Background: an optimization exercise with open tools, aiming at small area. Do not read the settings as production practice.
In this exercise RTL edits were held to simulation tests only and were not proved equivalent to the original.
Not every run is shown, and edits may drop behaviour that the tests do not exercise.
Power and IR drop assume default switching activity.

**flow/design.v**
```verilog
module hex_decoder(hex_digit, segments);
    input [3:0] hex_digit;
    output reg [6:0] segments;
    always @(*)
        case (hex_digit)
            4'h0: segments = 7'b100_0000;
            4'h1: segments = 7'b111_1001;
            4'h2: segments = 7'b010_0100;
            4'h3: segments = 7'b011_0000;
            4'h4: segments = 7'b001_1001;
            4'h5: segments = 7'b001_0010;
            4'h6: segments = 7'b000_0010;
            4'h7: segments = 7'b111_1000;
            4'h8: segments = 7'b000_0000;
            4'h9: segments = 7'b001_1000;
            4'hA: segments = 7'b000_1000;
            4'hB: segments = 7'b000_0011;
            4'hC: segments = 7'b100_0110;
            4'hD: segments = 7'b010_0001;
            4'hE: segments = 7'b000_0110;
            4'hF: segments = 7'b000_1110;
            default: segments = 7'h7f;
        endcase
endmodule
module rate_divider_fast(rst, enable, clkin, tick, fast);
	parameter FAST_DIV = 1500000;
	parameter SLOW_DIV = 3000000;
	input rst;
	input [0:0] enable;
	input clkin;
	input fast;
	output tick;
	reg [0:0]clkout;
	reg [24:0] count;
	assign tick = enable & ~clkout & (fast ? (count >= FAST_DIV) : (count >= SLOW_DIV));
	always @(posedge clkin) begin
		if (rst) begin
			count <= 0;
			clkout <= 0;
		end
		else if (enable == 1'b1) begin
			if (fast) begin
				if (count < FAST_DIV)
					count <= count + 1;
				else begin
					count <= 0;
					clkout <= ~clkout;
				end
			end
			else begin
				if (count < SLOW_DIV)
					count <= count + 1;
				else begin
					count <= 0;
					clkout <= ~clkout;
				end
			end
		end
	end
endmodule
module rate_divider_slow(rst, enable, clkin, tick);
	parameter SECOND_DIV = 24999999;
	input rst;
	input [0:0] enable;
	input clkin;
	output tick;
	reg [0:0]clkout;
	reg [24:0] count;
	assign tick = enable & ~clkout & (count >= SECOND_DIV);
	always @(posedge clkin) begin
		if (rst) begin
			count <= 0;
			clkout <= 0;
		end
		else if (enable == 1'b1) begin
			if (count < SECOND_DIV)
				count <= count + 1;
			else begin
				count <= 0;
				clkout <= ~clkout;
			end
		end
	end
endmodule
module timeCount (rst, SW ,CLOCK_50, HEX0, HEX1, HEX2, HEX3, fast_slow);
	parameter SECOND_DIV = 24999999;
	input rst;
	input [0:0] SW;
	input CLOCK_50;
	output [6:0] HEX0, HEX1, HEX2, HEX3;
	output fast_slow;
	wire tick;
	reg [3:0] counter0, counter1, counter2, counter3;
	rate_divider_slow myDivider (rst, SW, CLOCK_50, tick);
	defparam myDivider.SECOND_DIV = SECOND_DIV;
	always @(posedge CLOCK_50) begin
		if (rst) begin
			counter0 <= 0;
			counter1 <= 0;
			counter2 <= 0;
			counter3 <= 0;
		end
		else if (tick) begin
		if (counter0 < 4'b1001)begin
			counter0 <= counter0 + 1;
		end
		else begin
			counter0 <= 0;
			counter1 <= counter1 + 1;
		end
		if (counter1 == 4'b1001) begin
			counter1 <= 0;
			counter2 <= counter2 + 1;
		end
		if (counter2 == 4'b1001) begin
			counter2 <= 0;
			counter3 <= counter3 + 1;
		end
		end
	end
	assign fast_slow = (counter1) % 2;
	hex_decoder myHEX0(counter0, HEX0);
	hex_decoder myHEX1(counter1, HEX1);
	hex_decoder myHEX2(counter2, HEX2);
	hex_decoder myHEX3(counter3, HEX3);
endmodule
module ps2_keyboard (
    input clk,                
    input rst,                
    input ps2_clk,            
    input ps2_data,           
    output reg w, a, s, d,    
    output reg up, left, down, right   
);
    reg [10:0] shift_reg;   
    reg [3:0] bit_count;    
    reg [7:0] last_key;
    reg key_released;       
    reg [2:0] ps2_clk_s;    
    reg [1:0] ps2_data_s;   
    wire ps2_fall = ps2_clk_s[2] & ~ps2_clk_s[1];
    always @(posedge clk) begin
        if (rst) begin
            ps2_clk_s <= 3'b111;
            ps2_data_s <= 2'b11;
        end else begin
            ps2_clk_s <= {ps2_clk_s[1:0], ps2_clk};
            ps2_data_s <= {ps2_data_s[0], ps2_data};
        end
    end
    always @(posedge clk) begin
        if (rst) begin
            shift_reg <= 0;
            bit_count <= 0;
            last_key <= 0;
        end else if (ps2_fall) begin
        if (bit_count < 11) begin
            shift_reg <= {ps2_data_s[1], shift_reg[10:1]};  
            bit_count <= bit_count + 1;
        end 
        if (bit_count == 10) begin
            last_key <= shift_reg[8:1];  
            bit_count <= 0;              
        end
        end
    end
    always @(posedge clk) begin
        if (rst) begin
            key_released <= 0;
            w <= 0; a <= 0; s <= 0; d <= 0;
            up <= 0; left <= 0; down <= 0; right <= 0;
        end else
        if (last_key == 8'b11110000) begin  
            key_released <= 1;
        end else if (key_released) begin
            case (last_key)
                8'b00011101: w <= 0;   
                8'b00011011: s <= 0;   
                8'b00011100: a <= 0;   
                8'b00100011: d <= 0;   
                8'b01110101: up <= 0;   
                8'b01110010: down <= 0;  
                8'b01101011: left <= 0;  
                8'b01110100: right <= 0;  
            endcase
            key_released <= 0;
        end else begin
            case (last_key)
                8'b00011101: w <= 1;    
                8'b00011011: s <= 1;    
                8'b00011100: a <= 1;    
                8'b00100011: d <= 1;    
                8'b01110101: up <= 1;   
                8'b01110010: down <= 1;  
                8'b01101011: left <= 1;  
                8'b01110100: right <= 1;  
            endcase
        end
    end
endmodule
module vga_address_translator(x, y, mem_address);
	parameter RESOLUTION = "320x240";
	input [((RESOLUTION == "320x240") ? (8) : (7)):0] x; 
	input [((RESOLUTION == "320x240") ? (7) : (6)):0] y;	
	output reg [((RESOLUTION == "320x240") ? (16) : (14)):0] mem_address;
	wire [16:0] res_320x240 = ({1'b0, y, 8'd0} + {1'b0, y, 6'd0} + {1'b0, x});
	wire [15:0] res_160x120 = ({1'b0, y, 7'd0} + {1'b0, y, 5'd0} + {1'b0, x});
	always @(*)
	begin
		if (RESOLUTION == "320x240")
			mem_address = res_320x240;
		else
			mem_address = res_160x120[14:0];
	end
endmodule
module vga_controller(	vga_clock, resetn, rst, pixel_colour, memory_address, 
		VGA_R, VGA_G, VGA_B,
		VGA_HS, VGA_VS, VGA_BLANK,
		VGA_SYNC);
	parameter BITS_PER_COLOUR_CHANNEL = 1;
	parameter MONOCHROME = "FALSE";
	parameter RESOLUTION = "320x240";
	parameter C_VERT_NUM_PIXELS  = 10'd480;
	parameter C_VERT_SYNC_START  = 10'd493;
	parameter C_VERT_SYNC_END    = 10'd494;  
	parameter C_VERT_TOTAL_COUNT = 10'd525;
	parameter C_HORZ_NUM_PIXELS  = 10'd640;
	parameter C_HORZ_SYNC_START  = 10'd659;
	parameter C_HORZ_SYNC_END    = 10'd754;  
	parameter C_HORZ_TOTAL_COUNT = 10'd800;	
	input vga_clock, resetn;
	input rst;  
	input [((MONOCHROME == "TRUE") ? (0) : (BITS_PER_COLOUR_CHANNEL*3-1)):0] pixel_colour;
	output [((RESOLUTION == "320x240") ? (16) : (14)):0] memory_address;
	output reg [9:0] VGA_R;
	output reg [9:0] VGA_G;
	output reg [9:0] VGA_B;
	output reg VGA_HS;
	output reg VGA_VS;
	output reg VGA_BLANK;
	output VGA_SYNC;
	reg VGA_HS1;
	reg VGA_VS1;
	reg VGA_BLANK1; 
	reg [9:0] xCounter, yCounter;
	wire xCounter_clear;
	wire yCounter_clear;
	wire vcc;
	reg [((RESOLUTION == "320x240") ? (8) : (7)):0] x; 
	reg [((RESOLUTION == "320x240") ? (7) : (6)):0] y;	
	assign vcc =1'b1;
	always @(posedge vga_clock)
	begin
		if (!resetn || rst)
			xCounter <= 10'd0;
		else if (xCounter_clear)
			xCounter <= 10'd0;
		else
		begin
			xCounter <= xCounter + 1'b1;
		end
	end
	assign xCounter_clear = (xCounter == (C_HORZ_TOTAL_COUNT-1));
	always @(posedge vga_clock)
	begin
		if (!resetn || rst)
			yCounter <= 10'd0;
		else if (xCounter_clear && yCounter_clear)
			yCounter <= 10'd0;
		else if (xCounter_clear)		 
			yCounter <= yCounter + 1'b1;
	end
	assign yCounter_clear = (yCounter == (C_VERT_TOTAL_COUNT-1)); 
	always @(*)
	begin
		if (RESOLUTION == "320x240")
		begin
			x = xCounter[9:1];
			y = yCounter[8:1];
		end
		else
		begin
			x = xCounter[9:2];
			y = yCounter[8:2];
		end
	end
	vga_address_translator controller_translator(
					.x(x), .y(y), .mem_address(memory_address) );
		defparam controller_translator.RESOLUTION = RESOLUTION;
	always @(posedge vga_clock)
	if (rst)
	begin
		VGA_HS1 <= 1'b1;
		VGA_VS1 <= 1'b1;
		VGA_BLANK1 <= 1'b0;
		VGA_HS <= 1'b1;
		VGA_VS <= 1'b1;
		VGA_BLANK <= 1'b0;
	end
	else
	begin
		VGA_HS1 <= ~((xCounter >= C_HORZ_SYNC_START) && (xCounter <= C_HORZ_SYNC_END));
		VGA_VS1 <= ~((yCounter >= C_VERT_SYNC_START) && (yCounter <= C_VERT_SYNC_END));
		VGA_BLANK1 <= ((xCounter < C_HORZ_NUM_PIXELS) && (yCounter < C_VERT_NUM_PIXELS));	
		VGA_HS <= VGA_HS1;
		VGA_VS <= VGA_VS1;
		VGA_BLANK <= VGA_BLANK1;	
	end
	assign VGA_SYNC = vcc;
	integer index;
	integer sub_index;
	always @(*)
	begin		
		VGA_R = 'b0;
		VGA_G = 'b0;
		VGA_B = 'b0;
		if (MONOCHROME == "FALSE")
		begin
			for (index = 10-BITS_PER_COLOUR_CHANNEL; index >= 0; index = index - BITS_PER_COLOUR_CHANNEL)
			begin
				for (sub_index = BITS_PER_COLOUR_CHANNEL - 1; sub_index >= 0; sub_index = sub_index - 1)
				begin
					VGA_R[sub_index+index] = pixel_colour[sub_index + BITS_PER_COLOUR_CHANNEL*2];
					VGA_G[sub_index+index] = pixel_colour[sub_index + BITS_PER_COLOUR_CHANNEL];
					VGA_B[sub_index+index] = pixel_colour[sub_index];
				end
			end	
		end
		else
		begin
			for (index = 0; index < 10; index = index + 1)
			begin
				VGA_R[index] = pixel_colour[0:0];
				VGA_G[index] = pixel_colour[0:0];
				VGA_B[index] = pixel_colour[0:0];
			end	
		end
	end
endmodule
module vga_adapter(
			resetn,
			clock,
			colour,
			x, y, plot,
			VGA_R,
			VGA_G,
			VGA_B,
			VGA_HS,
			VGA_VS,
			VGA_BLANK,
			VGA_SYNC,
			mem_we, mem_waddr, mem_wdata, mem_raddr, mem_rdata,
			rst);
	parameter BITS_PER_COLOUR_CHANNEL = 1;
	parameter MONOCHROME = "FALSE";
	parameter RESOLUTION = "320x240";
	parameter BACKGROUND_IMAGE = "background.mif";
	input resetn;
	input clock;
	input [((MONOCHROME == "TRUE") ? (0) : (BITS_PER_COLOUR_CHANNEL*3-1)):0] colour;
	input [((RESOLUTION == "320x240") ? (8) : (7)):0] x; 
	input [((RESOLUTION == "320x240") ? (7) : (6)):0] y;
	input plot;
	output [9:0] VGA_R;
	output [9:0] VGA_G;
	output [9:0] VGA_B;
	output VGA_HS;
	output VGA_VS;
	output VGA_BLANK;
	output VGA_SYNC;
	output mem_we;
	output [((RESOLUTION == "320x240") ? (16) : (14)):0] mem_waddr;
	output [((MONOCHROME == "TRUE") ? (0) : (BITS_PER_COLOUR_CHANNEL*3-1)):0] mem_wdata;
	output [((RESOLUTION == "320x240") ? (16) : (14)):0] mem_raddr;
	input [((MONOCHROME == "TRUE") ? (0) : (BITS_PER_COLOUR_CHANNEL*3-1)):0] mem_rdata;
	input rst;
	wire valid_160x120;
	wire valid_320x240;
	wire writeEn;
	wire [((MONOCHROME == "TRUE") ? (0) : (BITS_PER_COLOUR_CHANNEL*3-1)):0] to_ctrl_colour;
	wire [((RESOLUTION == "320x240") ? (16) : (14)):0] user_to_video_memory_addr;
	wire [((RESOLUTION == "320x240") ? (16) : (14)):0] controller_to_video_memory_addr;
	wire vcc, gnd;
	assign vcc = 1'b1;
	assign gnd = 1'b0;
	vga_address_translator user_input_translator(
					.x(x), .y(y), .mem_address(user_to_video_memory_addr) );
		defparam user_input_translator.RESOLUTION = RESOLUTION;
	assign valid_160x120 = (({1'b0, x} >= 0) & ({1'b0, x} < 160) & ({1'b0, y} >= 0) & ({1'b0, y} < 120)) & (RESOLUTION == "160x120");
	assign valid_320x240 = (({1'b0, x} >= 0) & ({1'b0, x} < 320) & ({1'b0, y} >= 0) & ({1'b0, y} < 240)) & (RESOLUTION == "320x240");
	assign writeEn = (plot) & (valid_160x120 | valid_320x240);
	assign mem_we = writeEn;
	assign mem_waddr = user_to_video_memory_addr;
	assign mem_wdata = colour;
	assign mem_raddr = controller_to_video_memory_addr;
	assign to_ctrl_colour = mem_rdata;
	vga_controller controller(
			.vga_clock(clock),
			.resetn(resetn),
			.rst(rst),
			.pixel_colour(to_ctrl_colour),
			.memory_address(controller_to_video_memory_addr), 
			.VGA_R(VGA_R),
			.VGA_G(VGA_G),
			.VGA_B(VGA_B),
			.VGA_HS(VGA_HS),
			.VGA_VS(VGA_VS),
			.VGA_BLANK(VGA_BLANK),
			.VGA_SYNC(VGA_SYNC)
		);
		defparam controller.BITS_PER_COLOUR_CHANNEL  = BITS_PER_COLOUR_CHANNEL ;
		defparam controller.MONOCHROME = MONOCHROME;
		defparam controller.RESOLUTION = RESOLUTION;
endmodule
module game (
    CLOCK_50,                            
    rst,                                 
    KEY,
    SW,
    VGA_HS,                              
    VGA_VS,                              
    VGA_BLANK_N,                         
    VGA_SYNC_N,                          
    VGA_R,                               
    VGA_G,                               
    VGA_B,                               
    ps2_clk,        
    ps2_data,       
    HEX0,
    HEX1,
    HEX2,
    HEX3,
    HEX4,
    HEX5,
    HEX6,
    HEX7,
    LEDR,
    fb_we,
    fb_waddr,
    fb_wdata,
    fb_raddr,
    fb_rdata
    );
    parameter FAST_DIV   = 15;         
    parameter SLOW_DIV   = 30;         
    parameter SECOND_DIV = 249;        
    input       CLOCK_50;
    input       rst;
    input       [17:0] SW;
    input       [3:0] KEY;
    input ps2_clk;        
    input ps2_data;       
    output [6:0] HEX0, HEX1, HEX2, HEX3, HEX4, HEX6, HEX5, HEX7;
    output [0:0] LEDR;
    output      VGA_HS;                  
    output      VGA_VS;                  
    output      VGA_BLANK_N;             
    output      VGA_SYNC_N;              
    output      [9:0] VGA_R;             
    output      [9:0] VGA_G;             
    output      [9:0] VGA_B;             
    output      fb_we;
    output      [14:0] fb_waddr;
    output      [2:0] fb_wdata;
    output      [14:0] fb_raddr;
    input       [2:0] fb_rdata;
    wire w, a, s, d, up, left, down, right;
    wire resetn;
    assign resetn = KEY[0];
    wire [7:0] t1x, t2x;
	reg [7:0] x;
	reg [6:0] y;
	reg [2:0] colour;
    wire [6:0] t1y, t2y;
    wire [1:0] xposoff1, yposoff1, xposoff2, yposoff2;
    reg [1:0] switch;
	reg writeEn;
    wire clk_out_fast;
    reg [24:0] counter;
	reg p1Dead, p2Dead;
	wire fast;
	reg [31:0] i, j;
    rate_divider_fast fast_clk(
        .rst(rst),
        .enable(SW[17]),
        .clkin(CLOCK_50),
        .fast(fast),
        .tick(clk_out_fast));
    defparam fast_clk.FAST_DIV = FAST_DIV;
    defparam fast_clk.SLOW_DIV = SLOW_DIV;
    ps2_keyboard teclado (
        .clk(CLOCK_50),
        .rst(rst),
        .ps2_clk(ps2_clk),
        .ps2_data(ps2_data),
        .w(w), .a(a), .s(s), .d(d),
        .up(up), .left(left), .down(down), .right(right)
    );
    vga_adapter VGA(
        .resetn(1'b1),
        .rst(rst),
        .clock(CLOCK_50),
        .colour(colour),
        .x(x),
        .y(y),
        .plot(writeEn),
        .VGA_R(VGA_R),
        .VGA_G(VGA_G),
        .VGA_B(VGA_B),
        .VGA_HS(VGA_HS),
        .VGA_VS(VGA_VS),
        .VGA_BLANK(VGA_BLANK_N),
        .VGA_SYNC(VGA_SYNC_N),
        .mem_we(fb_we),
        .mem_waddr(fb_waddr),
        .mem_wdata(fb_wdata),
        .mem_raddr(fb_raddr),
        .mem_rdata(fb_rdata));
    defparam VGA.RESOLUTION = "160x120";
    defparam VGA.MONOCHROME = "FALSE";
    defparam VGA.BITS_PER_COLOUR_CHANNEL = 1;
    wire reposition;
    wire p1_left, p1_right, p1_up, p1_down;
    wire p2_left, p2_right, p2_up, p2_down;
    assign p1_left  = a | SW[12];
    assign p1_down  = s | SW[11];
    assign p1_up    = w | SW[10];
    assign p1_right = d | SW[9];
    assign p2_left  = left  | SW[3];
    assign p2_down  = down  | SW[2];
    assign p2_up    = up    | SW[1];
    assign p2_right = right | SW[0];
    tron_datapath_1 d1(
        .clk(CLOCK_50),
        .rst(rst),
        .en(clk_out_fast),
        .coordsX(t1x),
        .coordsY(t1y),
        .xOffset(xposoff1),
        .yOffset(yposoff1),
        .resetn(reposition));
	assign reposition = ~KEY[0] || p1Dead || p2Dead;
    tron_datapath_2 d2(
        .clk(CLOCK_50),
        .rst(rst),
        .en(clk_out_fast),
        .coordsX(t2x),
        .coordsY(t2y),
        .xOffset(xposoff2),
		  .yOffset(yposoff2),
        .resetn(reposition));
     tron_control c1 (
        .clk(CLOCK_50),
        .rst(rst),
        .SW({p1_left, p1_down, p1_up, p1_right}),
        .resetn(KEY[3] || p1Dead || p2Dead),
        .xOffset(xposoff1),
        .yOffset(yposoff1)
    );
     tron_control c2 (
        .clk(CLOCK_50),
        .rst(rst),
        .SW({p2_left, p2_down, p2_up, p2_right}),
        .resetn(KEY[3] || p1Dead || p2Dead),
        .xOffset(xposoff2),
        .yOffset(yposoff2)
    );
    timeCount count(
       .rst(rst),
       .SW(SW[17]),
       .CLOCK_50(CLOCK_50),
       .HEX0(HEX0),
       .HEX1(HEX1),
       .HEX2(HEX2),
       .HEX3(HEX3),
		 .fast_slow(fast));
    defparam count.SECOND_DIV = SECOND_DIV;
    always @(posedge CLOCK_50) begin
	   if (rst) begin
		p1Dead <= 0;
		p2Dead <= 0;
		i <= 11;
		j <= 18;
		x <= 0;
		y <= 0;
		colour <= 0;
		writeEn <= 0;
		switch <= 0;
		counter <= 0;
	   end
	   else begin
		 if (reposition) begin
		    writeEn <= 1;
			colour <= 3'b000;
			if (i == 148 && j == 107) begin
				p1Dead <= 0;
				p2Dead <= 0;
			    i <= 11;
				j <= 18;
				writeEn <= 0;
			end
			else if (i < 148 && j == 107) begin
				i <= i + 1;
				j <= 18;
			end
			else if (j < 107) begin
				j <= j + 1;
			end
			x <= i[7:0];
			y <= j[6:0];
		 end
		 if (~reposition) begin
			if (switch == 2'b00) begin
				if((t1x == t2x && t1y ==t2y) || t1x == 8'd10 || t1x == 8'd149 || t1y == 7'd17 || t1y == 7'd108) begin
				    p1Dead <= 1;
				end
			    else begin
					x <= t1x;
					y <= t1y;
					colour <= 3'b001;
					writeEn <= 1;
					switch <= switch + 1;
				end
			end
			else if (switch == 2'b01) begin
				if((t1x == t2x && t1y ==t2y) || t2x == 8'd10 || t2x == 8'd149 || t2y == 7'd17 || t2y == 7'd108) begin
					p2Dead <= 1;
				end
				else begin
					x <= t2x;
					y <= t2y;
					colour <= 3'b100;
					writeEn <= 1;
					switch <= switch + 1;
				end
			end
		else
			writeEn <= 0;
			 if (fast) begin
			   if (counter < FAST_DIV - 1)
			    counter <= counter + 1;
				else begin
					counter <= 0;
					switch <= 0;
			end
			 end
			 else begin
		    if (counter < SLOW_DIV - 1)
			    counter <= counter + 1;
	        else begin
				counter <= 0;
				switch <= 0;
			end
			end
	  end
	  end
    end
	assign LEDR[0] = p1Dead || p2Dead;
	scoreKeep player1Score(CLOCK_50, rst, p2Dead, HEX6);
	scoreKeep player2Score(CLOCK_50, rst, p1Dead, HEX4);
	scoreKeep player1ScoreH(CLOCK_50, rst, ~KEY[2], HEX7);  
	scoreKeep player2ScoreH(CLOCK_50, rst, ~KEY[1], HEX5);  
endmodule
module scoreKeep(
		input clk,
		input rst,
		input givePoint,
		output [6:0] hex0,
		output [6:0] hex1);
	reg [3:0] ones, tens;
	reg givePoint_q;
	always@(posedge clk) begin
		if (rst) begin
			ones <= 0;
			tens <= 0;
			givePoint_q <= 0;
		end
		else begin
			givePoint_q <= givePoint;
			if (givePoint && !givePoint_q) begin
				if (ones < 9) begin
					ones <= ones + 1;
				end
				else begin
					ones <= 0;
					tens <= tens + 1;
				end
			end
		end
	end
	hex_decoder hex6(ones, hex0);
	hex_decoder hex7(tens, hex1);
endmodule
module tron_datapath_1(
    input clk,
    input rst,
    input en,
    input [1:0] xOffset,
    input  [1:0] yOffset,
    input resetn,
    output [7:0] coordsX,
    output [6:0] coordsY);
    reg [7:0] y_coordinate;
	reg [7:0] x_coordinate;
    always @(posedge clk) begin
		if (rst) begin
			x_coordinate <= 8'd25;
			y_coordinate <= 7'd100;
		end
		else if (en) begin
		if (resetn != 1) begin
		    if (xOffset == 2'b01)begin
				x_coordinate <= x_coordinate + 1'b1;
		     end
		    else if (xOffset == 2'b10) begin
			    x_coordinate <= x_coordinate - 1'b1;
		    end
		    if (yOffset == 2'b01)begin
			    y_coordinate <= y_coordinate + 1'b1;
		    end
		    else if (yOffset == 2'b10) begin
			    y_coordinate <= y_coordinate - 1'b1;
		    end
		end
	   else begin
		    x_coordinate <= 8'd25;
		    y_coordinate <= 7'd100;
	   end
		end
	end
	assign coordsY = y_coordinate[6:0];
    assign coordsX = x_coordinate;
endmodule
module tron_datapath_2(
    input clk,
    input rst,
    input en,
    output [7:0] coordsX,
	output [6:0] coordsY,
    input [1:0] xOffset,
    input  [1:0] yOffset,
    input resetn);
    reg [7:0] y_coordinate;
	reg [7:0] x_coordinate;
    always @(posedge clk) begin
		if (rst) begin
			x_coordinate <= 8'd135;
			y_coordinate <= 7'd100;
		end
		else if (en) begin
		if (resetn != 1) begin
		if (xOffset == 2'b01)begin
			x_coordinate <= x_coordinate + 1'b1;
		end
		else if (xOffset == 2'b10) begin
			x_coordinate <= x_coordinate - 1'b1;
		end
		if (yOffset == 2'b01)begin
			y_coordinate <= y_coordinate + 1'b1;
		end
		else if (yOffset == 2'b10) begin
			y_coordinate <= y_coordinate - 1'b1;
		end
		end
		else begin
			x_coordinate <= 8'd135;
			y_coordinate <= 7'd100;
		end
		end
	end
    assign coordsY = y_coordinate[6:0];
    assign coordsX = x_coordinate;
endmodule
module tron_control(
    input clk,
    input rst,
    input resetn,
	input [3:0] SW,
    output reg [1:0] xOffset,
    output reg [1:0] yOffset);
    reg [2:0] current_state, next_state;
    localparam  down = 2'b00,
                right = 2'b01,
                up = 2'b10,
                left = 2'b11;
    always@(posedge clk)
    begin: state_table
      if (rst)
        next_state <= 3'd0;
      else
      case (current_state)
        up: begin: turn_table_1
			       case (SW[3:0])
				         4'b0001: next_state <= right;
				         4'b1000: next_state <= left;
				         default: next_state <= up;
			       endcase
			end
		right: begin: turn_table_2
				    case (SW[3:0])
					     4'b0010: next_state <= up;
					     4'b0100: next_state <= down;
					     default: next_state <= right;
				     endcase
			 end
		down: begin: turn_table_3
				      case (SW[3:0])
					     4'b0001: next_state <= right;
					     4'b1000: next_state <= left;
					     default: next_state <= down;
			         endcase
            end
		left: begin: turn_table_4
				      case (SW[3:0])
					     4'b0100: next_state <= down;
					     4'b0010: next_state <= up;
					     default: next_state <= left;
				     endcase
            end
      default: next_state <= up;
      endcase
  end
  always@(*)
  begin: make_output
      case(current_state)
       up: begin
				        xOffset = 2'b00;
				        yOffset = 2'b01;
			        end
	   right: begin
				        xOffset = 2'b01;
				        yOffset = 2'b00;
		         end
       down: begin
                xOffset = 2'b00;
                yOffset = 2'b10;
		         end
       left: begin
				        yOffset = 2'b00;
				        xOffset = 2'b10;
			       end
      default: begin
			        	xOffset = 2'b00;
				        yOffset = 2'b00;
			         end
      endcase
    end
    always@(posedge clk)
    begin: state_FFs
        if (rst)
            current_state <= 3'd0;
        else if(!resetn)  
            current_state <= down;
		else
            current_state <= next_state;
    end
endmodule
```
**flow/run.sh**
```bash
#!/bin/bash
# synth_recipe.tcl (not shown) runs the flow's synth.tcl, then flattens the netlist and writes it again
# the make line also repeats each setting of config.mk as NAME=value (left out here)
make -C /OpenROAD-flow-scripts/flow DESIGN_CONFIG=/design/flow/config.mk WORK_HOME=/design/flow/orfs CLKGATE_MAP_FILE= SYNTH_SCRIPT=/design/flow/synth_recipe.tcl finish
```
**flow/config.mk**
```make
export PLATFORM = sky130hd
export DESIGN_NAME = game
export DESIGN_NICKNAME = game
export VERILOG_FILES = /design/flow/design.v
export SDC_FILE = /design/flow/constraint.sdc
export NUM_CORES = 4
export LEC_CHECK = 0
export CAP_MARGIN = 20
export CORE_MARGIN = 2
export CORE_UTILIZATION = 40
export PLACE_DENSITY = 0.6
export SLEW_MARGIN = 20
```
**flow/constraint.sdc**
```tcl
create_clock -name core_clock -period 8.0 [get_ports {CLOCK_50}]
set_input_delay 1.6000 -clock core_clock [delete_from_list [all_inputs] [get_ports {CLOCK_50}]]
set_output_delay 1.6000 -clock core_clock [all_outputs]
set_load 0.01 [all_outputs]
```
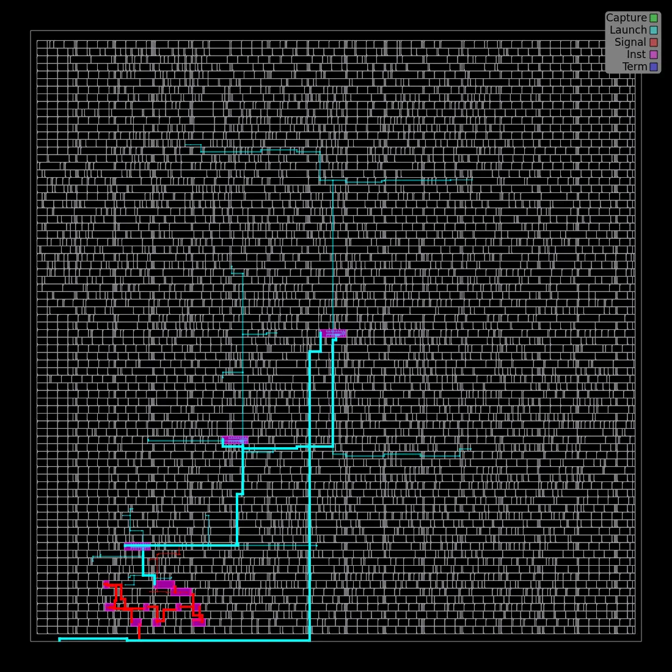
Figure 1: run 1, worst path highlighted.
setup_tns: 0 ps
Final WS setup: 2930 ps
non-filler cells, final: 2,793
fin util: 46.5%

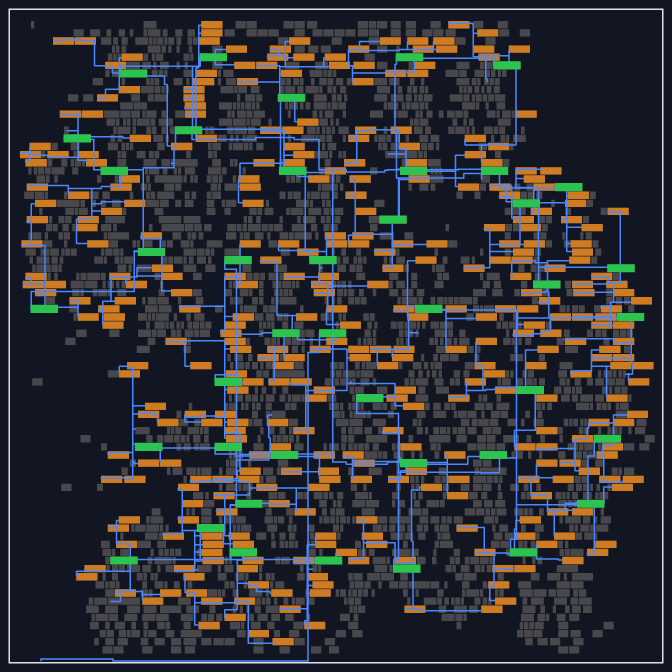
Figure 2: run 1, clock network drawn from the DEF.
[flip-flops] orange | count: 356
[cells driving clock nets] green | count: 41
[clock wires] blue | length: 4,840 µm
flops lie: spread over the die
routed clock nets: 42
Worst-Skew Late Latency: 560 ps
Power Clock: 1.88 mW
clock share of power: 47.7%

==> key figures, run 1 <==
Timing
  • Worst-Margin Slew: 968 ps
  • Unrepaired setup endpoints after global routing: no
  • Clk_skew: 24.1 ps
  • Worst slew margin: 34.9%
  • Peak Freq: 197 MHz
  • Count of final setup violators: 0
  • Worst hold slack: 406 ps
  • Period minus WS final: 5070 ps
  • Tcrit/Tclk final: 63.3%
  • Max Slew Vio Count: 0
  • Final hold vios: 0

Critical path
  • Startpoint types: flop
  • CP max stage delay: 550 ps
  • Worst path most repeated cell: a21oi_1
  • CP Buf/Inv Count: 1
  • WP depth: 9
  • Required time of the critical path: 6400 ps
  • Critical setup path kind: flop to output pin
  • Cell family with most CP delay: compound AO/OA/AOI/OAI gates
  • Critical path data arrival time: 3470 ps
  • Worst Reg-to-Reg Cells: 11
  • Crit Path Max Fanout: 8
  • CP endpoint kind: output pin
  • Crit-path slowest cell: clkdlybuf4s50_1
  • Crit path cell chain: fa_1, ha_1, a21o_1, a21oi_1, o21bai_1, a21oi_1, o21ai_0, xor2_1, clkdlybuf4s50_1

Clocking
  • Post-CTS Hold Fix Bufs: 0
  • CTS Sinks: 356
  • CTS tree: done
  • Clock buffer count from CTS: 41
  • H-tree level count: 2
  • Setup Buffers After CTS: 0
  • CTS root buffer: clkbuf_16
  • Clock tree buffer depth: 3
  • Clk slew on worst S/H paths: 60 ps
  • CTS resizes: 0

Yosys
  • Post-Synthesis Cells: 2,110
  • Count leader, synth: dfxtp_1
  • Async SR Flop Fraction: 0%
  • Synthesized area: 0.0184 mm²
  • Syn Nets: 2,276
  • Synth warnings: 12
  • Yosys top cell by area: dfxtp_1
  • Area share of the largest cell type after synthesis: 38.7%
  • Post-synthesis sequential area ratio: 38.7%
  • Mean Syn Cell Area: 8.72 µm²
  • Synth cell count leaders: 356 x dfxtp_1, 283 x nor2_1, 134 x nand2_1
  • Post-synth EDFFs: 0
  • Yosys reg bits: 356
  • Synth cell types: 91
  • Synth Flop Type: dfxtp_1
  • Largest cells by area after synthesis: dfxtp_1 39%, ha_1 8.8%, nor2_1 5.8%

Detailed routing
  • 1st-iter DRT viols: 893
  • DRC viols: 0
  • Final ANT Viol Nets: 0
  • First-pass DRT Iterations: 5
  • Vias per cell: 5.30

Placed design
  • Port buffer count: 110
  • Placed Area: 0.0197 mm²
  • Cells after DPL: 2,720
  • Post-DP HPWL: 28,700 µm
  • Pre-CTS setup slack: 2680 ps
  • Gpl congestion: 0.850

Final layout
  • Area grow syn2layout: 14.7%
  • Fraction of layout cells with a size suffix above 1: 5.47%
  • Final Cell Area: 0.0211 mm²
  • Layout Nets: 2,329
  • Inserted Diodes: 0
  • Largest registers: i: 32 flops, j: 32 flops

Global routing
  • First-pass GRT wire length: 68,400 µm
  • Initial antenna violation count: 0
  • Residual overflow from global routing: 0
  • Vias in the first global route: 14,200
  • Largest net degree at the start of global routing: 60

Flow run
  • Max Cap Viol: 0

Floorplanning
  • Die height: 218 µm
  • Initial Utilization: 40.5%
  • Core area: 0.0454 mm²
  • Die X: 218 µm
  • Core Rows: 78
  • Ports: 154
  • Area of the die: 0.0477 mm²

Pwr
  • Worst vdd ir: 0.167 mV
  • Pwr Total: 3.94 mW
  • Power per cell area: 187 mW/mm²
  • Leakage: 8.35 nW

Outcome
  • Status: complete, no violations

Hold path
  • Worst Hold Class: flop to flop
  • Worst Hold Depth: 1
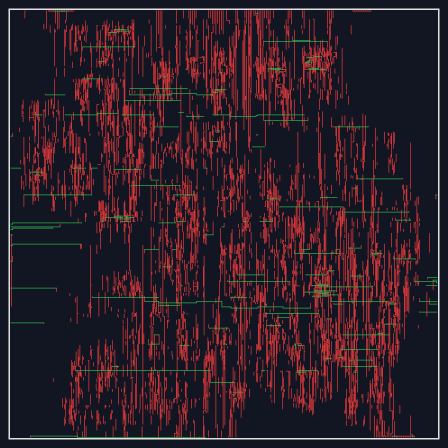
Figure 3: run 1, routed metal, one color a layer.
Only two layers are drawn.
[met2] red | wire length: 19,500 µm
[met3] green | wire length: 1,690 µm
routed len/inst: 14.6 µm
overall track demand over capacity in global routing: 17.0%
via count: 14,800
Total Wirelength: 40,800 µm

## run 1: worst paths after layout
kind	startpoint	end	slack, ps
hold / removal	teclado.ps2_clk_s[0]	teclado.ps2_clk_s[1]	410
hold reg to reg	teclado.ps2_clk_s[0]	teclado.ps2_clk_s[1]	410
setup reg to reg	count.myDivider.count[0]	HEX3[3]	4640
setup / recovery	VGA.controller.yCounter[4]	fb_raddr[13]	2930
## run 1: cells in the final DEF (no fill, tap or decap), types with 8 or more instances in the layout
cell and n:
a211oi_1 16, a21o_1 15, a21oi_1 125, a221oi_1 18
a31oi_1 30, and2_1 36, and3_1 46, and4_1 8
buf_4 11, clkbuf_1 10, clkbuf_16 43, clkdlybuf4s50_1 109
dfxtp_1 356, fa_1 8, ha_1 129, inv_1 97
mux2i_1 44, nand2_1 134, nand2b_1 21, nand3_1 73
nand4_1 38, nor2_1 283, nor2b_1 26, nor3_1 38
nor4_1 40, nor4bb_1 9, o21a_1 11, o21ai_0 72
o21bai_1 8, o22ai_1 17, or2_2 8, or3_1 9
xnor2_1 86, xor2_1 60
## run 1: power breakdown
part           switching [mW]  total (mW)  internal [mW]
logic                   0.141       0.243          0.101
clock network           0.736        1.88           1.14
registers              0.0211        1.82           1.80
total                   0.899        3.94           3.04
## run 1: final cells by class
type                            count  area [µm²]
Multi-Input combinational cell   1544       10300
Sequential cell                   356        7130
Tap cell                          600         751
Clock buffer                       60        1210
Timing Repair Buffer              120        1170
Inverter                          100         375
Clock inverter                     13         149
Fill cell                        4345       24300
## run 1: layer usage
metal / GRT usage (%) / part of all wire [%] / vias up
li1: - / - / 7513
met1: 21.7 / 46 / 6942
met2: 29.1 / 48 / 269
met3: 3.30 / 4.2 / 67
met4: 5.26 / 2.4 / 0
met5: 0 / 0 / -
## run 1: logic make-up (layout without fill, tap and decap cells)
kind of cell / after synthesis / in the layout / share of synthesized area (%)
AO/OA/AOI/OAI: 401 / 401 / 14.4
XOR/XNOR: 148 / 148 / 7.13
adder cells (fa/ha/maj): 137 / 137 / 9.64
buffers and inverters: 210 / 293 / 5.26
flip-flops: 356 / 356 / 38.7
multiplexers: 46 / 46 / 2.54
other: 1 / 1 / 0.0204
AND/OR/NAND/NOR: 811 / 811 / 22.3
Figure 4. Full-chip view from the flow's report step (run 1).
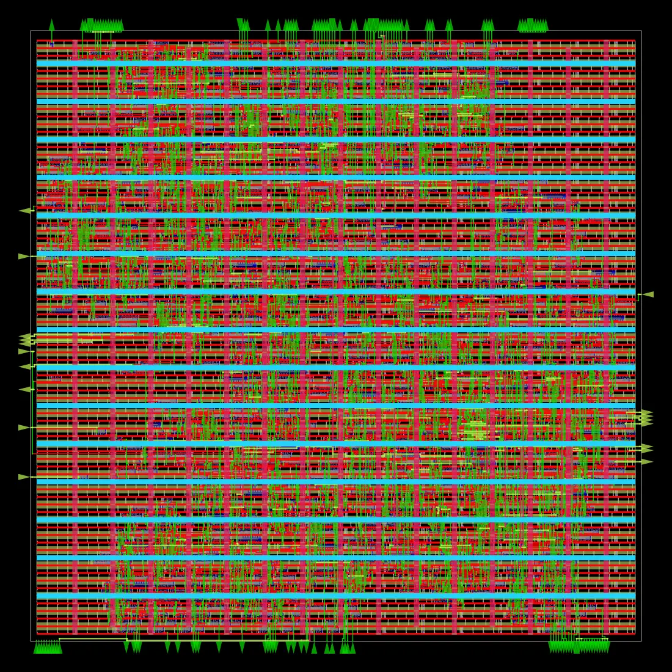

==> run 2: a larger rewrite; changed files in full <==
==> flow/design.v <==
module hex_decoder(hex_digit, segments);
    input [3:0] hex_digit;
    output reg [6:0] segments;
    always @(*)
        case (hex_digit)
            4'h0: segments = 7'b100_0000;
            4'h1: segments = 7'b111_1001;
            4'h2: segments = 7'b010_0100;
            4'h3: segments = 7'b011_0000;
            4'h4: segments = 7'b001_1001;
            4'h5: segments = 7'b001_0010;
            4'h6: segments = 7'b000_0010;
            4'h7: segments = 7'b111_1000;
            4'h8: segments = 7'b000_0000;
            4'h9: segments = 7'b001_1000;
            4'hA: segments = 7'b000_1000;
            4'hB: segments = 7'b000_0011;
            4'hC: segments = 7'b100_0110;
            4'hD: segments = 7'b010_0001;
            4'hE: segments = 7'b000_0110;
            default: segments = 7'b000_1110;
        endcase
endmodule
module bcd_decoder(d, seg);
    input [3:0] d;
    output [6:0] seg;
    wire A = d[3], B = d[2], C = d[1], D = d[0];
    wire a = A | C | (B & D) | (~B & ~D);
    wire b = ~B | (~C & ~D) | (C & D);
    wire c = B | ~C | D;
    wire dd = (~B & ~D) | (C & ~D) | (B & ~C & D) | (~B & C);
    wire e = (~B & ~D) | (C & ~D);
    wire f = A | (~C & ~D) | (B & ~C) | (B & ~D);
    wire g = A | (B & ~C) | (~B & C) | (C & ~D);
    assign seg = ~{g, f, e, dd, c, b, a};
endmodule
module game (
    CLOCK_50, rst, KEY, SW,
    VGA_HS, VGA_VS, VGA_BLANK_N, VGA_SYNC_N, VGA_R, VGA_G, VGA_B,
    ps2_clk, ps2_data,
    HEX0, HEX1, HEX2, HEX3, HEX4, HEX5, HEX6, HEX7,
    LEDR,
    fb_we, fb_waddr, fb_wdata, fb_raddr, fb_rdata
    );
    parameter FAST_DIV   = 15;
    parameter SLOW_DIV   = 30;
    parameter SECOND_DIV = 249;
    input       CLOCK_50;
    input       rst;
    input       [17:0] SW;
    input       [3:0] KEY;
    input       ps2_clk;
    input       ps2_data;
    output [6:0] HEX0, HEX1, HEX2, HEX3, HEX4, HEX6, HEX5, HEX7;
    output [0:0] LEDR;
    output      VGA_HS;
    output      VGA_VS;
    output      VGA_BLANK_N;
    output      VGA_SYNC_N;
    output      [9:0] VGA_R;
    output      [9:0] VGA_G;
    output      [9:0] VGA_B;
    output      fb_we;
    output      [14:0] fb_waddr;
    output      [2:0] fb_wdata;
    output      [14:0] fb_raddr;
    input       [2:0] fb_rdata;
    wire clk = CLOCK_50;
    wire run = SW[17];
    reg [2:0] ps2_clk_s;
    reg [1:0] ps2_data_s;       
    reg [7:0] kb_shift;         
    reg [3:0] bit_count;
    reg [3:0] last_key;         
    reg key_released;
    reg w, a, s, d, up, left, down, right;
    wire ps2_fall = ps2_clk_s[2] & ~ps2_clk_s[1];
    always @(posedge clk) begin
        ps2_data_s <= {ps2_data_s[0], ps2_data};
        if (ps2_fall && !bit_count[3])
            kb_shift <= {ps2_data_s[1], kb_shift[7:1]};
    end
    reg [3:0] key_class;
    always @(*) begin
        case (kb_shift)
            8'h1D: key_class = 4'd1;    
            8'h1B: key_class = 4'd2;    
            8'h1C: key_class = 4'd3;    
            8'h23: key_class = 4'd4;    
            8'h75: key_class = 4'd5;    
            8'h72: key_class = 4'd6;    
            8'h6B: key_class = 4'd7;    
            8'h74: key_class = 4'd8;    
            8'hF0: key_class = 4'd9;
            default: key_class = 4'd0;
        endcase
    end
    always @(posedge clk) begin
        if (rst) begin
            ps2_clk_s <= 3'b111;
            bit_count <= 0;
            last_key <= 0;
            key_released <= 0;
            w <= 0; a <= 0; s <= 0; d <= 0;
            up <= 0; left <= 0; down <= 0; right <= 0;
        end else begin
            ps2_clk_s <= {ps2_clk_s[1:0], ps2_clk};
            if (ps2_fall) begin
                if (bit_count == 4'd10) begin
                    last_key <= key_class;
                    bit_count <= 0;
                end else
                    bit_count <= bit_count + 1'b1;
            end
            key_released <= (last_key == 4'd9);
            if (last_key == 4'd1) w <= ~key_released;
            if (last_key == 4'd2) s <= ~key_released;
            if (last_key == 4'd3) a <= ~key_released;
            if (last_key == 4'd4) d <= ~key_released;
            if (last_key == 4'd5) up <= ~key_released;
            if (last_key == 4'd6) down <= ~key_released;
            if (last_key == 4'd7) left <= ~key_released;
            if (last_key == 4'd8) right <= ~key_released;
        end
    end
    reg [7:0] sec_count;
    reg sec_clkout;
    reg [3:0] counter0, counter1, counter2, counter3;
    wire sec_tick = run & ~sec_clkout & (sec_count == SECOND_DIV);
    always @(posedge clk) begin
        if (rst) begin
            sec_count <= 0;
            sec_clkout <= 0;
        end else if (run) begin
            if (sec_count == SECOND_DIV) begin
                sec_count <= 0;
                sec_clkout <= ~sec_clkout;
            end else
                sec_count <= sec_count + 1'b1;
        end
    end
    always @(posedge clk) begin
        if (rst) begin
            counter0 <= 0;
            counter1 <= 0;
            counter2 <= 0;
            counter3 <= 0;
        end else if (sec_tick) begin
            if (counter0 != 4'd9)
                counter0 <= counter0 + 1'b1;
            else begin
                counter0 <= 0;
                counter1 <= counter1 + 1'b1;
            end
            if (counter1 == 4'd9) begin
                counter1 <= 0;
                counter2 <= counter2 + 1'b1;
            end
            if (counter2 == 4'd9) begin
                counter2 <= 0;
                counter3 <= counter3 + 1'b1;
            end
        end
    end
    wire fast = counter1[0];
    bcd_decoder hx0(counter0, HEX0);
    bcd_decoder hx1(counter1, HEX1);
    bcd_decoder hx2(counter2, HEX2);
    hex_decoder hx3(counter3, HEX3);
    reg [4:0] mv_count;
    reg mv_clkout;
    wire mv_wrap = fast ? (mv_count >= FAST_DIV) : (mv_count >= SLOW_DIV);
    wire mv_tick = run & ~mv_clkout & mv_wrap;
    always @(posedge clk) begin
        if (rst) begin
            mv_count <= 0;
            mv_clkout <= 0;
        end else if (run) begin
            if (mv_wrap) begin
                mv_count <= 0;
                mv_clkout <= ~mv_clkout;
            end else
                mv_count <= mv_count + 1'b1;
        end
    end
    reg p1Dead, p2Dead;
    wire dead = p1Dead | p2Dead;
    wire reposition = ~KEY[0] | dead;
    wire dir_keep = KEY[3] | dead;
    wire [3:0] p1_sw = {a | SW[12], s | SW[11], w | SW[10], d | SW[9]};
    wire [3:0] p2_sw = {left | SW[3], down | SW[2], up | SW[1], right | SW[0]};
    function [1:0] turn;
        input [1:0] cs;
        input [3:0] sw;
        begin
            turn = cs;
            if (cs[0] == 1'b0) begin
                if (sw == 4'b0001) turn = 2'd1;
                else if (sw == 4'b1000) turn = 2'd3;
            end else begin
                if (sw == 4'b0010) turn = 2'd2;
                else if (sw == 4'b0100) turn = 2'd0;
            end
        end
    endfunction
    reg [1:0] cs1, ns1, cs2, ns2;
    always @(posedge clk) begin
        if (rst) begin
            cs1 <= 0; ns1 <= 0; cs2 <= 0; ns2 <= 0;
        end else begin
            ns1 <= turn(cs1, p1_sw);
            ns2 <= turn(cs2, p2_sw);
            cs1 <= dir_keep ? ns1 : 2'd0;
            cs2 <= dir_keep ? ns2 : 2'd0;
        end
    end
    reg [7:0] t1x, t2x;
    reg [6:0] t1y, t2y;
    always @(posedge clk) begin
        if (rst) begin
            t1x <= 8'd25;  t1y <= 7'd100;
            t2x <= 8'd135; t2y <= 7'd100;
        end else if (mv_tick) begin
            if (reposition) begin
                t1x <= 8'd25;  t1y <= 7'd100;
                t2x <= 8'd135; t2y <= 7'd100;
            end else begin
                if (cs1 == 2'd1) t1x <= t1x + 1'b1;
                if (cs1 == 2'd3) t1x <= t1x - 1'b1;
                if (cs1 == 2'd2) t1y <= t1y + 1'b1;
                if (cs1 == 2'd0) t1y <= t1y - 1'b1;
                if (cs2 == 2'd1) t2x <= t2x + 1'b1;
                if (cs2 == 2'd3) t2x <= t2x - 1'b1;
                if (cs2 == 2'd2) t2y <= t2y + 1'b1;
                if (cs2 == 2'd0) t2y <= t2y - 1'b1;
            end
        end
    end
    reg [7:0] i;
    reg [6:0] j;
    reg [7:0] x;            
    reg [6:0] y;            
    reg col_p1, col_p2;
    reg writeEn;
    reg [1:0] switch;
    reg [4:0] counter;
    wire heads = (t1x == t2x) && (t1y == t2y);
    wire die1 = heads || t1x == 8'd10 || t1x == 8'd149 || t1y == 7'd17 || t1y == 7'd108;
    wire die2 = heads || t2x == 8'd10 || t2x == 8'd149 || t2y == 7'd17 || t2y == 7'd108;
    wire clear_done = (i == 8'd148) && (j == 7'd107);
    wire cnt_wrap = fast ? (counter >= FAST_DIV - 1) : (counter >= SLOW_DIV - 1);
    always @(posedge clk) begin
        if (rst) begin
            p1Dead <= 0;
            p2Dead <= 0;
            i <= 8'd11;
            j <= 7'd18;
            writeEn <= 0;
            switch <= 0;
            counter <= 0;
        end else if (reposition) begin
            writeEn <= 1;
            if (j == 7'd107) begin
                if (i == 8'd148) begin
                    p1Dead <= 0;
                    p2Dead <= 0;
                    i <= 8'd11;
                    writeEn <= 0;
                end else
                    i <= i + 1'b1;
                j <= 7'd18;
            end else
                j <= j + 1'b1;
        end else begin
            if (switch == 2'd0) begin
                if (die1) p1Dead <= 1;
                else begin
                    writeEn <= 1;
                    switch <= 2'd1;
                end
            end else if (switch == 2'd1) begin
                if (die2) p2Dead <= 1;
                else begin
                    writeEn <= 1;
                    switch <= 2'd2;
                end
            end else
                writeEn <= 0;
            if (cnt_wrap) begin
                counter <= 0;
                switch <= 0;
            end else
                counter <= counter + 1'b1;
        end
    end
    always @(posedge clk) begin
        if (reposition) begin
            x <= i;
            y <= j;
            col_p1 <= 0;
            col_p2 <= 0;
        end else if (switch == 2'd0) begin
            if (!die1) begin
                x <= t1x;
                y <= t1y;
                col_p1 <= 1;
                col_p2 <= 0;
            end
        end else if (switch == 2'd1) begin
            if (!die2) begin
                x <= t2x;
                y <= t2y;
                col_p1 <= 0;
                col_p2 <= 1;
            end
        end
    end
    assign fb_we = writeEn & (x < 8'd160) & (y < 7'd120);
    assign fb_waddr = {({1'b0, y, 2'b00} + {3'b000, y} + {7'b0, x[7:5]}), x[4:0]};
    assign fb_wdata = {col_p2, 1'b0, col_p1};
    assign LEDR[0] = dead;
    reg repos_q;            
    reg key2_q, key1_q;
    reg [3:0] sc_p1, sc_p2, hn_p1, hn_p2;
    always @(posedge clk)
        repos_q <= reposition;
    always @(posedge clk) begin
        if (rst) begin
            key2_q <= 0; key1_q <= 0;
            sc_p1 <= 0; sc_p2 <= 0; hn_p1 <= 0; hn_p2 <= 0;
        end else begin
            key2_q <= ~KEY[2];
            key1_q <= ~KEY[1];
            if (p2Dead && !repos_q) sc_p1 <= (sc_p1 == 4'd9) ? 4'd0 : sc_p1 + 1'b1;
            if (p1Dead && !repos_q) sc_p2 <= (sc_p2 == 4'd9) ? 4'd0 : sc_p2 + 1'b1;
            if (~KEY[2] && !key2_q) hn_p1 <= (hn_p1 == 4'd9) ? 4'd0 : hn_p1 + 1'b1;
            if (~KEY[1] && !key1_q) hn_p2 <= (hn_p2 == 4'd9) ? 4'd0 : hn_p2 + 1'b1;
        end
    end
    bcd_decoder hx6(sc_p1, HEX6);
    bcd_decoder hx4(sc_p2, HEX4);
    bcd_decoder hx7(hn_p1, HEX7);
    bcd_decoder hx5(hn_p2, HEX5);
    reg [9:0] xCounter, yCounter;
    wire x_end = (xCounter == 10'd799);
    wire y_end = (yCounter == 10'd524);
    always @(posedge clk) begin
        if (rst) begin
            xCounter <= 0;
            yCounter <= 0;
        end else begin
            xCounter <= x_end ? 10'd0 : xCounter + 1'b1;
            if (x_end)
                yCounter <= y_end ? 10'd0 : yCounter + 1'b1;
        end
    end
    wire [7:0] sx = xCounter[9:2];
    wire [6:0] sy = yCounter[8:2];
    assign fb_raddr = {({1'b0, sy, 2'b00} + {3'b000, sy} + {7'b0, sx[7:5]}), sx[4:0]};
    wire x_lt2 = (xCounter < 10'd2);
    assign VGA_HS = ~((xCounter >= 10'd661) && (xCounter <= 10'd756));
    assign VGA_VS = ~(x_lt2 ? (yCounter == 10'd494 || yCounter == 10'd495)
                            : (yCounter == 10'd493 || yCounter == 10'd494));
    assign VGA_BLANK_N = (xCounter >= 10'd2) && (xCounter <= 10'd641) && (yCounter < 10'd480);
    assign VGA_SYNC_N = 1'b1;
    assign VGA_R = {10{fb_rdata[2]}};
    assign VGA_G = {10{fb_rdata[1]}};
    assign VGA_B = {10{fb_rdata[0]}};
endmodule
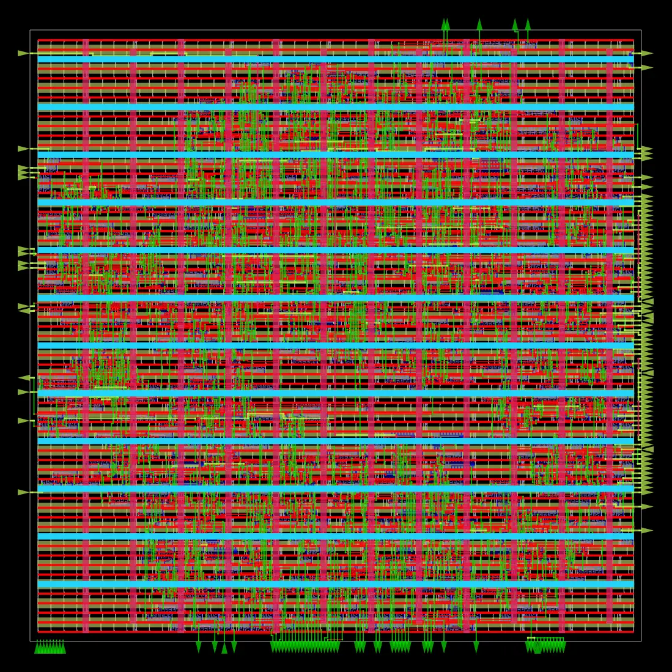
Figure 5: run 2, full-chip view from the flow's report step.
area of the die: 0.0304 mm²
non-filler cells, final: 1,815

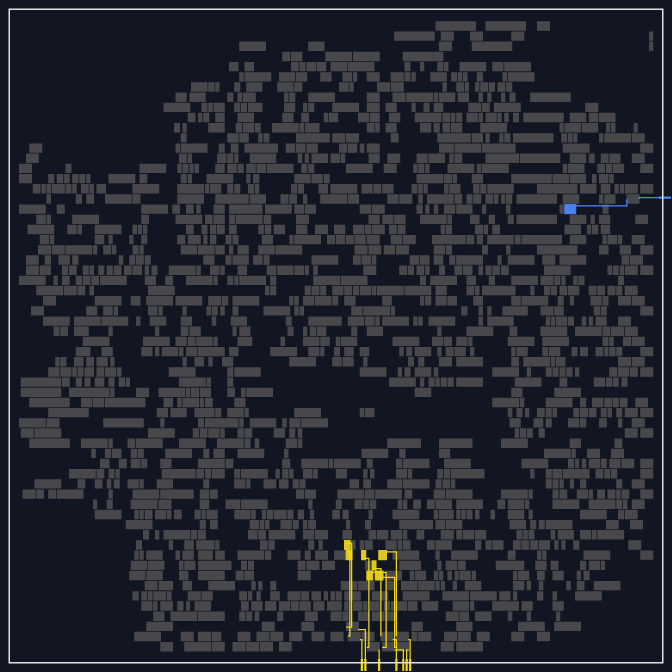
Figure 6: run 2, wires at chosen ports, followed through buffers.
[fb_we] blue | bits: 1 | direction: output | end cells: 1 | buffers: 1 | wire: 21.4 µm
[HEX0] yellow | bits: 7 | direction: output | end cells: 7 | buffers: 7 | wire: 208 µm
port buffer count: 109
Ports: 154

==> run 2 against run 1 <==
  * Clock-buffer cell count shrank 41
  * First-iteration DRC count shrank 32%
  * Clock skew shrank 11 ps
  * Total power down 45%
  * Sequential power fell by 45%
  * Flip-flop and latch count is 169 lower
  * Largest cell class unchanged
  * Die area fell by 36%
  * Non-clock buffer count is 7 lower
  * Critical path depth grew 2
  * Still clean
==> key figures, run 2 <==
Outcome
  • Status: complete, no violations

Yosys
  • Mean Syn Cell Area: 8.35 µm² (-4.3%)
  • Synth cell count leaders: 169 x nor2_1, 164 x dfxtp_1, 103 x a21oi_1
  • Post-synthesis sequential area ratio: 34.3% (-4.5 points)
  • Largest cells by area after synthesis: dfxtp_1 28%, ha_1 7.8%, edfxtp_1 6.0%
  • Post-Synthesis Cells: 1,389 (-34%)
  • Async SR Flop Fraction: 0% (unchanged)
  • Synth Flop Type: dfxtp_1
  • Yosys reg bits: 187 (-47%)
  • Syn Nets: 1,498 (-34%)
  • Post-synth EDFFs: 23 (+23)
  • Count leader, synth: nor2_1
  • Synth cell types: 78 (-14%)

Global routing
  • Overall track demand over capacity in global routing: 16.7% (-0.39 points)
  • Vias in the first global route: 8,629 (-39%)
  • Residual overflow from global routing: 0 (unchanged)

Placed design
  • Cells after DPL: 1,783 (-34%)
  • Placed Area: 0.0126 mm² (-36%)

Pwr
  • Power per cell area: 163 mW/mm² (-13%)
  • Leakage: 5.17 nW (-38%)

Floorplanning
  • Core Rows: 62 (-21%)
  • Die height: 174 µm (-20%)

Critical path
  • CP endpoint kind: output pin
  • Crit Path Max Fanout: 6 (-2)
  • Startpoint types: flop
  • Crit path from: xCounter[9]
  • FF-to-FF setup slack: 4740 ps (+100 ps)

Detailed routing
  • Final ANT Viol Nets: 0 (unchanged)
  • Vias per cell: 5.20 (-1.7%)
  • Routed len/inst: 13.6 µm (-6.8%)

Clocking
  • Clk slew on worst S/H paths: 80 ps (+20 ps)
  • Clock tree buffer depth: 2 (-1)
  • CTS root buffer: clkbuf_16

Timing
  • Max Slew Vio Count: 0 (unchanged)
  • Final hold vios: 0 (unchanged)
  • Worst slew margin: 39.1% (+4.3 points)
  • Setup_tns: 0 ps (unchanged)
  • Period minus WS final: 5130 ps (+66.7 ps)
  • Worst-Margin Slew: 890 ps (-77.9 ps)
  • Final WS setup: 2870 ps (-66.7 ps)
  • Tcrit/Tclk final: 64.1% (+0.83 points)

Hold path
  • Min-delay src: ps2_data_s[0]

Final layout
  • Sequential cell area: 0.00397 mm² (-44%)
  • Area grow syn2layout: 14.1%
  • Fraction of layout cells with a size suffix above 1: 4.40% (-1.1 points)
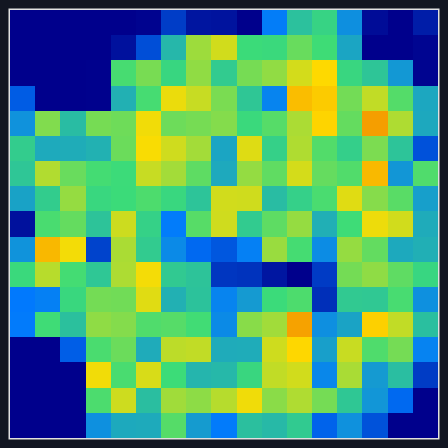
Figure 7: run 2, cell area per tile.
The die is cut into 17 by 17 equal tiles; dark blue is low, red is high, 0 to 100% covered.
tiles over 75% full: 3.5%
emptiest ninth of the die: top left
fullest tile: 82%
nearly empty tiles: 13%
mean over tiles: 42%
core area: 0.0286 mm²
fin util: 46.2%
Initial Utilization: 40.5%

==> run 2: cell families after synthesis <==
logic type	synth area share [%]
mux	2.11
flops	34.3
simple gates	23.6
xor+xnor	8.08
other cells	0.0648
compound gates	16.0
buf+inv	6.70
fa+ha+maj	9.15
==> run 2: final timing paths <==
kind / to / depth (start not counted)
setup / recovery: fb_raddr[13] / 11
hold / removal: ps2_data_s[1] / 0
setup reg to reg: t1x[7] / 8
hold reg to reg: ps2_data_s[1] / 0
==> run 2: cell type report <==
type,instances,area share (%)
clock buffer,19,3.43
timing repair buffer,113,8.45
tap,384,3.63
multi-input combinational,1040,51.8
clock inverter,13,1.02
inverter,59,1.67
sequential,187,30.0
==> run 2: power breakdown <==
group	leakage [nW]	switching [mW]	internal, mW
clock network	0.289	0.426	0.438
registers	1.56	0.0272	0.979
logic	3.33	0.141	0.143
==> run 2: routing by layer <==
| layer | up-vias | track usage [%] | share of wire [%] |
|---|---|---|---|
| met5 | - | 0 | 0 |
| met4 | 0 | 4.69 | 1.2 |
| met3 | 27 | 2.91 | 3.3 |
| met2 | 137 | 26.5 | 46 |
| met1 | 4382 | 23.2 | 50 |
| li1 | 4899 | - | - |
==> run 2: metrics by stage <==
stage / hold WS (ps) / total power, mW / util [%]
after floorplan: 310 / 1.23 / -
after global placement: 313 / 1.31 / 44.2
after detailed placement: 317 / 1.31 / 44.2
after CTS: 335 / 2.18 / 46.2
after global routing: 352 / 2.26 / 46.2
final: 333 / 2.15 / 46.2
==> run 2: critical path: stages, from the launching register on <==
cell and delay, ps:
dfxtp_1 330, inv_1 120, fa_1 550, inv_1 70, ha_1 300, a21o_1 180
a21oi_1 240, nor2b_1 90, o21a_1 190, o41a_1 320, xor2_1 150, clkdlybuf4s50_1 560
Figure 8. Clock network drawn from the DEF (run 2).
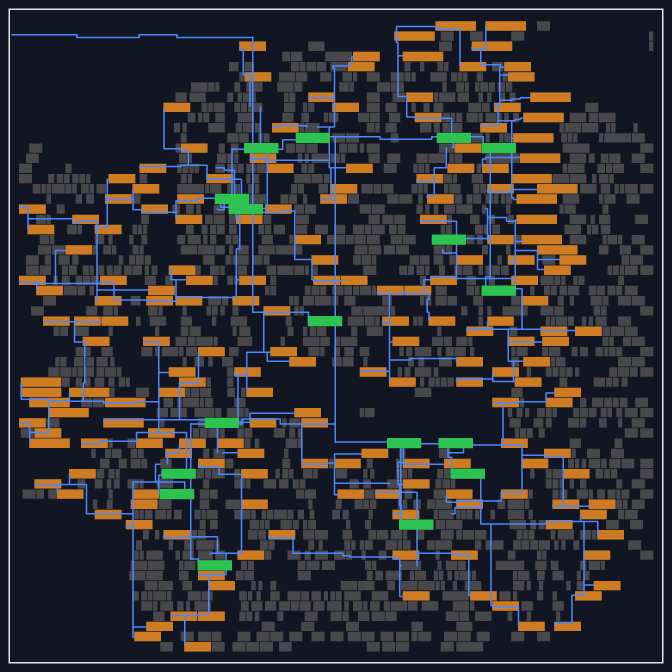

## Run 3: files that changed since run 2, shown whole
==> flow/design.v <==
module hex_decoder(hex_digit, segments);
    input [3:0] hex_digit;
    output [6:0] segments;
    wire [15:0] s0 = 16'b0010_1000_0001_0010;
    wire [15:0] s1 = 16'b1101_1000_0110_0000;
    wire [15:0] s2 = 16'b1101_0000_0000_0100;
    wire [15:0] s3 = 16'b1000_0110_1001_0010;
    wire [15:0] s4 = 16'b0000_0010_1011_1010;
    wire [15:0] s5 = 16'b0010_0000_1000_1110;
    wire [15:0] s6 = 16'b0001_0000_1000_0011;
    assign segments = {s6[hex_digit], s5[hex_digit], s4[hex_digit], s3[hex_digit],
                       s2[hex_digit], s1[hex_digit], s0[hex_digit]};
endmodule
module bcd_decoder(d, seg);
    input [3:0] d;
    output [6:0] seg;
    wire A = d[3], B = d[2], C = d[1], D = d[0];
    wire a = A | C | (B & D) | (~B & ~D);
    wire b = ~B | (~C & ~D) | (C & D);
    wire c = B | ~C | D;
    wire dd = (~B & ~D) | (C & ~D) | (B & ~C & D) | (~B & C);
    wire e = (~B & ~D) | (C & ~D);
    wire f = A | (~C & ~D) | (B & ~C) | (B & ~D);
    wire g = A | (B & ~C) | (~B & C) | (C & ~D);
    assign seg = ~{g, f, e, dd, c, b, a};
endmodule
module game (
    CLOCK_50, rst, KEY, SW,
    VGA_HS, VGA_VS, VGA_BLANK_N, VGA_SYNC_N, VGA_R, VGA_G, VGA_B,
    ps2_clk, ps2_data,
    HEX0, HEX1, HEX2, HEX3, HEX4, HEX5, HEX6, HEX7,
    LEDR,
    fb_we, fb_waddr, fb_wdata, fb_raddr, fb_rdata
    );
    parameter FAST_DIV   = 15;
    parameter SLOW_DIV   = 30;
    parameter SECOND_DIV = 249;
    input       CLOCK_50;
    input       rst;
    input       [17:0] SW;
    input       [3:0] KEY;
    input       ps2_clk;
    input       ps2_data;
    output [6:0] HEX0, HEX1, HEX2, HEX3, HEX4, HEX6, HEX5, HEX7;
    output [0:0] LEDR;
    output      VGA_HS;
    output      VGA_VS;
    output      VGA_BLANK_N;
    output      VGA_SYNC_N;
    output      [9:0] VGA_R;
    output      [9:0] VGA_G;
    output      [9:0] VGA_B;
    output      fb_we;
    output      [14:0] fb_waddr;
    output      [2:0] fb_wdata;
    output      [14:0] fb_raddr;
    input       [2:0] fb_rdata;
    wire w, a, s, d, up, left, down, right;
    wire [3:0] counter0, counter1, counter2, counter3;
    wire fast = counter1[0];
    wire mv_tick;
    wire p1Dead, p2Dead;
    wire dead = p1Dead | p2Dead;
    wire reposition = ~KEY[0] | dead;
    wire [7:0] t1x, t2x;
    wire [6:0] t1y, t2y;
    ps2_keyboard_min kbd (
        .clk(CLOCK_50), .rst(rst), .ps2_clk(ps2_clk), .ps2_data(ps2_data),
        .w(w), .a(a), .s(s), .d(d), .up(up), .left(left), .down(down), .right(right));
    game_timer timer (
        .clk(CLOCK_50), .rst(rst), .run(SW[17]),
        .counter0(counter0), .counter1(counter1), .counter2(counter2), .counter3(counter3));
    bcd_decoder hx0(counter0, HEX0);
    bcd_decoder hx1(counter1, HEX1);
    bcd_decoder hx2(counter2, HEX2);
    hex_decoder hx3(counter3, HEX3);
    move_divider mdiv (
        .clk(CLOCK_50), .rst(rst), .run(SW[17]), .fast(fast), .tick(mv_tick));
    player #(.X0(8'd25)) pl1 (
        .clk(CLOCK_50), .rst(rst), .tick(mv_tick), .reposition(reposition),
        .dir_keep(KEY[3] | dead),
        .keys({a | SW[12], s | SW[11], w | SW[10], d | SW[9]}),
        .x(t1x), .y(t1y));
    player #(.X0(8'd135)) pl2 (
        .clk(CLOCK_50), .rst(rst), .tick(mv_tick), .reposition(reposition),
        .dir_keep(KEY[3] | dead),
        .keys({left | SW[3], down | SW[2], up | SW[1], right | SW[0]}),
        .x(t2x), .y(t2y));
    draw_control drw (
        .clk(CLOCK_50), .rst(rst), .reposition(reposition), .fast(fast),
        .t1x(t1x), .t1y(t1y), .t2x(t2x), .t2y(t2y),
        .p1Dead(p1Dead), .p2Dead(p2Dead),
        .fb_we(fb_we), .fb_waddr(fb_waddr), .fb_wdata(fb_wdata));
    assign LEDR[0] = dead;
    scores sc (
        .clk(CLOCK_50), .rst(rst), .reposition(reposition),
        .p1Dead(p1Dead), .p2Dead(p2Dead), .KEY(KEY[2:1]),
        .HEX4(HEX4), .HEX5(HEX5), .HEX6(HEX6), .HEX7(HEX7));
    vga_scan vga (
        .clk(CLOCK_50), .rst(rst),
        .fb_raddr(fb_raddr), .VGA_HS(VGA_HS), .VGA_VS(VGA_VS), .VGA_BLANK_N(VGA_BLANK_N));
    assign VGA_SYNC_N = 1'b1;
    assign VGA_R = {10{fb_rdata[2]}};
    assign VGA_G = {10{fb_rdata[1]}};
    assign VGA_B = {10{fb_rdata[0]}};
endmodule
module ps2_keyboard_min (
    input clk, input rst, input ps2_clk, input ps2_data,
    output reg w, a, s, d, up, left, down, right);
    reg [2:0] ps2_clk_s;
    reg [1:0] ps2_data_s;       
    reg [7:0] kb_shift;         
    reg [3:0] bit_count;        
    reg [3:0] last_key;         
    reg key_released;
    wire ps2_fall = ps2_clk_s[2] & ~ps2_clk_s[1];
    always @(posedge clk) begin
        ps2_data_s <= {ps2_data_s[0], ps2_data};
        if (ps2_fall && !bit_count[3])
            kb_shift <= {ps2_data_s[1], kb_shift[7:1]};
    end
    reg [3:0] key_class;
    always @(*) begin
        case (kb_shift)
            8'h1D: key_class = 4'd1;    
            8'h1B: key_class = 4'd2;    
            8'h1C: key_class = 4'd3;    
            8'h23: key_class = 4'd4;    
            8'h75: key_class = 4'd5;    
            8'h72: key_class = 4'd6;    
            8'h6B: key_class = 4'd7;    
            8'h74: key_class = 4'd8;    
            8'hF0: key_class = 4'd9;    
            default: key_class = 4'd0;
        endcase
    end
    always @(posedge clk) begin
        if (rst) begin
            ps2_clk_s <= 3'b111;
            bit_count <= 0;
            last_key <= 0;
            key_released <= 0;
            w <= 0; a <= 0; s <= 0; d <= 0;
            up <= 0; left <= 0; down <= 0; right <= 0;
        end else begin
            ps2_clk_s <= {ps2_clk_s[1:0], ps2_clk};
            if (ps2_fall) begin
                if (bit_count[3] & bit_count[1]) begin    
                    last_key <= key_class;
                    bit_count <= 0;
                end else
                    bit_count <= bit_count + 1'b1;
            end
            key_released <= (last_key == 4'd9);
            if (last_key == 4'd1) w <= ~key_released;
            if (last_key == 4'd2) s <= ~key_released;
            if (last_key == 4'd3) a <= ~key_released;
            if (last_key == 4'd4) d <= ~key_released;
            if (last_key == 4'd5) up <= ~key_released;
            if (last_key == 4'd6) down <= ~key_released;
            if (last_key == 4'd7) left <= ~key_released;
            if (last_key == 4'd8) right <= ~key_released;
        end
    end
endmodule
module game_timer (
    input clk, input rst, input run,
    output reg [3:0] counter0, counter1, counter2, counter3);
    reg [7:0] sec_count;    
    reg sec_clkout;
    wire sec_end = &{sec_count[7:3], sec_count[0]};    
    wire sec_tick = run & ~sec_clkout & sec_end;
    always @(posedge clk) begin
        if (rst) begin
            sec_count <= 0;
            sec_clkout <= 0;
        end else if (run) begin
            if (sec_end) begin
                sec_count <= 0;
                sec_clkout <= ~sec_clkout;
            end else
                sec_count <= sec_count + 1'b1;
        end
    end
    always @(posedge clk) begin
        if (rst) begin
            counter0 <= 0;
            counter1 <= 0;
            counter2 <= 0;
            counter3 <= 0;
        end else if (sec_tick) begin
            if (!(counter0[3] & counter0[0]))
                counter0 <= counter0 + 1'b1;
            else begin
                counter0 <= 0;
                counter1 <= counter1 + 1'b1;
            end
            if (counter1[3] & counter1[0]) begin
                counter1 <= 0;
                counter2 <= counter2 + 1'b1;
            end
            if (counter2[3] & counter2[0]) begin
                counter2 <= 0;
                counter3 <= counter3 + 1'b1;
            end
        end
    end
endmodule
module move_divider (
    input clk, input rst, input run, input fast, output tick);
    reg [4:0] mv_count;     
    reg mv_clkout;
    wire ge15 = mv_count[4] | (&mv_count[3:0]);
    wire ge30 = &mv_count[4:1];
    wire mv_wrap = fast ? ge15 : ge30;
    assign tick = run & ~mv_clkout & mv_wrap;
    always @(posedge clk) begin
        if (rst) begin
            mv_count <= 0;
            mv_clkout <= 0;
        end else if (run) begin
            if (mv_wrap) begin
                mv_count <= 0;
                mv_clkout <= ~mv_clkout;
            end else
                mv_count <= mv_count + 1'b1;
        end
    end
endmodule
module player #(parameter [7:0] X0 = 8'd25) (
    input clk, input rst, input tick, input reposition, input dir_keep,
    input [3:0] keys,
    output reg [7:0] x, output reg [6:0] y);
    reg [1:0] cs, ns;
    reg [1:0] turn;
    always @(*) begin
        turn = cs;
        if (cs[0] == 1'b0) begin
            if (keys == 4'b0001) turn = 2'd1;
            else if (keys == 4'b1000) turn = 2'd3;
        end else begin
            if (keys == 4'b0010) turn = 2'd2;
            else if (keys == 4'b0100) turn = 2'd0;
        end
    end
    always @(posedge clk) begin
        if (rst) begin
            cs <= 0; ns <= 0;
        end else begin
            ns <= turn;
            cs <= dir_keep ? ns : 2'd0;
        end
    end
    wire xdn = cs[1];           
    wire ydn = ~cs[1];          
    wire [7:0] xc, xn;
    wire [6:0] yc, yn;
    assign xc[0] = 1'b1;
    assign yc[0] = 1'b1;
    genvar k;
    generate
        for (k = 1; k < 8; k = k + 1) begin : gx
            assign xc[k] = xc[k-1] & (x[k-1] ^ xdn);
        end
        for (k = 1; k < 7; k = k + 1) begin : gy
            assign yc[k] = yc[k-1] & (y[k-1] ^ ydn);
        end
    endgenerate
    assign xn = x ^ xc;
    assign yn = y ^ yc;
    always @(posedge clk) begin
        if (rst) begin
            x <= X0;
            y <= 7'd100;
        end else if (tick) begin
            if (reposition) begin
                x <= X0;
                y <= 7'd100;
            end else if (cs[0])
                x <= xn;
            else
                y <= yn;
        end
    end
endmodule
module draw_control (
    input clk, input rst, input reposition, input fast,
    input [7:0] t1x, input [6:0] t1y, input [7:0] t2x, input [6:0] t2y,
    output reg p1Dead, output reg p2Dead,
    output fb_we, output [14:0] fb_waddr, output [2:0] fb_wdata);
    reg [7:0] i;            
    reg [6:0] j;            
    reg [7:0] x;            
    reg [6:0] y;            
    reg col_p1, col_p2;
    reg writeEn;
    reg [1:0] switch;       
    reg [4:0] counter;      
    wire heads = (t1x == t2x) && (t1y == t2y);
    wire die1 = heads || t1x == 8'd10 || t1x == 8'd149 || t1y == 7'd17 || t1y == 7'd108;
    wire die2 = heads || t2x == 8'd10 || t2x == 8'd149 || t2y == 7'd17 || t2y == 7'd108;
    wire j_end = j[6] & j[5] & j[3] & j[1] & j[0];     
    wire i_end = i[7] & i[4] & i[2];                   
    wire ge14 = counter[4] | (&counter[3:1]);
    wire ge29 = counter[4] & counter[3] & counter[2] & counter[0];
    wire cnt_wrap = fast ? ge14 : ge29;
    always @(posedge clk) begin
        if (rst) begin
            p1Dead <= 0;
            p2Dead <= 0;
            i <= 8'd11;
            j <= 7'd18;
            writeEn <= 0;
            switch <= 0;
            counter <= 0;
        end else if (reposition) begin
            writeEn <= 1;
            if (j_end) begin
                if (i_end) begin
                    p1Dead <= 0;
                    p2Dead <= 0;
                    i <= 8'd11;
                    writeEn <= 0;
                end else
                    i <= i + 1'b1;
                j <= 7'd18;
            end else
                j <= j + 1'b1;
        end else begin
            if (switch == 2'd0) begin
                if (die1) p1Dead <= 1;
                else begin
                    writeEn <= 1;
                    switch <= 2'd1;
                end
            end else if (switch == 2'd1) begin
                if (die2) p2Dead <= 1;
                else begin
                    writeEn <= 1;
                    switch <= 2'd2;
                end
            end else
                writeEn <= 0;
            if (cnt_wrap) begin
                counter <= 0;
                switch <= 0;
            end else
                counter <= counter + 1'b1;
        end
    end
    always @(posedge clk) begin
        if (reposition) begin
            x <= i;
            y <= j;
            col_p1 <= 0;
            col_p2 <= 0;
        end else if (switch == 2'd0) begin
            if (!die1) begin
                x <= t1x;
                y <= t1y;
                col_p1 <= 1;
                col_p2 <= 0;
            end
        end else if (switch == 2'd1) begin
            if (!die2) begin
                x <= t2x;
                y <= t2y;
                col_p1 <= 0;
                col_p2 <= 1;
            end
        end
    end
    assign fb_we = writeEn & (x < 8'd160) & (y < 7'd120);
    assign fb_waddr = {({1'b0, y, 2'b00} + {3'b000, y} + {7'b0, x[7:5]}), x[4:0]};
    assign fb_wdata = {col_p2, 1'b0, col_p1};
endmodule
module scores (
    input clk, input rst, input reposition, input p1Dead, input p2Dead,
    input [2:1] KEY,
    output [6:0] HEX4, HEX5, HEX6, HEX7);
    reg repos_q;            
    reg key2_q, key1_q;
    reg [3:0] sc_p1, sc_p2, hn_p1, hn_p2;    
    always @(posedge clk)
        repos_q <= reposition;
    function [3:0] bcd_inc;
        input [3:0] v;
        bcd_inc = (v[3] & v[0]) ? 4'd0 : v + 1'b1;
    endfunction
    always @(posedge clk) begin
        if (rst) begin
            key2_q <= 0; key1_q <= 0;
            sc_p1 <= 0; sc_p2 <= 0; hn_p1 <= 0; hn_p2 <= 0;
        end else begin
            key2_q <= ~KEY[2];
            key1_q <= ~KEY[1];
            if (p2Dead && !repos_q) sc_p1 <= bcd_inc(sc_p1);
            if (p1Dead && !repos_q) sc_p2 <= bcd_inc(sc_p2);
            if (~KEY[2] && !key2_q) hn_p1 <= bcd_inc(hn_p1);
            if (~KEY[1] && !key1_q) hn_p2 <= bcd_inc(hn_p2);
        end
    end
    bcd_decoder hx6(sc_p1, HEX6);
    bcd_decoder hx4(sc_p2, HEX4);
    bcd_decoder hx7(hn_p1, HEX7);
    bcd_decoder hx5(hn_p2, HEX5);
endmodule
module vga_scan (
    input clk, input rst,
    output [14:0] fb_raddr, output VGA_HS, output VGA_VS, output VGA_BLANK_N);
    reg [9:0] xCounter;     
    reg [9:0] yCounter;     
    wire x_end = xCounter[9] & xCounter[8] & (&xCounter[4:0]);    
    wire y_end = yCounter[9] & yCounter[3] & yCounter[2];           
    always @(posedge clk) begin
        if (rst) begin
            xCounter <= 0;
            yCounter <= 0;
        end else begin
            xCounter <= x_end ? 10'd0 : xCounter + 1'b1;
            if (x_end)
                yCounter <= y_end ? 10'd0 : yCounter + 1'b1;
        end
    end
    wire [7:0] sx = xCounter[9:2];
    wire [6:0] sy = yCounter[8:2];
    assign fb_raddr = {({1'b0, sy, 2'b00} + {3'b000, sy} + {7'b0, sx[7:5]}), sx[4:0]};
    wire x_lt2 = ~|xCounter[9:1];
    assign VGA_HS = ~((xCounter >= 10'd661) && (xCounter <= 10'd756));
    assign VGA_VS = ~(x_lt2 ? (yCounter == 10'd494 || yCounter == 10'd495)
                            : (yCounter == 10'd493 || yCounter == 10'd494));
    assign VGA_BLANK_N = ~x_lt2 && (xCounter <= 10'd641) && (yCounter < 10'd480);
endmodule
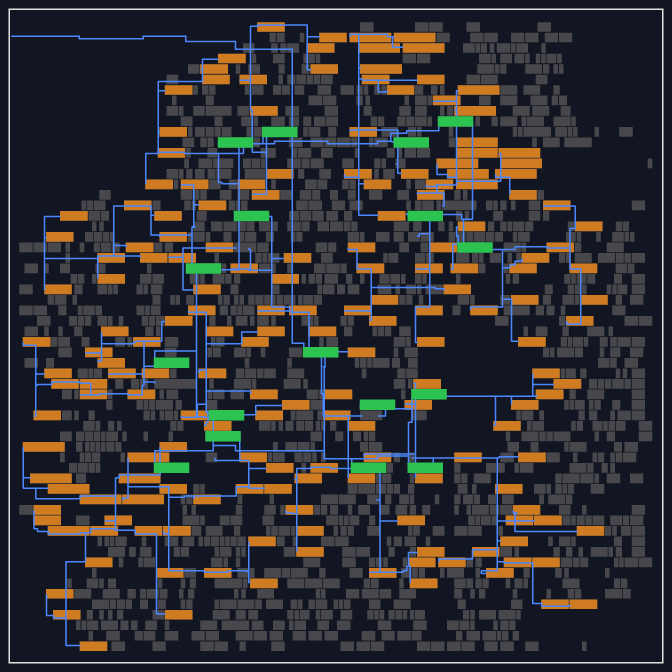
Figure 9: run 3, clock network drawn from the DEF.
[flip-flops] orange | count: 180
[clock wires] blue | length: 2,380 µm
[cells driving clock nets] green | count: 17
routed clock nets: 18
Power Clock: 856 µW
clk_skew: 13.3 ps

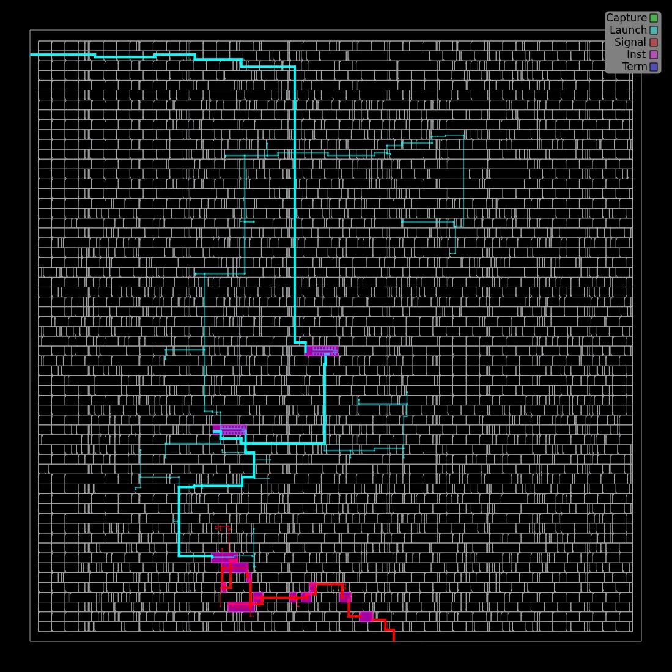
Figure 10: run 3, worst path highlighted.
Final WS setup: 2950 ps
Period minus WS final: 5050 ps

==> run 3 against run 2 <==
  * Clock-buffer cell count shrank 1
  * Largest cell class unchanged
  * Combinational power shrank 26%
  * Clock power decreased by 0.9%
  * Hold slack improved by 3.0 ps
  * Flip-flop and latch count down 7
  * Still clean on timing, DRC and antenna
  * Critical endpoint is now fb_raddr[12]
==> key figures, run 3 <==
Outcome
  • Status: complete, no violations

Yosys
  • Simple-gate share of the synthesized area: 24.1% (+0.46 points)
  • Syn Nets: 1,421 (-5.1%)
  • Async SR Flop Fraction: 0% (unchanged)
  • Post-synth EDFFs: 23 (unchanged)
  • Mean Syn Cell Area: 8.23 µm² (-1.4%)
  • Post-Synthesis Cells: 1,322 (-4.8%)
  • Synth cell count leaders: 158 x nor2_1, 157 x dfxtp_1, 124 x nand2_1
  • Yosys reg bits: 180 (-3.7%)
  • Largest cells by area after synthesis: dfxtp_1 29%, ha_1 7.6%, edfxtp_1 6.3%
  • Post-synthesis xor/xnor area fraction: 9.82% (+1.7 points)
  • Synth cell types: 71 (-9.0%)
  • Post-synthesis sequential area ratio: 35.2% (+0.95 points)
  • Largest family of logic cells by synthesized area: simple AND/OR/NAND/NOR gates

Timing
  • Worst-Margin Slew: 849 ps (-41.4 ps)
  • Max Slew Vio Count: 0 (unchanged)
  • Final hold vios: 0 (unchanged)
  • Worst slew margin: 43.4% (+4.2 points)
  • Setup_tns: 0 ps (unchanged)

Critical path
  • FF-to-FF setup slack: 5410 ps (+670 ps)
  • R2R Path End: pl2.y[1]
  • Worst Reg-to-Reg Cells: 6 (-2)
  • Startpoint types: flop
  • Crit path from: vga.yCounter[2]
  • Crit Path Max Fanout: 5 (-1)

Hold path
  • Worst Hold Depth: 0 (unchanged)
  • Min-delay src: kbd.ps2_data_s[0]

Floorplanning
  • Core area: 0.0268 mm² (-6.4%)
  • Core Rows: 60 (-3.2%)
  • Initial Utilization: 40.6% (+0.11 points)
  • Ports: 154 (unchanged)

Pwr
  • Power per cell area: 164 mW/mm² (+0.48%)
  • Pwr Total: 2.03 mW (-5.9%)
  • Flop pwr share: 47.5% (+0.8 points)
  • Leakage: 4.58 nW (-12%)
  • Comb power frac: 10.3% (-2.9 points)
  • Switching power: 522 µW (-12%)
  • Internal power: 1.51 mW (-3.5%)
  • Sw Share: 25.7% (-1.8 points)

Clocking
  • CTS root buffer: clkbuf_16
  • Clock tree buffer depth: 2 (unchanged)
  • Clk slew on worst S/H paths: 80 ps (about the same)

Final layout
  • Area grow syn2layout: 13.9%

Placed design
  • Placed Area: 0.0118 mm² (-6.8%)
  • Port buffer count: 109 (unchanged)
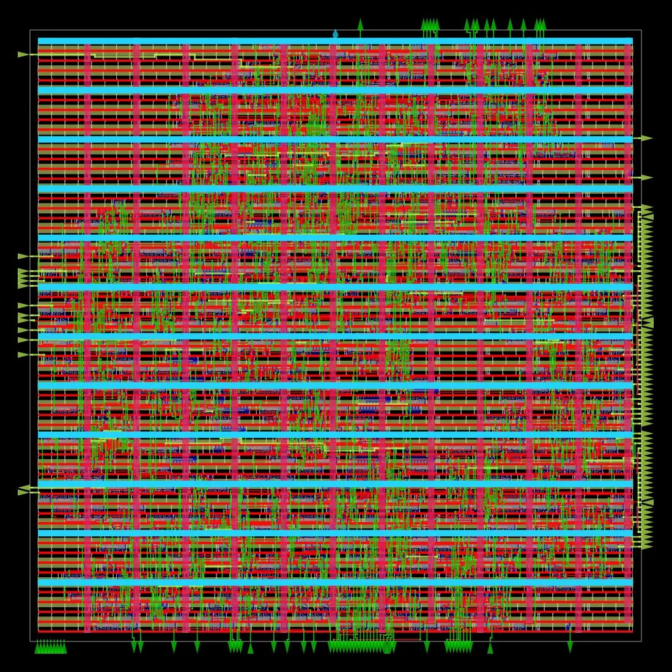
Figure 11: run 3, full-chip view from the flow's report step.
Total Wirelength: 22,500 µm
Die X: 169 µm
area of the die: 0.0285 mm²

==> run 3: cell families (layout without fill, tap and decap cells) <==
group,Yosys count,after routing
xor gates and xnor gates,122,122
muxes,22,22
buffers and inverters,169,191
and+or+nand+nor,531,531
AOI/OAI and AO/OA,226,226
DFF,180,180
other,2,2
adders and majority gates,70,70
==> run 3: final cells by class <==
class	instances	area [µm²]
Tap cell	341	427
Inverter	44	165
Clock inverter	14	160
Sequential cell	180	3830
Clock buffer	18	450
Multi-Input combinational cell	973	6230
Fill cell	2583	14400
Timing Repair Buffer	115	1130
==> run 3: critical path, cell delays in order, from the launching register on <==
cell             delay, ps
dfxtp_1                410
inv_1                  110
fa_1                   530
inv_1                   70
fa_1                   460
a21o_1                 200
a21oi_1                210
o21bai_1                90
a21oi_1                230
xnor2_1                150
clkdlybuf4s50_1        560
==> run 3: power by group through the flow <==
| stage | Combinational, mW | Sequential [mW] | Clock (mW) |
|---|---|---|---|
| 2_1_floorplan | 0.157 | 0.969 | 0 |
| 3_3_place_gp | 0.209 | 0.983 | 0 |
| 3_5_place_dp | 0.211 | 0.983 | 0 |
| 4_1_cts | 0.213 | 0.962 | 0.886 |
| 5_1_grt | 0.235 | 0.967 | 0.922 |
| 6_report | 0.209 | 0.962 | 0.856 |
==> run 3: per-layer routing <==
metal	share of wire [%]	GRT usage, %	vias up
met5	0	0	-
met4	0.93	4.16	0
met3	3.5	3.11	20
met2	47	26.7	127
met1	49	21.9	4071
li1	-	-	4535
==> run 3: how the worst max path moves through the flow <==
stage                     slack (ps)      endpoint  cells past startpoint
after CTS                       2910  fb_raddr[13]                     10
after global placement          3420  fb_raddr[13]                     10
after floorplan                 4090  fb_raddr[13]                      9
final                           2950  fb_raddr[12]                     10
after detailed placement        3400  fb_raddr[13]                     10
after global routing            2720  fb_raddr[13]                     10
==> run 3: per-stage QoR <==
stage,setup slack [ps],util [%],hold WS [ps],cells
2_1_floorplan,4090,-,310,1322
3_3_place_gp,3420,44.0,311,1653
3_5_place_dp,3400,44.0,316,1653
4_1_cts,2910,46.3,343,1685
5_1_grt,2720,46.3,345,1685
6_report,2950,46.3,336,1685
Figure 12. Wires at chosen ports, followed through buffers (run 3).
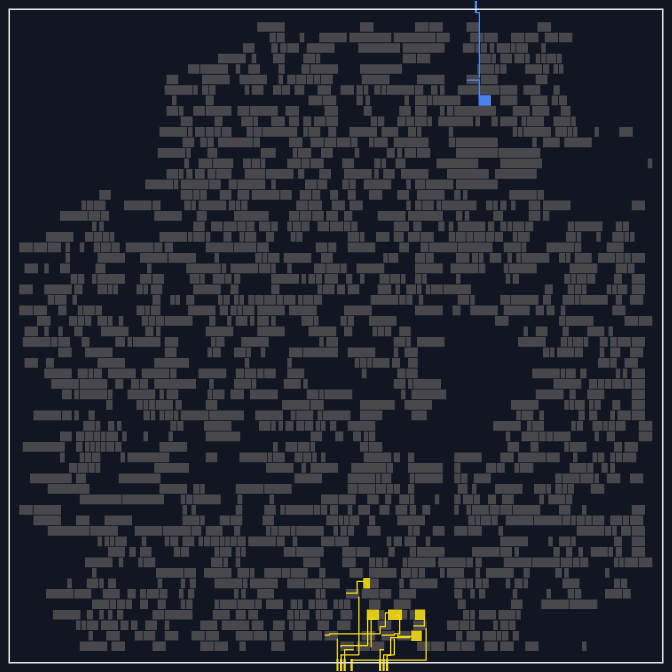

==> inputs of run 4 (changes only) <==
==> flow/flow/run.sh (new file) <==
#!/bin/bash
# Standard synthesis, then the combinational logic between the registers is
# mapped again for area (registers untouched), then the standard layout with
# the smallest port buffers and a clock tree of small clock buffers without
# dummy loads. Each tool's output goes to a log file in this folder.
set -euo pipefail
HERE=$(pwd)
R=$HERE/orfs/results/sky130hd/game/base
LIB=$FLOW_HOME/platforms/sky130hd/lib/sky130_fd_sc_hd__tt_025C_1v80.lib

# 1. standard synthesis
bash standard.sh synth > synth.log 2>&1

# 2. area re-mapping of the combinational logic
cp $R/1_2_yosys.v $HERE/std_synth.v
DU=""
for c in $(sed -n '/^export DONT_USE_CELLS/,/^#/p' $FLOW_HOME/platforms/sky130hd/config.mk | grep -oE 'sky130_fd_sc_hd__[a-z0-9_]+'); do
  DU="$DU -dont_use $c"
done
SEQ=$(grep -oE '^\s*sky130_fd_sc_hd__[a-z0-9_]+' std_synth.v | sort -u | grep -E '__(e?dfx|dfr|dfs|dfb|sdf|dl|conb)' | tr '\n' ' ')
cat > remap.ys <<YS
read_liberty -ignore_miss_func $LIB
read_verilog $HERE/std_synth.v
hierarchy -top game
blackbox $SEQ
flatten
opt_clean
read_liberty -lib -overwrite $LIB
abc -liberty $LIB $DU -script $HERE/flow/remap.abc
opt_clean -purge
splitnets
opt_clean -purge
hilomap -singleton -hicell sky130_fd_sc_hd__conb_1 HI -locell sky130_fd_sc_hd__conb_1 LO
insbuf -buf sky130_fd_sc_hd__buf_1 A X
opt_clean -purge
check -assert
stat -liberty $LIB
write_verilog -noattr -nohex -nodec $HERE/remap.v
YS
yosys -s remap.ys > remap.log 2>&1
if grep -qE '^\s*assign\s+\S+\s*=.*>>' remap.v; then echo "unmapped logic left" >&2; exit 1; fi
cp remap.v $R/1_2_yosys.v
rm -f $R/1_synth.odb $R/1_synth.sdc

# 3. layout
export BUFFER_PORTS_ARGS="-buffer_cell sky130_fd_sc_hd__buf_1"
export CTS_ARGS="-sink_clustering_enable -repair_clock_nets -buf_list sky130_fd_sc_hd__clkbuf_8 -dont_use_dummy_load"
bash standard.sh > layout.log 2>&1
==> flow/flow/remap.abc (new file) <==
strash
&get -n
&deepsyn -T 60
&put
dch -f
amap
topo
==> flow/standard.sh (new file) <==
#!/bin/bash
# synth_recipe.tcl (not shown) runs the flow's synth.tcl, then flattens the netlist and writes it again
# the make line also repeats each setting of config.mk as NAME=value (left out here)
make -C /OpenROAD-flow-scripts/flow DESIGN_CONFIG=/design/flow/config.mk WORK_HOME=/design/flow/orfs CLKGATE_MAP_FILE= SYNTH_SCRIPT=/design/flow/synth_recipe.tcl "${@:-finish}"
--- a/flow/config.mk
+++ b/flow/config.mk
@@ -7,5 +7,6 @@
 export LEC_CHECK = 0
+export ABC_AREA = 1
 export CAP_MARGIN = 20
 export CORE_MARGIN = 2
-export CORE_UTILIZATION = 40
+export CORE_UTILIZATION = 60
 export PLACE_DENSITY = 0.6
removed: flow/run.sh
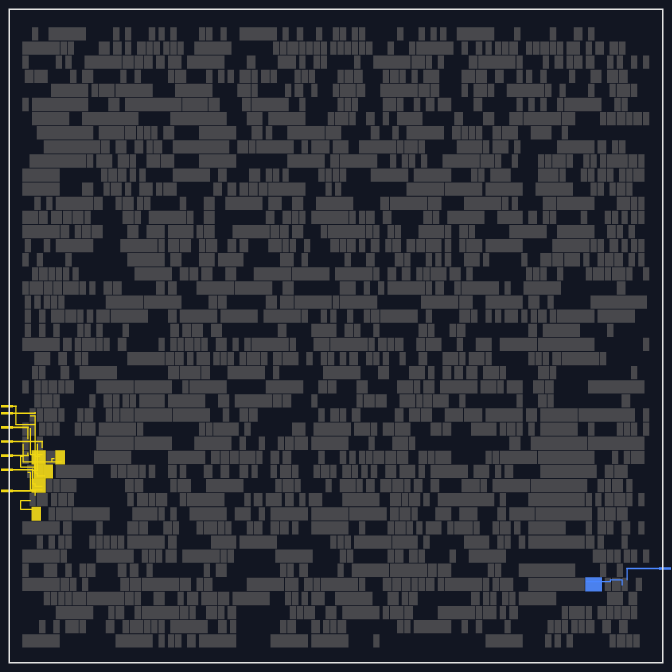
Figure 13: run 4, wires at chosen ports, followed through buffers.
[HEX0] yellow | bits: 7 | direction: output | end cells: 7 | buffers: 7 | wire: 99.9 µm
[fb_we] blue | bits: 1 | direction: output | end cells: 1 | buffers: 1 | wire: 16.8 µm

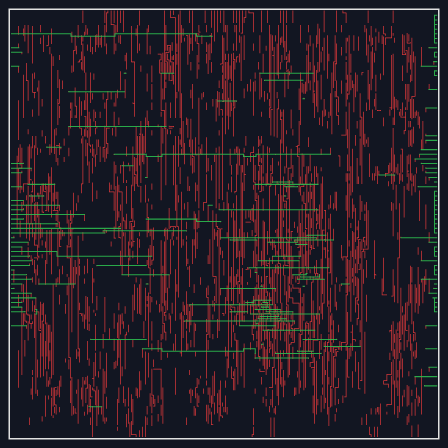
Figure 14: run 4, routed metal, one color a layer.
Only two layers are drawn.
[met2] red | wire length: 8,780 µm
[met3] green | wire length: 1,180 µm
Total Wirelength: 19,100 µm
routed len/inst: 13.3 µm
via count: 8,089
overall track demand over capacity in global routing: 24.4%

==> run 4 against run 3 <==
  * Still clean
  * Worst setup slack got worse by 61 ps
  * Flip-flop and latch count unchanged
  * Clock skew grew 8.1 ps
  * Maximum frequency down 1.2%
  * Sequential power is 0.6% lower
  * Synthesized cell count down 6.3%
  * Combinational power fell by about 30%
  * Cell count shrank 15%
  * Critical path type unchanged
  * Largest power group unchanged
  * Highest routed layer unchanged
==> key figures, run 4 <==
Outcome
  • Status: complete, no violations

Pwr
  • Switching power: 390 µW (-25%)
  • Leakage: 3.18 nW (-30%)
  • Clock share of power: 29.5%
  • Flop pwr share: 61.1% (+14 points)
  • Comb power frac: 9.4% (-0.9 points)
  • Worst vdd ir: 0.127 mV
  • Power per cell area: 168 mW/mm² (+2.5%)
  • Pwr Total: 1.57 mW (-23%)
  • Sw Share: 24.9% (-0.84 points)
  • Internal power: 1.18 mW (-22%)

Yosys
  • Mean Syn Cell Area: 7.17 µm² (-13%)
  • Synthesized area: 0.00888 mm²
  • Syn Nets: 1,268 (-11%)
  • Post-Synthesis Cells: 1,239 (-6.3%)

Floorplanning
  • Die height: 126 µm
  • Core area: 0.0145 mm² (-46%)
  • Core Rows: 44 (-27%)
  • Area of the die: 0.0158 mm² (-45%)
  • Die X: 126 µm (-26%)
  • Initial Utilization: 61.3% (+21 points)
  • Ports: 154 (unchanged)

Clocking
  • Setup Buffers After CTS: 0
  • CTS Sinks: 180
  • CTS root buffer: clkbuf_8
  • Post-CTS Hold Fix Bufs: 0
  • H-tree level count: 4
  • Clk slew on worst S/H paths: 90 ps (about the same)
  • Clock tree buffer depth: 2 (unchanged)
  • CTS tree: done
  • Worst-Skew Late Latency: 460 ps

Placed design
  • Port buffer count: 109 (unchanged)
  • Pre-CTS setup slack: 3420 ps (+19.7 ps)
  • Cells after DPL: 1,417 (-14%)
  • Gpl congestion: 0.936

Final layout
  • Fraction of layout cells with a size suffix above 1: 1.76%
  • Largest registers: vga.xCounter: 10 flops, vga.yCounter: 10 flops
  • Most common cell after layout, fill and taps aside: nor2_1
  • Fill count: 1,369 (-47%)
  • Most frequent cells in the layout: 257 x nor2_1, 158 x clkinv_1, 157 x dfxtp_1
  • Area grow syn2layout: 5.16%

Timing
  • Peak Freq: 196 MHz
  • Max Slew Vio Count: 0 (unchanged)
  • Unrepaired setup endpoints after global routing: no
  • Setup_tns: 0 ps (unchanged)
  • Tcrit/Tclk final: 63.9%
  • Clk_skew: 21.4 ps (+8.08 ps)
  • Count of final setup violators: 0
  • Worst slew margin: 44.0% (+0.68 points)
  • Worst-Margin Slew: 833 ps (-15.5 ps)
  • Final hold vios: 0 (unchanged)

Global routing
  • Residual overflow from global routing: 0
  • Vias in the first global route: 7,112
  • First-pass GRT wire length: 32,200 µm

Detailed routing
  • First-pass DRT Iterations: 8
  • Final ANT Viol Nets: 0
  • Vias per cell: 5.64
  • DRC viols: 0

Critical path
  • Critical setup path kind: flop to output pin
  • CP endpoint kind: output pin
  • Startpoint types: flop
  • Crit Path Max Fanout: 6 (+1)
  • Required time of the critical path: 6400 ps

Hold path
  • Worst Hold Class: flop to flop

Flow run
  • Max Cap Viol: 0
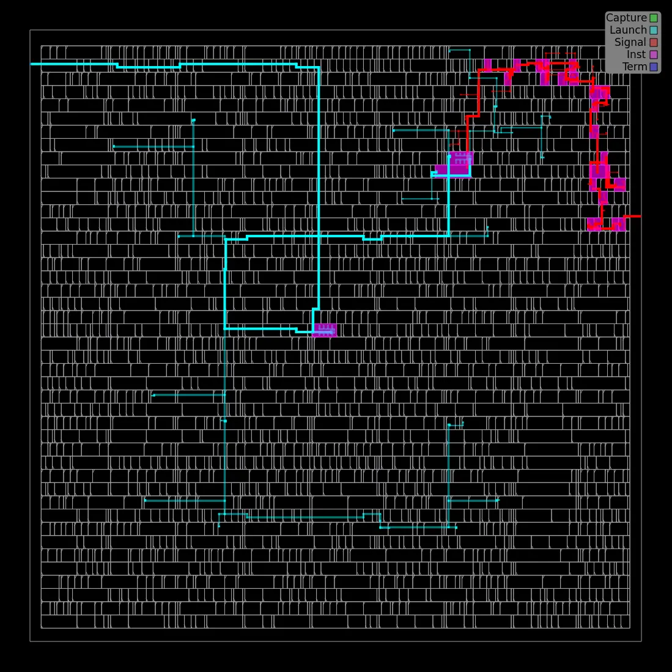
Figure 15: run 4, worst path highlighted.
non-filler cells, final: 1,434
fin util: 64.5%
Period minus WS final: 5110 ps
Final WS setup: 2890 ps

run 4: path summary, 6_finish.rpt:
path,from,endpoint,slack [ps],cells after the start
worst min register to register,kbd.ps2_data_s[0],kbd.ps2_data_s[1],350,0
worst max-delay path,vga.xCounter[7],fb_raddr[13],2890,22
worst max register to register,timer.counter1[0],pl1.y[6],4950,11
worst min-delay path,kbd.ps2_data_s[0],kbd.ps2_data_s[1],350,0
run 4: worst max-delay path: stages, from the launching register on:
cell and delay [ps]:
dfxtp_1 420, clkinv_1 140, nor2_1 170, clkinv_1 100
nand2_1 70, nand2_1 80, o21ai_0 120, nand2_1 100
o21ai_0 80, a21oi_1 120, o22ai_1 200, a21oi_1 120
nand2_1 90, nand3_1 100, o221a_1 240, or2_0 230
nand2_1 90, clkinv_1 60, o21ai_0 220, nor2_1 60
nor2_1 90, nor2_1 40, buf_1 120
run 4: layer usage:
layer | track usage, % | vias up | share of wire (%)
met1 | 31.9 | 3647 | 46
met4 | 6.99 | 0 | 1.4
met5 | 0 | - | 0
li1 | - | 4220 | -
met3 | 6.03 | 34 | 6.2
met2 | 40.4 | 188 | 46
run 4: power by group through the flow:
| stage | clock (mW) | combinational (mW) | sequential (mW) |
|---|---|---|---|
| 2_1_floorplan | 0 | 0.125 | 0.973 |
| 3_3_place_gp | 0 | 0.145 | 0.976 |
| 3_5_place_dp | 0 | 0.147 | 0.977 |
| 4_1_cts | 0.473 | 0.148 | 0.956 |
| 5_1_grt | 0.512 | 0.166 | 0.960 |
| 6_report | 0.462 | 0.147 | 0.956 |
run 4: metrics by stage:
step                      area, µm²  util (%)  hold slack (ps)
after floorplan                8880         -              310
after global placement         9100      62.9              327
after detailed placement       9100      62.9              327
after CTS                      9340      64.5              352
after global routing           9340      64.5              364
final                          9340      64.5              347
run 4: layout make-up:
class	count	area [µm²]	share of cell area, %
sequential	180	3830	41.1
timing repair buffer	113	440	4.72
inverter	158	593	6.35
multi-input combinational	782	4010	42.9
clock buffer	17	234	2.51
tap	184	230	2.47
Figure 16. Full-chip view from the flow's report step (run 4).
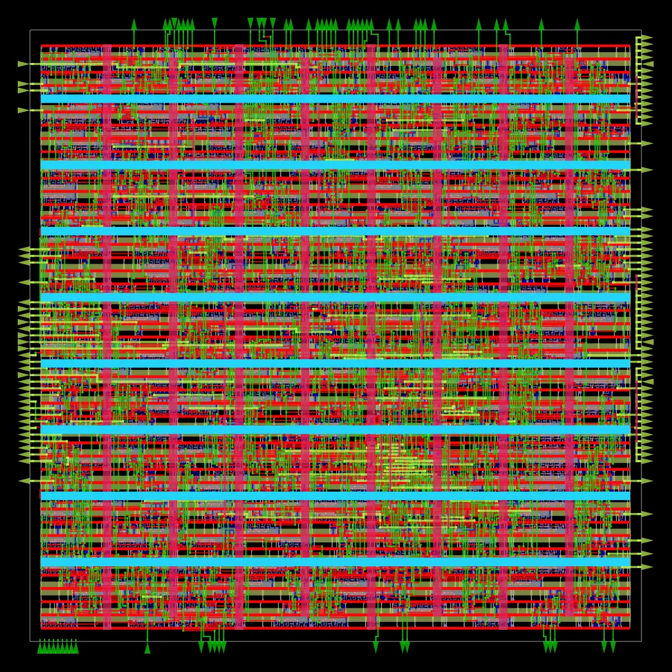

==> inputs of run 5 (changes only) <==
--- a/flow/design.v
+++ b/flow/design.v
@@ -3,11 +3,10 @@
     output [6:0] segments;
-    wire [15:0] s0 = 16'b0010_1000_0001_0010;
-    wire [15:0] s1 = 16'b1101_1000_0110_0000;
-    wire [15:0] s2 = 16'b1101_0000_0000_0100;
-    wire [15:0] s3 = 16'b1000_0110_1001_0010;
-    wire [15:0] s4 = 16'b0000_0010_1011_1010;
-    wire [15:0] s5 = 16'b0010_0000_1000_1110;
-    wire [15:0] s6 = 16'b0001_0000_1000_0011;
-    assign segments = {s6[hex_digit], s5[hex_digit], s4[hex_digit], s3[hex_digit],
-                       s2[hex_digit], s1[hex_digit], s0[hex_digit]};
+    wire [3:0] d = hex_digit;
+    assign segments[0] = ~((~d[0] & ~d[2]) | (d[1] & d[2]) | (~d[0] & d[3]) | (d[1] & ~d[3]) | (d[0] & d[2] & ~d[3]) | (~d[1] & ~d[2] & d[3]));
+    assign segments[1] = (~d[0] & d[1] & d[2]) | (d[0] & d[1] & d[3]) | (~d[0] & d[2] & d[3]) | (d[0] & ~d[1] & d[2] & ~d[3]);
+    assign segments[2] = (~d[0] & d[2] & d[3]) | (d[1] & d[2] & d[3]) | (~d[0] & d[1] & ~d[2] & ~d[3]);
+    assign segments[3] = (d[0] & ~d[1] & ~d[2]) | (d[0] & d[1] & d[2]) | (~d[0] & ~d[1] & d[2] & ~d[3]) | (~d[0] & d[1] & ~d[2] & d[3]);
+    assign segments[4] = (d[0] & ~d[1] & ~d[2]) | (d[0] & ~d[3]) | (~d[1] & d[2] & ~d[3]);
+    assign segments[5] = ~((~d[0] & ~d[1]) | (~d[0] & d[2]) | (d[1] & d[3]) | (~d[2] & d[3]) | (~d[1] & d[2] & ~d[3]));
+    assign segments[6] = (~d[1] & ~d[2] & ~d[3]) | (d[0] & d[1] & d[2] & ~d[3]) | (~d[0] & ~d[1] & d[2] & d[3]);
 endmodule
@@ -109,3 +108,3 @@
     output reg w, a, s, d, up, left, down, right);
-    reg [2:0] ps2_clk_s;
+    reg [2:0] ps2_clk_s;        
     reg [1:0] ps2_data_s;       
@@ -113,7 +112,9 @@
     reg [3:0] bit_count;        
-    reg [3:0] last_key;         
-    reg key_released;
+    reg took1, took2;           
+    reg was_f0;                 
     wire ps2_fall = ps2_clk_s[2] & ~ps2_clk_s[1];
+    wire take = ps2_fall & bit_count[3] & bit_count[1];    
     always @(posedge clk) begin
         ps2_data_s <= {ps2_data_s[0], ps2_data};
+        ps2_clk_s[2] <= ps2_clk_s[1];
         if (ps2_fall && !bit_count[3])
@@ -121,23 +122,11 @@
     end
-    reg [3:0] key_class;
-    always @(*) begin
-        case (kb_shift)
-            8'h1D: key_class = 4'd1;    
-            8'h1B: key_class = 4'd2;    
-            8'h1C: key_class = 4'd3;    
-            8'h23: key_class = 4'd4;    
-            8'h75: key_class = 4'd5;    
-            8'h72: key_class = 4'd6;    
-            8'h6B: key_class = 4'd7;    
-            8'h74: key_class = 4'd8;    
-            8'hF0: key_class = 4'd9;    
-            default: key_class = 4'd0;
-        endcase
-    end
+    wire upd = took1 | took2;
+    wire val = took2 | ~was_f0;
     always @(posedge clk) begin
         if (rst) begin
-            ps2_clk_s <= 3'b111;
+            ps2_clk_s[1:0] <= 2'b11;
             bit_count <= 0;
-            last_key <= 0;
-            key_released <= 0;
+            took1 <= 0;
+            took2 <= 0;
+            was_f0 <= 0;
             w <= 0; a <= 0; s <= 0; d <= 0;
@@ -145,19 +134,22 @@
         end else begin
-            ps2_clk_s <= {ps2_clk_s[1:0], ps2_clk};
+            ps2_clk_s[1:0] <= {ps2_clk_s[0], ps2_clk};
             if (ps2_fall) begin
-                if (bit_count[3] & bit_count[1]) begin    
-                    last_key <= key_class;
+                if (take)
                     bit_count <= 0;
-                end else
+                else
                     bit_count <= bit_count + 1'b1;
             end
-            key_released <= (last_key == 4'd9);
-            if (last_key == 4'd1) w <= ~key_released;
-            if (last_key == 4'd2) s <= ~key_released;
-            if (last_key == 4'd3) a <= ~key_released;
-            if (last_key == 4'd4) d <= ~key_released;
-            if (last_key == 4'd5) up <= ~key_released;
-            if (last_key == 4'd6) down <= ~key_released;
-            if (last_key == 4'd7) left <= ~key_released;
-            if (last_key == 4'd8) right <= ~key_released;
+            took1 <= take;
+            took2 <= took1;
+            if (took1) was_f0 <= (kb_shift == 8'hF0);
+            if (upd) begin
+                if (kb_shift == 8'h1D) w <= val;
+                if (kb_shift == 8'h1B) s <= val;
+                if (kb_shift == 8'h1C) a <= val;
+                if (kb_shift == 8'h23) d <= val;
+                if (kb_shift == 8'h75) up <= val;
+                if (kb_shift == 8'h72) down <= val;
+                if (kb_shift == 8'h6B) left <= val;
+                if (kb_shift == 8'h74) right <= val;
+            end
         end
@@ -168,5 +160,5 @@
     output reg [3:0] counter0, counter1, counter2, counter3);
-    reg [7:0] sec_count;    
+    reg [7:0] sec_count;
     reg sec_clkout;
-    wire sec_end = &{sec_count[7:3], sec_count[0]};    
+    wire sec_end = &{sec_count[7:4], ~sec_count[2:0]};
     wire sec_tick = run & ~sec_clkout & sec_end;
@@ -181,3 +173,3 @@
             end else
-                sec_count <= sec_count + 1'b1;
+                sec_count <= {sec_count[6:0], ~(sec_count[7] ^ sec_count[1] ^ sec_count[0])};
         end
@@ -253,19 +245,14 @@
     end
-    wire xdn = cs[1];           
-    wire ydn = ~cs[1];          
-    wire [7:0] xc, xn;
-    wire [6:0] yc, yn;
-    assign xc[0] = 1'b1;
-    assign yc[0] = 1'b1;
+    wire horiz = cs[0];
+    wire dn = ~(cs[0] ^ cs[1]);         
+    wire [7:0] v = horiz ? x : {1'b0, y};
+    wire [7:0] c, vn;
+    assign c[0] = 1'b1;
     genvar k;
     generate
-        for (k = 1; k < 8; k = k + 1) begin : gx
-            assign xc[k] = xc[k-1] & (x[k-1] ^ xdn);
-        end
-        for (k = 1; k < 7; k = k + 1) begin : gy
-            assign yc[k] = yc[k-1] & (y[k-1] ^ ydn);
+        for (k = 1; k < 8; k = k + 1) begin : gc
+            assign c[k] = c[k-1] & (v[k-1] ^ dn);
         end
     endgenerate
-    assign xn = x ^ xc;
-    assign yn = y ^ yc;
+    assign vn = v ^ c;
     always @(posedge clk) begin
@@ -278,6 +265,6 @@
                 y <= 7'd100;
-            end else if (cs[0])
-                x <= xn;
+            end else if (horiz)
+                x <= vn;
             else
-                y <= yn;
+                y <= vn[6:0];
         end
@@ -298,5 +285,6 @@
     reg [4:0] counter;      
+    wire [7:0] px = switch[0] ? t2x : t1x;
+    wire [6:0] py = switch[0] ? t2y : t1y;
     wire heads = (t1x == t2x) && (t1y == t2y);
-    wire die1 = heads || t1x == 8'd10 || t1x == 8'd149 || t1y == 7'd17 || t1y == 7'd108;
-    wire die2 = heads || t2x == 8'd10 || t2x == 8'd149 || t2y == 7'd17 || t2y == 7'd108;
+    wire die = heads || px == 8'd10 || px == 8'd149 || py == 7'd17 || py == 7'd108;
     wire j_end = j[6] & j[5] & j[3] & j[1] & j[0];     
@@ -330,3 +318,3 @@
             if (switch == 2'd0) begin
-                if (die1) p1Dead <= 1;
+                if (die) p1Dead <= 1;
                 else begin
@@ -336,3 +324,3 @@
             end else if (switch == 2'd1) begin
-                if (die2) p2Dead <= 1;
+                if (die) p2Dead <= 1;
                 else begin
@@ -351,3 +339,8 @@
     always @(posedge clk) begin
-        if (reposition) begin
+        if (rst) begin
+            x <= 0;
+            y <= 0;
+            col_p1 <= 0;
+            col_p2 <= 0;
+        end else if (reposition) begin
             x <= i;
@@ -356,16 +349,7 @@
             col_p2 <= 0;
-        end else if (switch == 2'd0) begin
-            if (!die1) begin
-                x <= t1x;
-                y <= t1y;
-                col_p1 <= 1;
-                col_p2 <= 0;
-            end
-        end else if (switch == 2'd1) begin
-            if (!die2) begin
-                x <= t2x;
-                y <= t2y;
-                col_p1 <= 0;
-                col_p2 <= 1;
-            end
+        end else if (!die) begin
+            x <= px;
+            y <= py;
+            col_p1 <= ~switch[0];
+            col_p2 <= switch[0];
         end
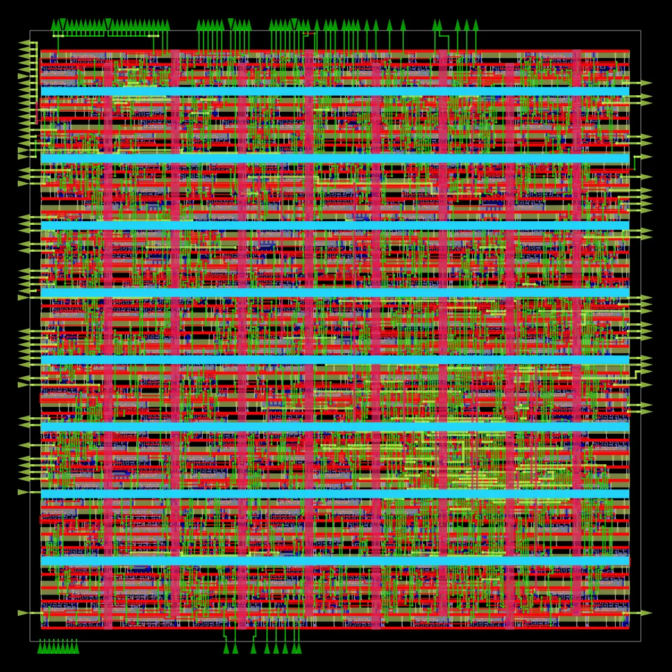
Figure 17: run 5, full-chip view from the flow's report step.
Core Rows: 43
fin util: 65.0%

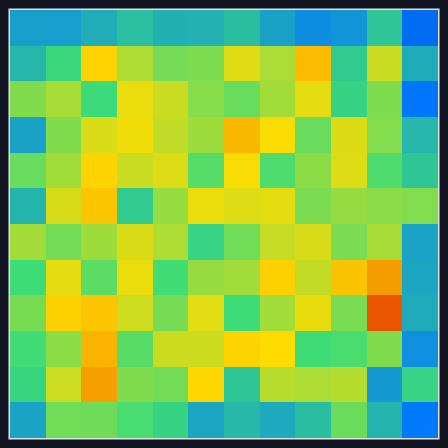
Figure 18: run 5, cell area per tile.
The die is cut into 12 by 12 equal tiles; dark blue is low, red is high, 0 to 100% covered.
mean over tiles: 58%
tiles over 75% full: 11%
fullest tile: 90%
core area: 0.0139 mm²
Initial Utilization: 61.8%

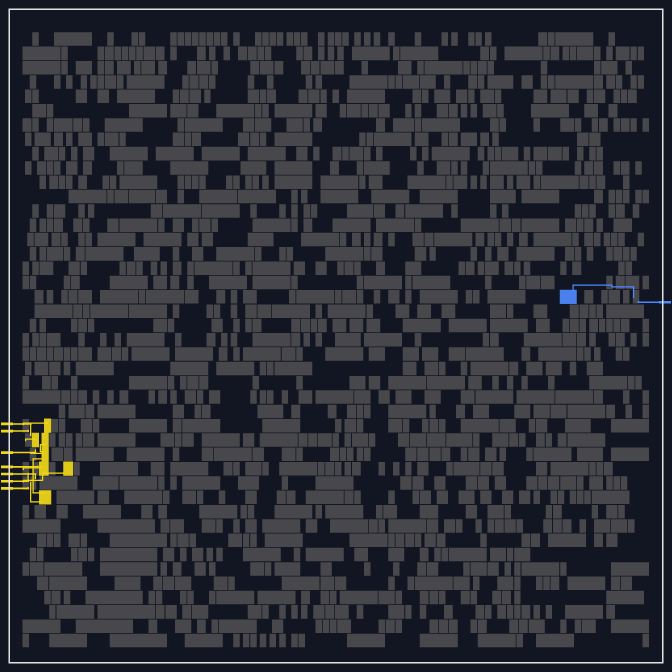
Figure 19: run 5, wires at chosen ports, followed through buffers.
[HEX0] yellow | bits: 7 | direction: output | end cells: 7 | buffers: 7 | wire: 74.2 µm
[fb_we] blue | bits: 1 | direction: output | end cells: 1 | buffers: 1 | wire: 19.5 µm

==> run 5 against run 4 <==
  * Still clean
  * Cell area fell by 2.9%
  * Clock-buffer cell count did not move
  * Flip-flop and latch count fell by 2
  * Combinational power rose by 17%
  * Clock skew rose by 3.5 ps
  * Synthesized cell count fell by 3.0%
  * Sequential power fell by 2%
  * Highest routed layer unchanged
==> key figures, run 5 <==
Clocking
  • CTS resizes: 0
  • Post-CTS Hold Fix Bufs: 0 (unchanged)
  • CTS Sinks: 178 (-1.1%)
  • Clock buffer count from CTS: 17
  • Setup Buffers After CTS: 0 (unchanged)
  • Worst-Skew Late Latency: 460 ps (about the same)
  • Clock tree buffer depth: 2 (unchanged)
  • CTS root buffer: clkbuf_8
  • CTS tree: done
  • Clk slew on worst S/H paths: 90 ps (about the same)
  • H-tree level count: 4 (unchanged)

Yosys
  • Syn Nets: 1,231 (-2.9%)
  • Mean Syn Cell Area: 7.17 µm² (about the same)
  • Synthesized area: 0.00862 mm² (-3.0%)
  • Post-Synthesis Cells: 1,202 (-3.0%)
  • Synth warnings: 8

Pwr
  • Switching power: 405 µW (+4.0%)
  • Sw Share: 25.9% (+0.98 points)
  • Comb power frac: 11.0% (+1.6 points)
  • Flop pwr share: 59.8% (-1.3 points)
  • Leakage: 2.97 nW (-6.7%)
  • Internal power: 1.16 mW (-1.2%)
  • Pwr Total: 1.57 mW (about the same)
  • Power per cell area: 173 mW/mm² (+3.1%)
  • Clock share of power: 29.2% (-0.3 points)
  • Worst vdd ir: 0.143 mV (+12%)

Floorplanning
  • Area of the die: 0.0153 mm² (-2.9%)
  • Die height: 124 µm (-1.4%)
  • Ports: 154 (unchanged)
  • Die X: 124 µm (-1.4%)

Critical path
  • CP Buf/Inv Count: 4 (unchanged)
  • Worst path most repeated cell: nor2_1
  • CP max stage delay: 350 ps (-70 ps)
  • Startpoint types: flop
  • Required time of the critical path: 6400 ps (about the same)
  • Crit-path slowest cell: dfxtp_1
  • Critical path data arrival time: 3490 ps
  • CP endpoint kind: output pin
  • Cell family with most CP delay: simple AND/OR/NAND/NOR gates
  • Critical setup path kind: flop to output pin
  • Crit Path Max Fanout: 4 (-2)
  • Crit path cell chain: clkinv_1, nor2_1, clkinv_1, nand2_1, nand2_1, nor3_1, a21oi_1, nor2_1, a21oi_1, nand2_1, clkinv_1, o21ai_0, o32a_1, nor2_1, nor2_1, nor2_1, a21oi_1, nor2_1, nor2_1, nor2_1, buf_1

Global routing
  • Met1 usage: 34.0% (+2.2 points)
  • First-pass GRT wire length: 31,200 µm (-3.1%)
  • Residual overflow from global routing: 0 (unchanged)
  • Met3 usage: 5.59% (-0.45 points)
  • Vias in the first global route: 6,836 (-3.9%)
  • Grt peak-use layer: met2
  • Largest net degree at the start of global routing: 38
  • GR Util met2: 40.0% (-0.37 points)
  • Overall track demand over capacity in global routing: 25.2% (+0.82 points)
  • Initial antenna violation count: 0

Hold path
  • Worst Hold Class: flop to flop

Timing
  • Unrepaired setup endpoints after global routing: no
  • Worst slew margin: 36.2% (-7.8 points)
  • Peak Freq: 197 MHz (+0.50%)
  • Clk_skew: 24.8 ps (+3.49 ps)
  • Count of final setup violators: 0 (unchanged)
  • Worst-Margin Slew: 953 ps (+120 ps)
  • Worst hold slack: 334 ps (-13.0 ps)
  • Max Slew Vio Count: 0 (unchanged)
  • Final hold vios: 0 (unchanged)
  • Tcrit/Tclk final: 63.6% (-0.32 points)
  • Setup_tns: 0 ps (unchanged)
  • Period minus WS final: 5090 ps (-25.4 ps)

Outcome
  • Status: complete, no violations

Detailed routing
  • Routed len/inst: 13.6 µm (+2.3%)
  • Final ANT Viol Nets: 0 (unchanged)
  • Vias per cell: 5.72 (+1.4%)
  • Via count: 7,960 (-1.6%)
  • First-pass DRT Iterations: 6 (-2)
  • 1st-iter DRT viols: 577
  • Total Wirelength: 18,900 µm (-0.73%)
  • DRC viols: 0 (unchanged)

Flow run
  • Max Cap Viol: 0 (unchanged)

Placed design
  • Port buffer count: 109 (unchanged)
  • Placed Area: 0.00883 mm² (-3.0%)
  • Gpl congestion: 0.931 (-0.50%)
  • Post-DP HPWL: 14,000 µm
  • Cells after DPL: 1,375 (-3.0%)

Final layout
  • Fraction of layout cells with a size suffix above 1: 1.73% (-0.027 points)
  • Most common cell after layout, fill and taps aside: nor2_1
  • Non-filler cells, final: 1,392 (-2.9%)
  • Layout Nets: 1,243
  • Final Cell Area: 0.00906 mm² (-2.9%)
  • Most frequent cells in the layout: 232 x nor2_1, 170 x dfxtp_1, 154 x clkinv_1
  • Area grow syn2layout: 5.17% (about the same)
  • Inserted Diodes: 0
  • Largest registers: vga.xCounter: 10 flops, vga.yCounter: 10 flops
run 5: through the flow:
| step | setup slack (ps) | util (%) |
|---|---|---|
| finish | 2910 | 65.0 |
| global route | 2360 | 65.0 |
| CTS | 2900 | 65.0 |
| detailed placement | 3410 | 63.4 |
| global placement | 3450 | 63.4 |
| floorplan | 3820 | - |
run 5: power by group through the flow:
stage | registers [mW] | logic, mW | clock network [mW]
detailed placement | 0.958 | 0.172 | 0
floorplan | 0.952 | 0.149 | 0
global placement | 0.957 | 0.170 | 0
global route | 0.940 | 0.198 | 0.502
finish | 0.938 | 0.172 | 0.458
CTS | 0.937 | 0.173 | 0.470
run 5: per-layer routing:
layer | up-vias | part of all wire, %
li1 | 4134 | -
met1 | 3546 | 48
met2 | 245 | 44
met3 | 35 | 6.2
met4 | 0 | 1.8
met5 | - | 0
run 5: path summary, 6_finish.rpt:
| kind | start | to | slack [ps] | depth (start not counted) |
|---|---|---|---|---|
| worst min-delay path | kbd.ps2_data_s[0] | kbd.ps2_data_s[1] | 330 | 0 |
| worst max register to register | pl1.y[0] | drw.y[0] | 4850 | 11 |
| worst min register to register | kbd.ps2_data_s[0] | kbd.ps2_data_s[1] | 330 | 0 |
| worst max-delay path | drw.x[5] | fb_waddr[13] | 2910 | 21 |
run 5: cell type report:
class | count | area (µm²)
clock buffer | 17 | 234
fill | 1310 | 4870
inverter | 154 | 578
multi-input combinational | 751 | 3950
sequential | 178 | 3640
tap | 180 | 225
timing repair buffer | 112 | 433
Figure 20. Routed metal, one color a layer (run 5).
Only two layers are drawn.
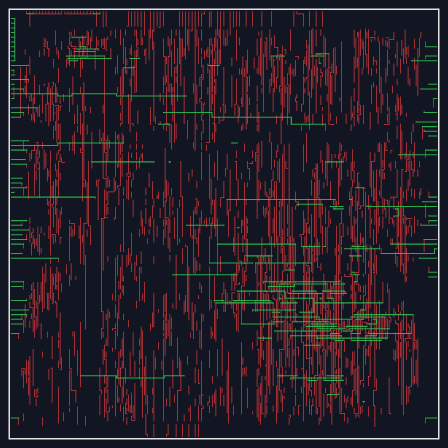

==> inputs of run 6 (changes only) <==
--- a/flow/flow/run.sh
+++ b/flow/flow/run.sh
@@ -2,5 +2,6 @@
 # Standard synthesis, then the combinational logic between the registers is
-# mapped again for area (registers untouched), then the standard layout with
-# the smallest port buffers and a clock tree of small clock buffers without
-# dummy loads. Each tool's output goes to a log file in this folder.
+# mapped again for area with ABC (registers untouched; several random seeds,
+# the smallest result kept), then the standard layout with the smallest port
+# buffers and a clock tree of clkbuf_8 without dummy loads.
+# Each tool's output goes to a log file in this folder.
 set -euo pipefail
@@ -20,3 +21,6 @@
 SEQ=$(grep -oE '^\s*sky130_fd_sc_hd__[a-z0-9_]+' std_synth.v | sort -u | grep -E '__(e?dfx|dfr|dfs|dfb|sdf|dl|conb)' | tr '\n' ' ')
-cat > remap.ys <<YS
+remap() {
+  S=$1
+  sed "s/@SEED@/$S/" flow/remap.abc > remap_$S.abc
+  cat > remap_$S.ys <<YS
 read_liberty -ignore_miss_func $LIB
@@ -28,3 +32,3 @@
 read_liberty -lib -overwrite $LIB
-abc -liberty $LIB $DU -script $HERE/flow/remap.abc
+abc -liberty $LIB $DU -script $HERE/remap_$S.abc
 opt_clean -purge
@@ -36,7 +40,20 @@
 check -assert
-stat -liberty $LIB
-write_verilog -noattr -nohex -nodec $HERE/remap.v
+tee -o $HERE/remap_$S.stat stat -liberty $LIB
+write_verilog -noattr -nohex -nodec $HERE/remap_$S.v
 YS
-yosys -s remap.ys > remap.log 2>&1
-if grep -qE '^\s*assign\s+\S+\s*=.*>>' remap.v; then echo "unmapped logic left" >&2; exit 1; fi
+  yosys -s remap_$S.ys > remap_$S.log 2>&1 || true
+}
+for S in 0 1 2 3; do remap $S & done; wait
+for S in 4 5 6 7; do remap $S & done; wait
+BEST=""; BESTA=""
+for S in 0 1 2 3 4 5 6 7; do
+  [[ -f remap_$S.v && -f remap_$S.stat ]] || continue
+  if grep -qE '^\s*assign\s+\S+\s*=.*>>' remap_$S.v; then continue; fi
+  A=$(grep -oE 'Chip area for module .\\game.: [0-9.]+' remap_$S.stat | awk '{print $NF}')
+  [[ -n "$A" ]] || continue
+  echo "seed $S area $A" >> remap_choice.log
+  if [[ -z "$BESTA" ]] || awk "BEGIN{exit !($A < $BESTA)}"; then BEST=$S; BESTA=$A; fi
+done
+echo "chosen seed $BEST area $BESTA" >> remap_choice.log
+cp remap_$BEST.v $HERE/remap.v
 cp remap.v $R/1_2_yosys.v
==> flow/flow/remap.abc (replaced) <==
strash
&get -n
&deepsyn -T 60 -S @SEED@
&put
dch -f
amap
topo
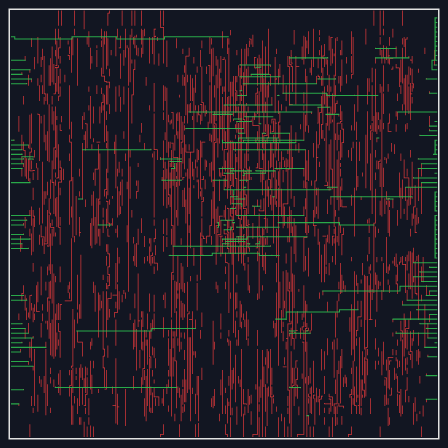
Figure 21: run 6, routed metal, one color a layer.
Only two layers are drawn.
[met3] green | wire length: 1,180 µm
[met2] red | wire length: 8,330 µm
via count: 7,889
Total Wirelength: 18,700 µm
routed len/inst: 13.5 µm

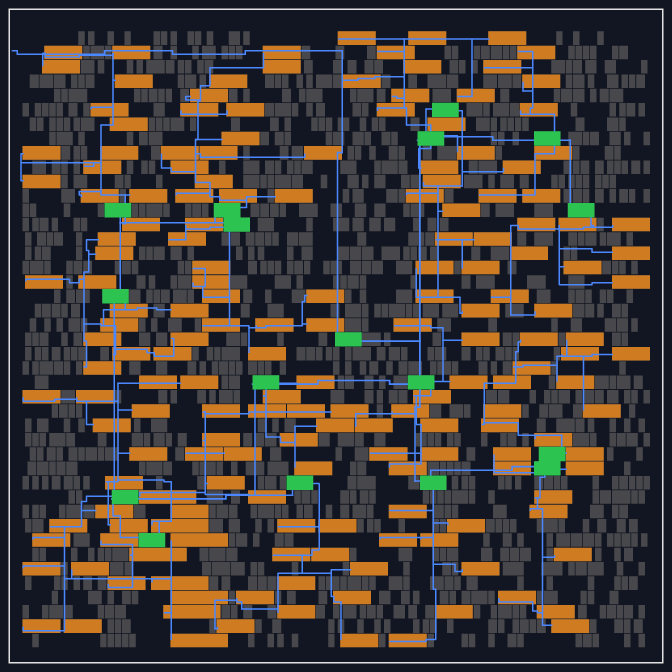
Figure 22: run 6, clock network drawn from the DEF.
[flip-flops] orange | count: 178
[clock wires] blue | length: 1,930 µm
[cells driving clock nets] green | count: 17
flops lie: spread over the die
clk_skew: 30.6 ps
Power Clock: 459 µW
clock share of power: 30.9%
Worst-Skew Late Latency: 460 ps

==> run 6 against run 5 <==
  * Die area fell by 0.30%
  * Synthesized cell count fell by 0.67%
  * Cell count fell by 0.50%
  * Clock-buffer cell count did not move
  * Largest power group unchanged
==> key figures, run 6 <==
Outcome
  • Status: complete, no violations

Final layout
  • Non-filler cells, final: 1,385 (-0.50%)
  • Sequential cell area: 0.00364 mm² (unchanged)
  • Fill count: 1,304 (-0.46%)
  • Layout Nets: 1,236 (-0.56%)
  • Fraction of layout cells with a size suffix above 1: 1.83% (+0.093 points)
  • Most common cell after layout, fill and taps aside: nor2_1
  • Largest registers: vga.xCounter: 10 flops, vga.yCounter: 10 flops
  • Inserted Diodes: 0 (unchanged)
  • Most frequent cells in the layout: 216 x nor2_1, 170 x dfxtp_1, 149 x clkinv_1
  • Multi-input gate area: 0.00394 mm² (-0.19%)
  • Area grow syn2layout: 5.27% (about the same)

Flow run
  • Max Cap Viol: 0 (unchanged)

Placed design
  • Post-DP HPWL: 13,900 µm (-0.50%)
  • Gpl congestion: 0.884 (-5.1%)
  • Port buffer count: 109 (unchanged)
  • Cells after DPL: 1,368 (-0.51%)
  • Pre-CTS setup slack: 3370 ps (-36.6 ps)

Clocking
  • CTS resizes: 0 (unchanged)
  • CTS Sinks: 178 (unchanged)
  • Clock tree buffer depth: 2 (unchanged)
  • H-tree level count: 4 (unchanged)
  • Clock buffer count from CTS: 17 (unchanged)
  • Setup Buffers After CTS: 0 (unchanged)
  • Post-CTS Hold Fix Bufs: 0 (unchanged)
  • CTS tree: done
  • Clk slew on worst S/H paths: 100 ps (about the same)
  • CTS root buffer: clkbuf_8

Critical path
  • Critical path data arrival time: 3330 ps (-160 ps)
  • Required time of the critical path: 6400 ps (about the same)
  • R2R Path End: pl1.y[6]
  • Startpoint types: flop
  • Worst Reg-to-Reg Cells: 16 (+5)
  • Crit-path slowest cell: dfxtp_1
  • Crit path cell chain: clkinv_1, nor2_1, a21oi_1, a22oi_1, o21ai_0, nor2_1, nor2_1, nor2_1, nor3_1, o32ai_1, nor2_1, clkinv_1, o21ai_0, nor2_1, a21oi_1, a221o_1, buf_1
  • CP max stage delay: 380 ps (+30 ps)
  • Worst path most repeated cell: nor2_1
  • Crit Path Max Fanout: 6 (+2)
  • Critical setup path kind: flop to output pin
  • FF-to-FF setup slack: 4690 ps (-160 ps)
  • Reg2reg start: timer.counter1[0]
  • CP Buf/Inv Count: 3 (-1)
  • CP endpoint kind: output pin
  • Cell family with most CP delay: compound AO/OA/AOI/OAI gates

Hold path
  • Min-delay src: kbd.ps2_data_s[0]
  • Worst Hold Class: flop to flop
  • Worst Hold Depth: 0 (unchanged)
  • Hold EP: kbd.ps2_data_s[1]

Timing
  • Count of final setup violators: 0 (unchanged)
  • Tcrit/Tclk final: 61.7% (-1.9 points)
  • Final hold vios: 0 (unchanged)
  • Max Slew Vio Count: 0 (unchanged)
  • Worst-Margin Slew: 980 ps (+27.1 ps)
  • Unrepaired setup endpoints after global routing: no
  • Setup_tns: 0 ps (unchanged)
  • Worst slew margin: 34.4% (-1.8 points)
  • Peak Freq: 203 MHz (+3.2%)

Detailed routing
  • Vias per cell: 5.70 (-0.39%)
  • Final ANT Viol Nets: 0 (unchanged)
  • DRC viols: 0 (unchanged)
  • 1st-iter DRT viols: 490 (-15%)
  • First-pass DRT Iterations: 5 (-1)

Yosys
  • Synth warnings: 8 (unchanged)
  • Syn Nets: 1,223 (-0.65%)
  • Mean Syn Cell Area: 7.19 µm² (+0.36%)
  • Post-Synthesis Cells: 1,194 (-0.67%)
  • Synthesized area: 0.00859 mm² (-0.30%)

Floorplanning
  • Die X: 124 µm (-0.15%)
  • Ports: 154 (unchanged)
  • Core Rows: 43 (unchanged)
  • Die height: 124 µm (-0.15%)
  • Area of the die: 0.0153 mm² (-0.30%)
  • Initial Utilization: 61.7% (-0.19 points)
  • Core area: 0.0139 mm² (unchanged)

Global routing
  • Largest net degree at the start of global routing: 38 (unchanged)
  • Vias in the first global route: 6,760 (-1.1%)
  • Residual overflow from global routing: 0 (unchanged)
  • Overall track demand over capacity in global routing: 25.0% (-0.16 points)
  • Initial antenna violation count: 0 (unchanged)
  • First-pass GRT wire length: 30,500 µm (-2.1%)

Pwr
  • Worst vdd ir: 0.108 mV (-24%)
  • Leakage: 3.01 nW (+1.4%)
  • Power per cell area: 164 mW/mm² (-4.9%)
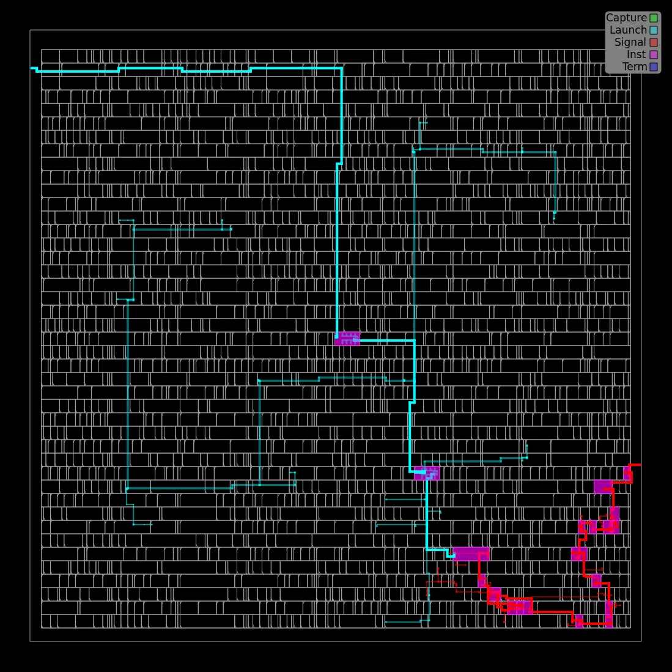
Figure 23: run 6, worst path highlighted.
Period minus WS final: 4930 ps
Final WS setup: 3070 ps
fin util: 64.9%

## run 6: area by class of cell
| cell class | instances | area share [%] |
|---|---|---|
| Clock buffer | 17 | 2.59 |
| Inverter | 149 | 6.18 |
| Multi-Input combinational cell | 748 | 43.6 |
| Sequential cell | 178 | 40.3 |
| Tap cell | 180 | 2.49 |
| Timing Repair Buffer | 113 | 4.87 |
## run 6: per-stage QoR
stage / util [%] / total power, mW / hold slack [ps] / instance area (µm²)
after floorplan: - / 1.03 / 310 / 8590
after global placement: 63.2 / 1.05 / 321 / 8810
after detailed placement: 63.2 / 1.05 / 321 / 8810
after CTS: 64.9 / 1.50 / 343 / 9040
after global routing: 64.9 / 1.55 / 351 / 9040
final: 64.9 / 1.49 / 340 / 9040
## run 6: how the worst max path moves through the flow
stage                     from      endpoint  cells past startpoint
6_report       vga.xCounter[8]  fb_raddr[12]                     17
5_1_grt        vga.xCounter[8]  fb_raddr[12]                     17
4_1_cts        vga.xCounter[8]  fb_raddr[12]                     17
3_5_place_dp            SW[17]      pl1.y[6]                     17
3_3_place_gp            SW[17]      pl1.y[6]                     17
2_1_floorplan           SW[17]      pl1.y[1]                      9
## run 6: power breakdown
group	switching [mW]	total, mW	internal [mW]
Clock	0.271	0.459	0.188
Combinational	0.0689	0.104	0.0349
Sequential	0.0148	0.925	0.910
## run 6: layer usage
metal | GRT usage, % | up-vias | wire [µm] | part of all wire, %
met5 | 0 | - | 0 | 0
met4 | 10.9 | 0 | 409 | 2.2
met3 | 4.40 | 36 | 1180 | 6.3
met2 | 40.5 | 224 | 8330 | 45
met1 | 33.0 | 3499 | 8810 | 47
li1 | - | 4130 | - | -
## run 6: worst reg2reg max path, stage by stage, from the launching register on
cell and delay (ps):
dfxtp_1 490, clkinv_1 230, nand2_1 110, a32oi_1 130, nor2_1 350, clkinv_1 160
nor2_1 160, clkinv_1 130, nor2_1 260, clkinv_1 160, nor4_1 290, o22a_1 220
o21ai_0 140, clkinv_1 80, o221ai_1 110, o21ai_0 100, o21ai_0 100

what the ideal ports hide:
How much do the figures lean on ideal ports? The routed layouts below were timed once more, with nothing changed but the port constraints.
Step 1 sets driving cells, clkbuf_16 on the clock port and buf_2 on the other inputs (assumed; they add their load-dependent delay and slew).
Step 2 moves the port delays by t, midway between the first and last clock arrival at a register: inputs arrive t later, outputs are due t later. That takes back most of the time a late clock gives input paths.
a / b / c = ideal ports / drivers / drivers and shift; a / b = the first two.
run | shift t [ns] | slack for setup (ns) | worst hold slack (ns) | latest minus earliest clock arrival (ns) | worst data-port slew with drivers (ns)
run 1 | 0.597 | 2.935 / 2.883 / 2.626 | 0.406 / 0.406 / 0.406 | 0.026 / 0.025 | 0.49
run 2 | 0.489 | 2.868 / 2.820 / 3.089 | 0.333 / 0.333 / 0.333 | 0.015 / 0.015 | 0.50
run 3 | 0.478 | 2.947 / 2.899 / 3.378 | 0.336 / 0.336 / 0.336 | 0.015 / 0.015 | 0.52
run 4 | 0.485 | 2.886 / 2.848 / 3.333 | 0.347 / 0.347 / 0.347 | 0.021 / 0.022 | 0.50
run 5 | 0.480 | 2.911 / 2.877 / 3.357 | 0.334 / 0.334 / 0.334 | 0.029 / 0.029 | 0.50
run 6 | 0.485 | 3.067 / 3.027 / 3.323 | 0.340 / 0.340 / 0.340 | 0.032 / 0.033 | 0.50
After both steps setup and hold are still met in every run listed. The setup slack of run 1, which loses most, moves by -0.052 ns with the drivers and by -0.309 ns with both steps.
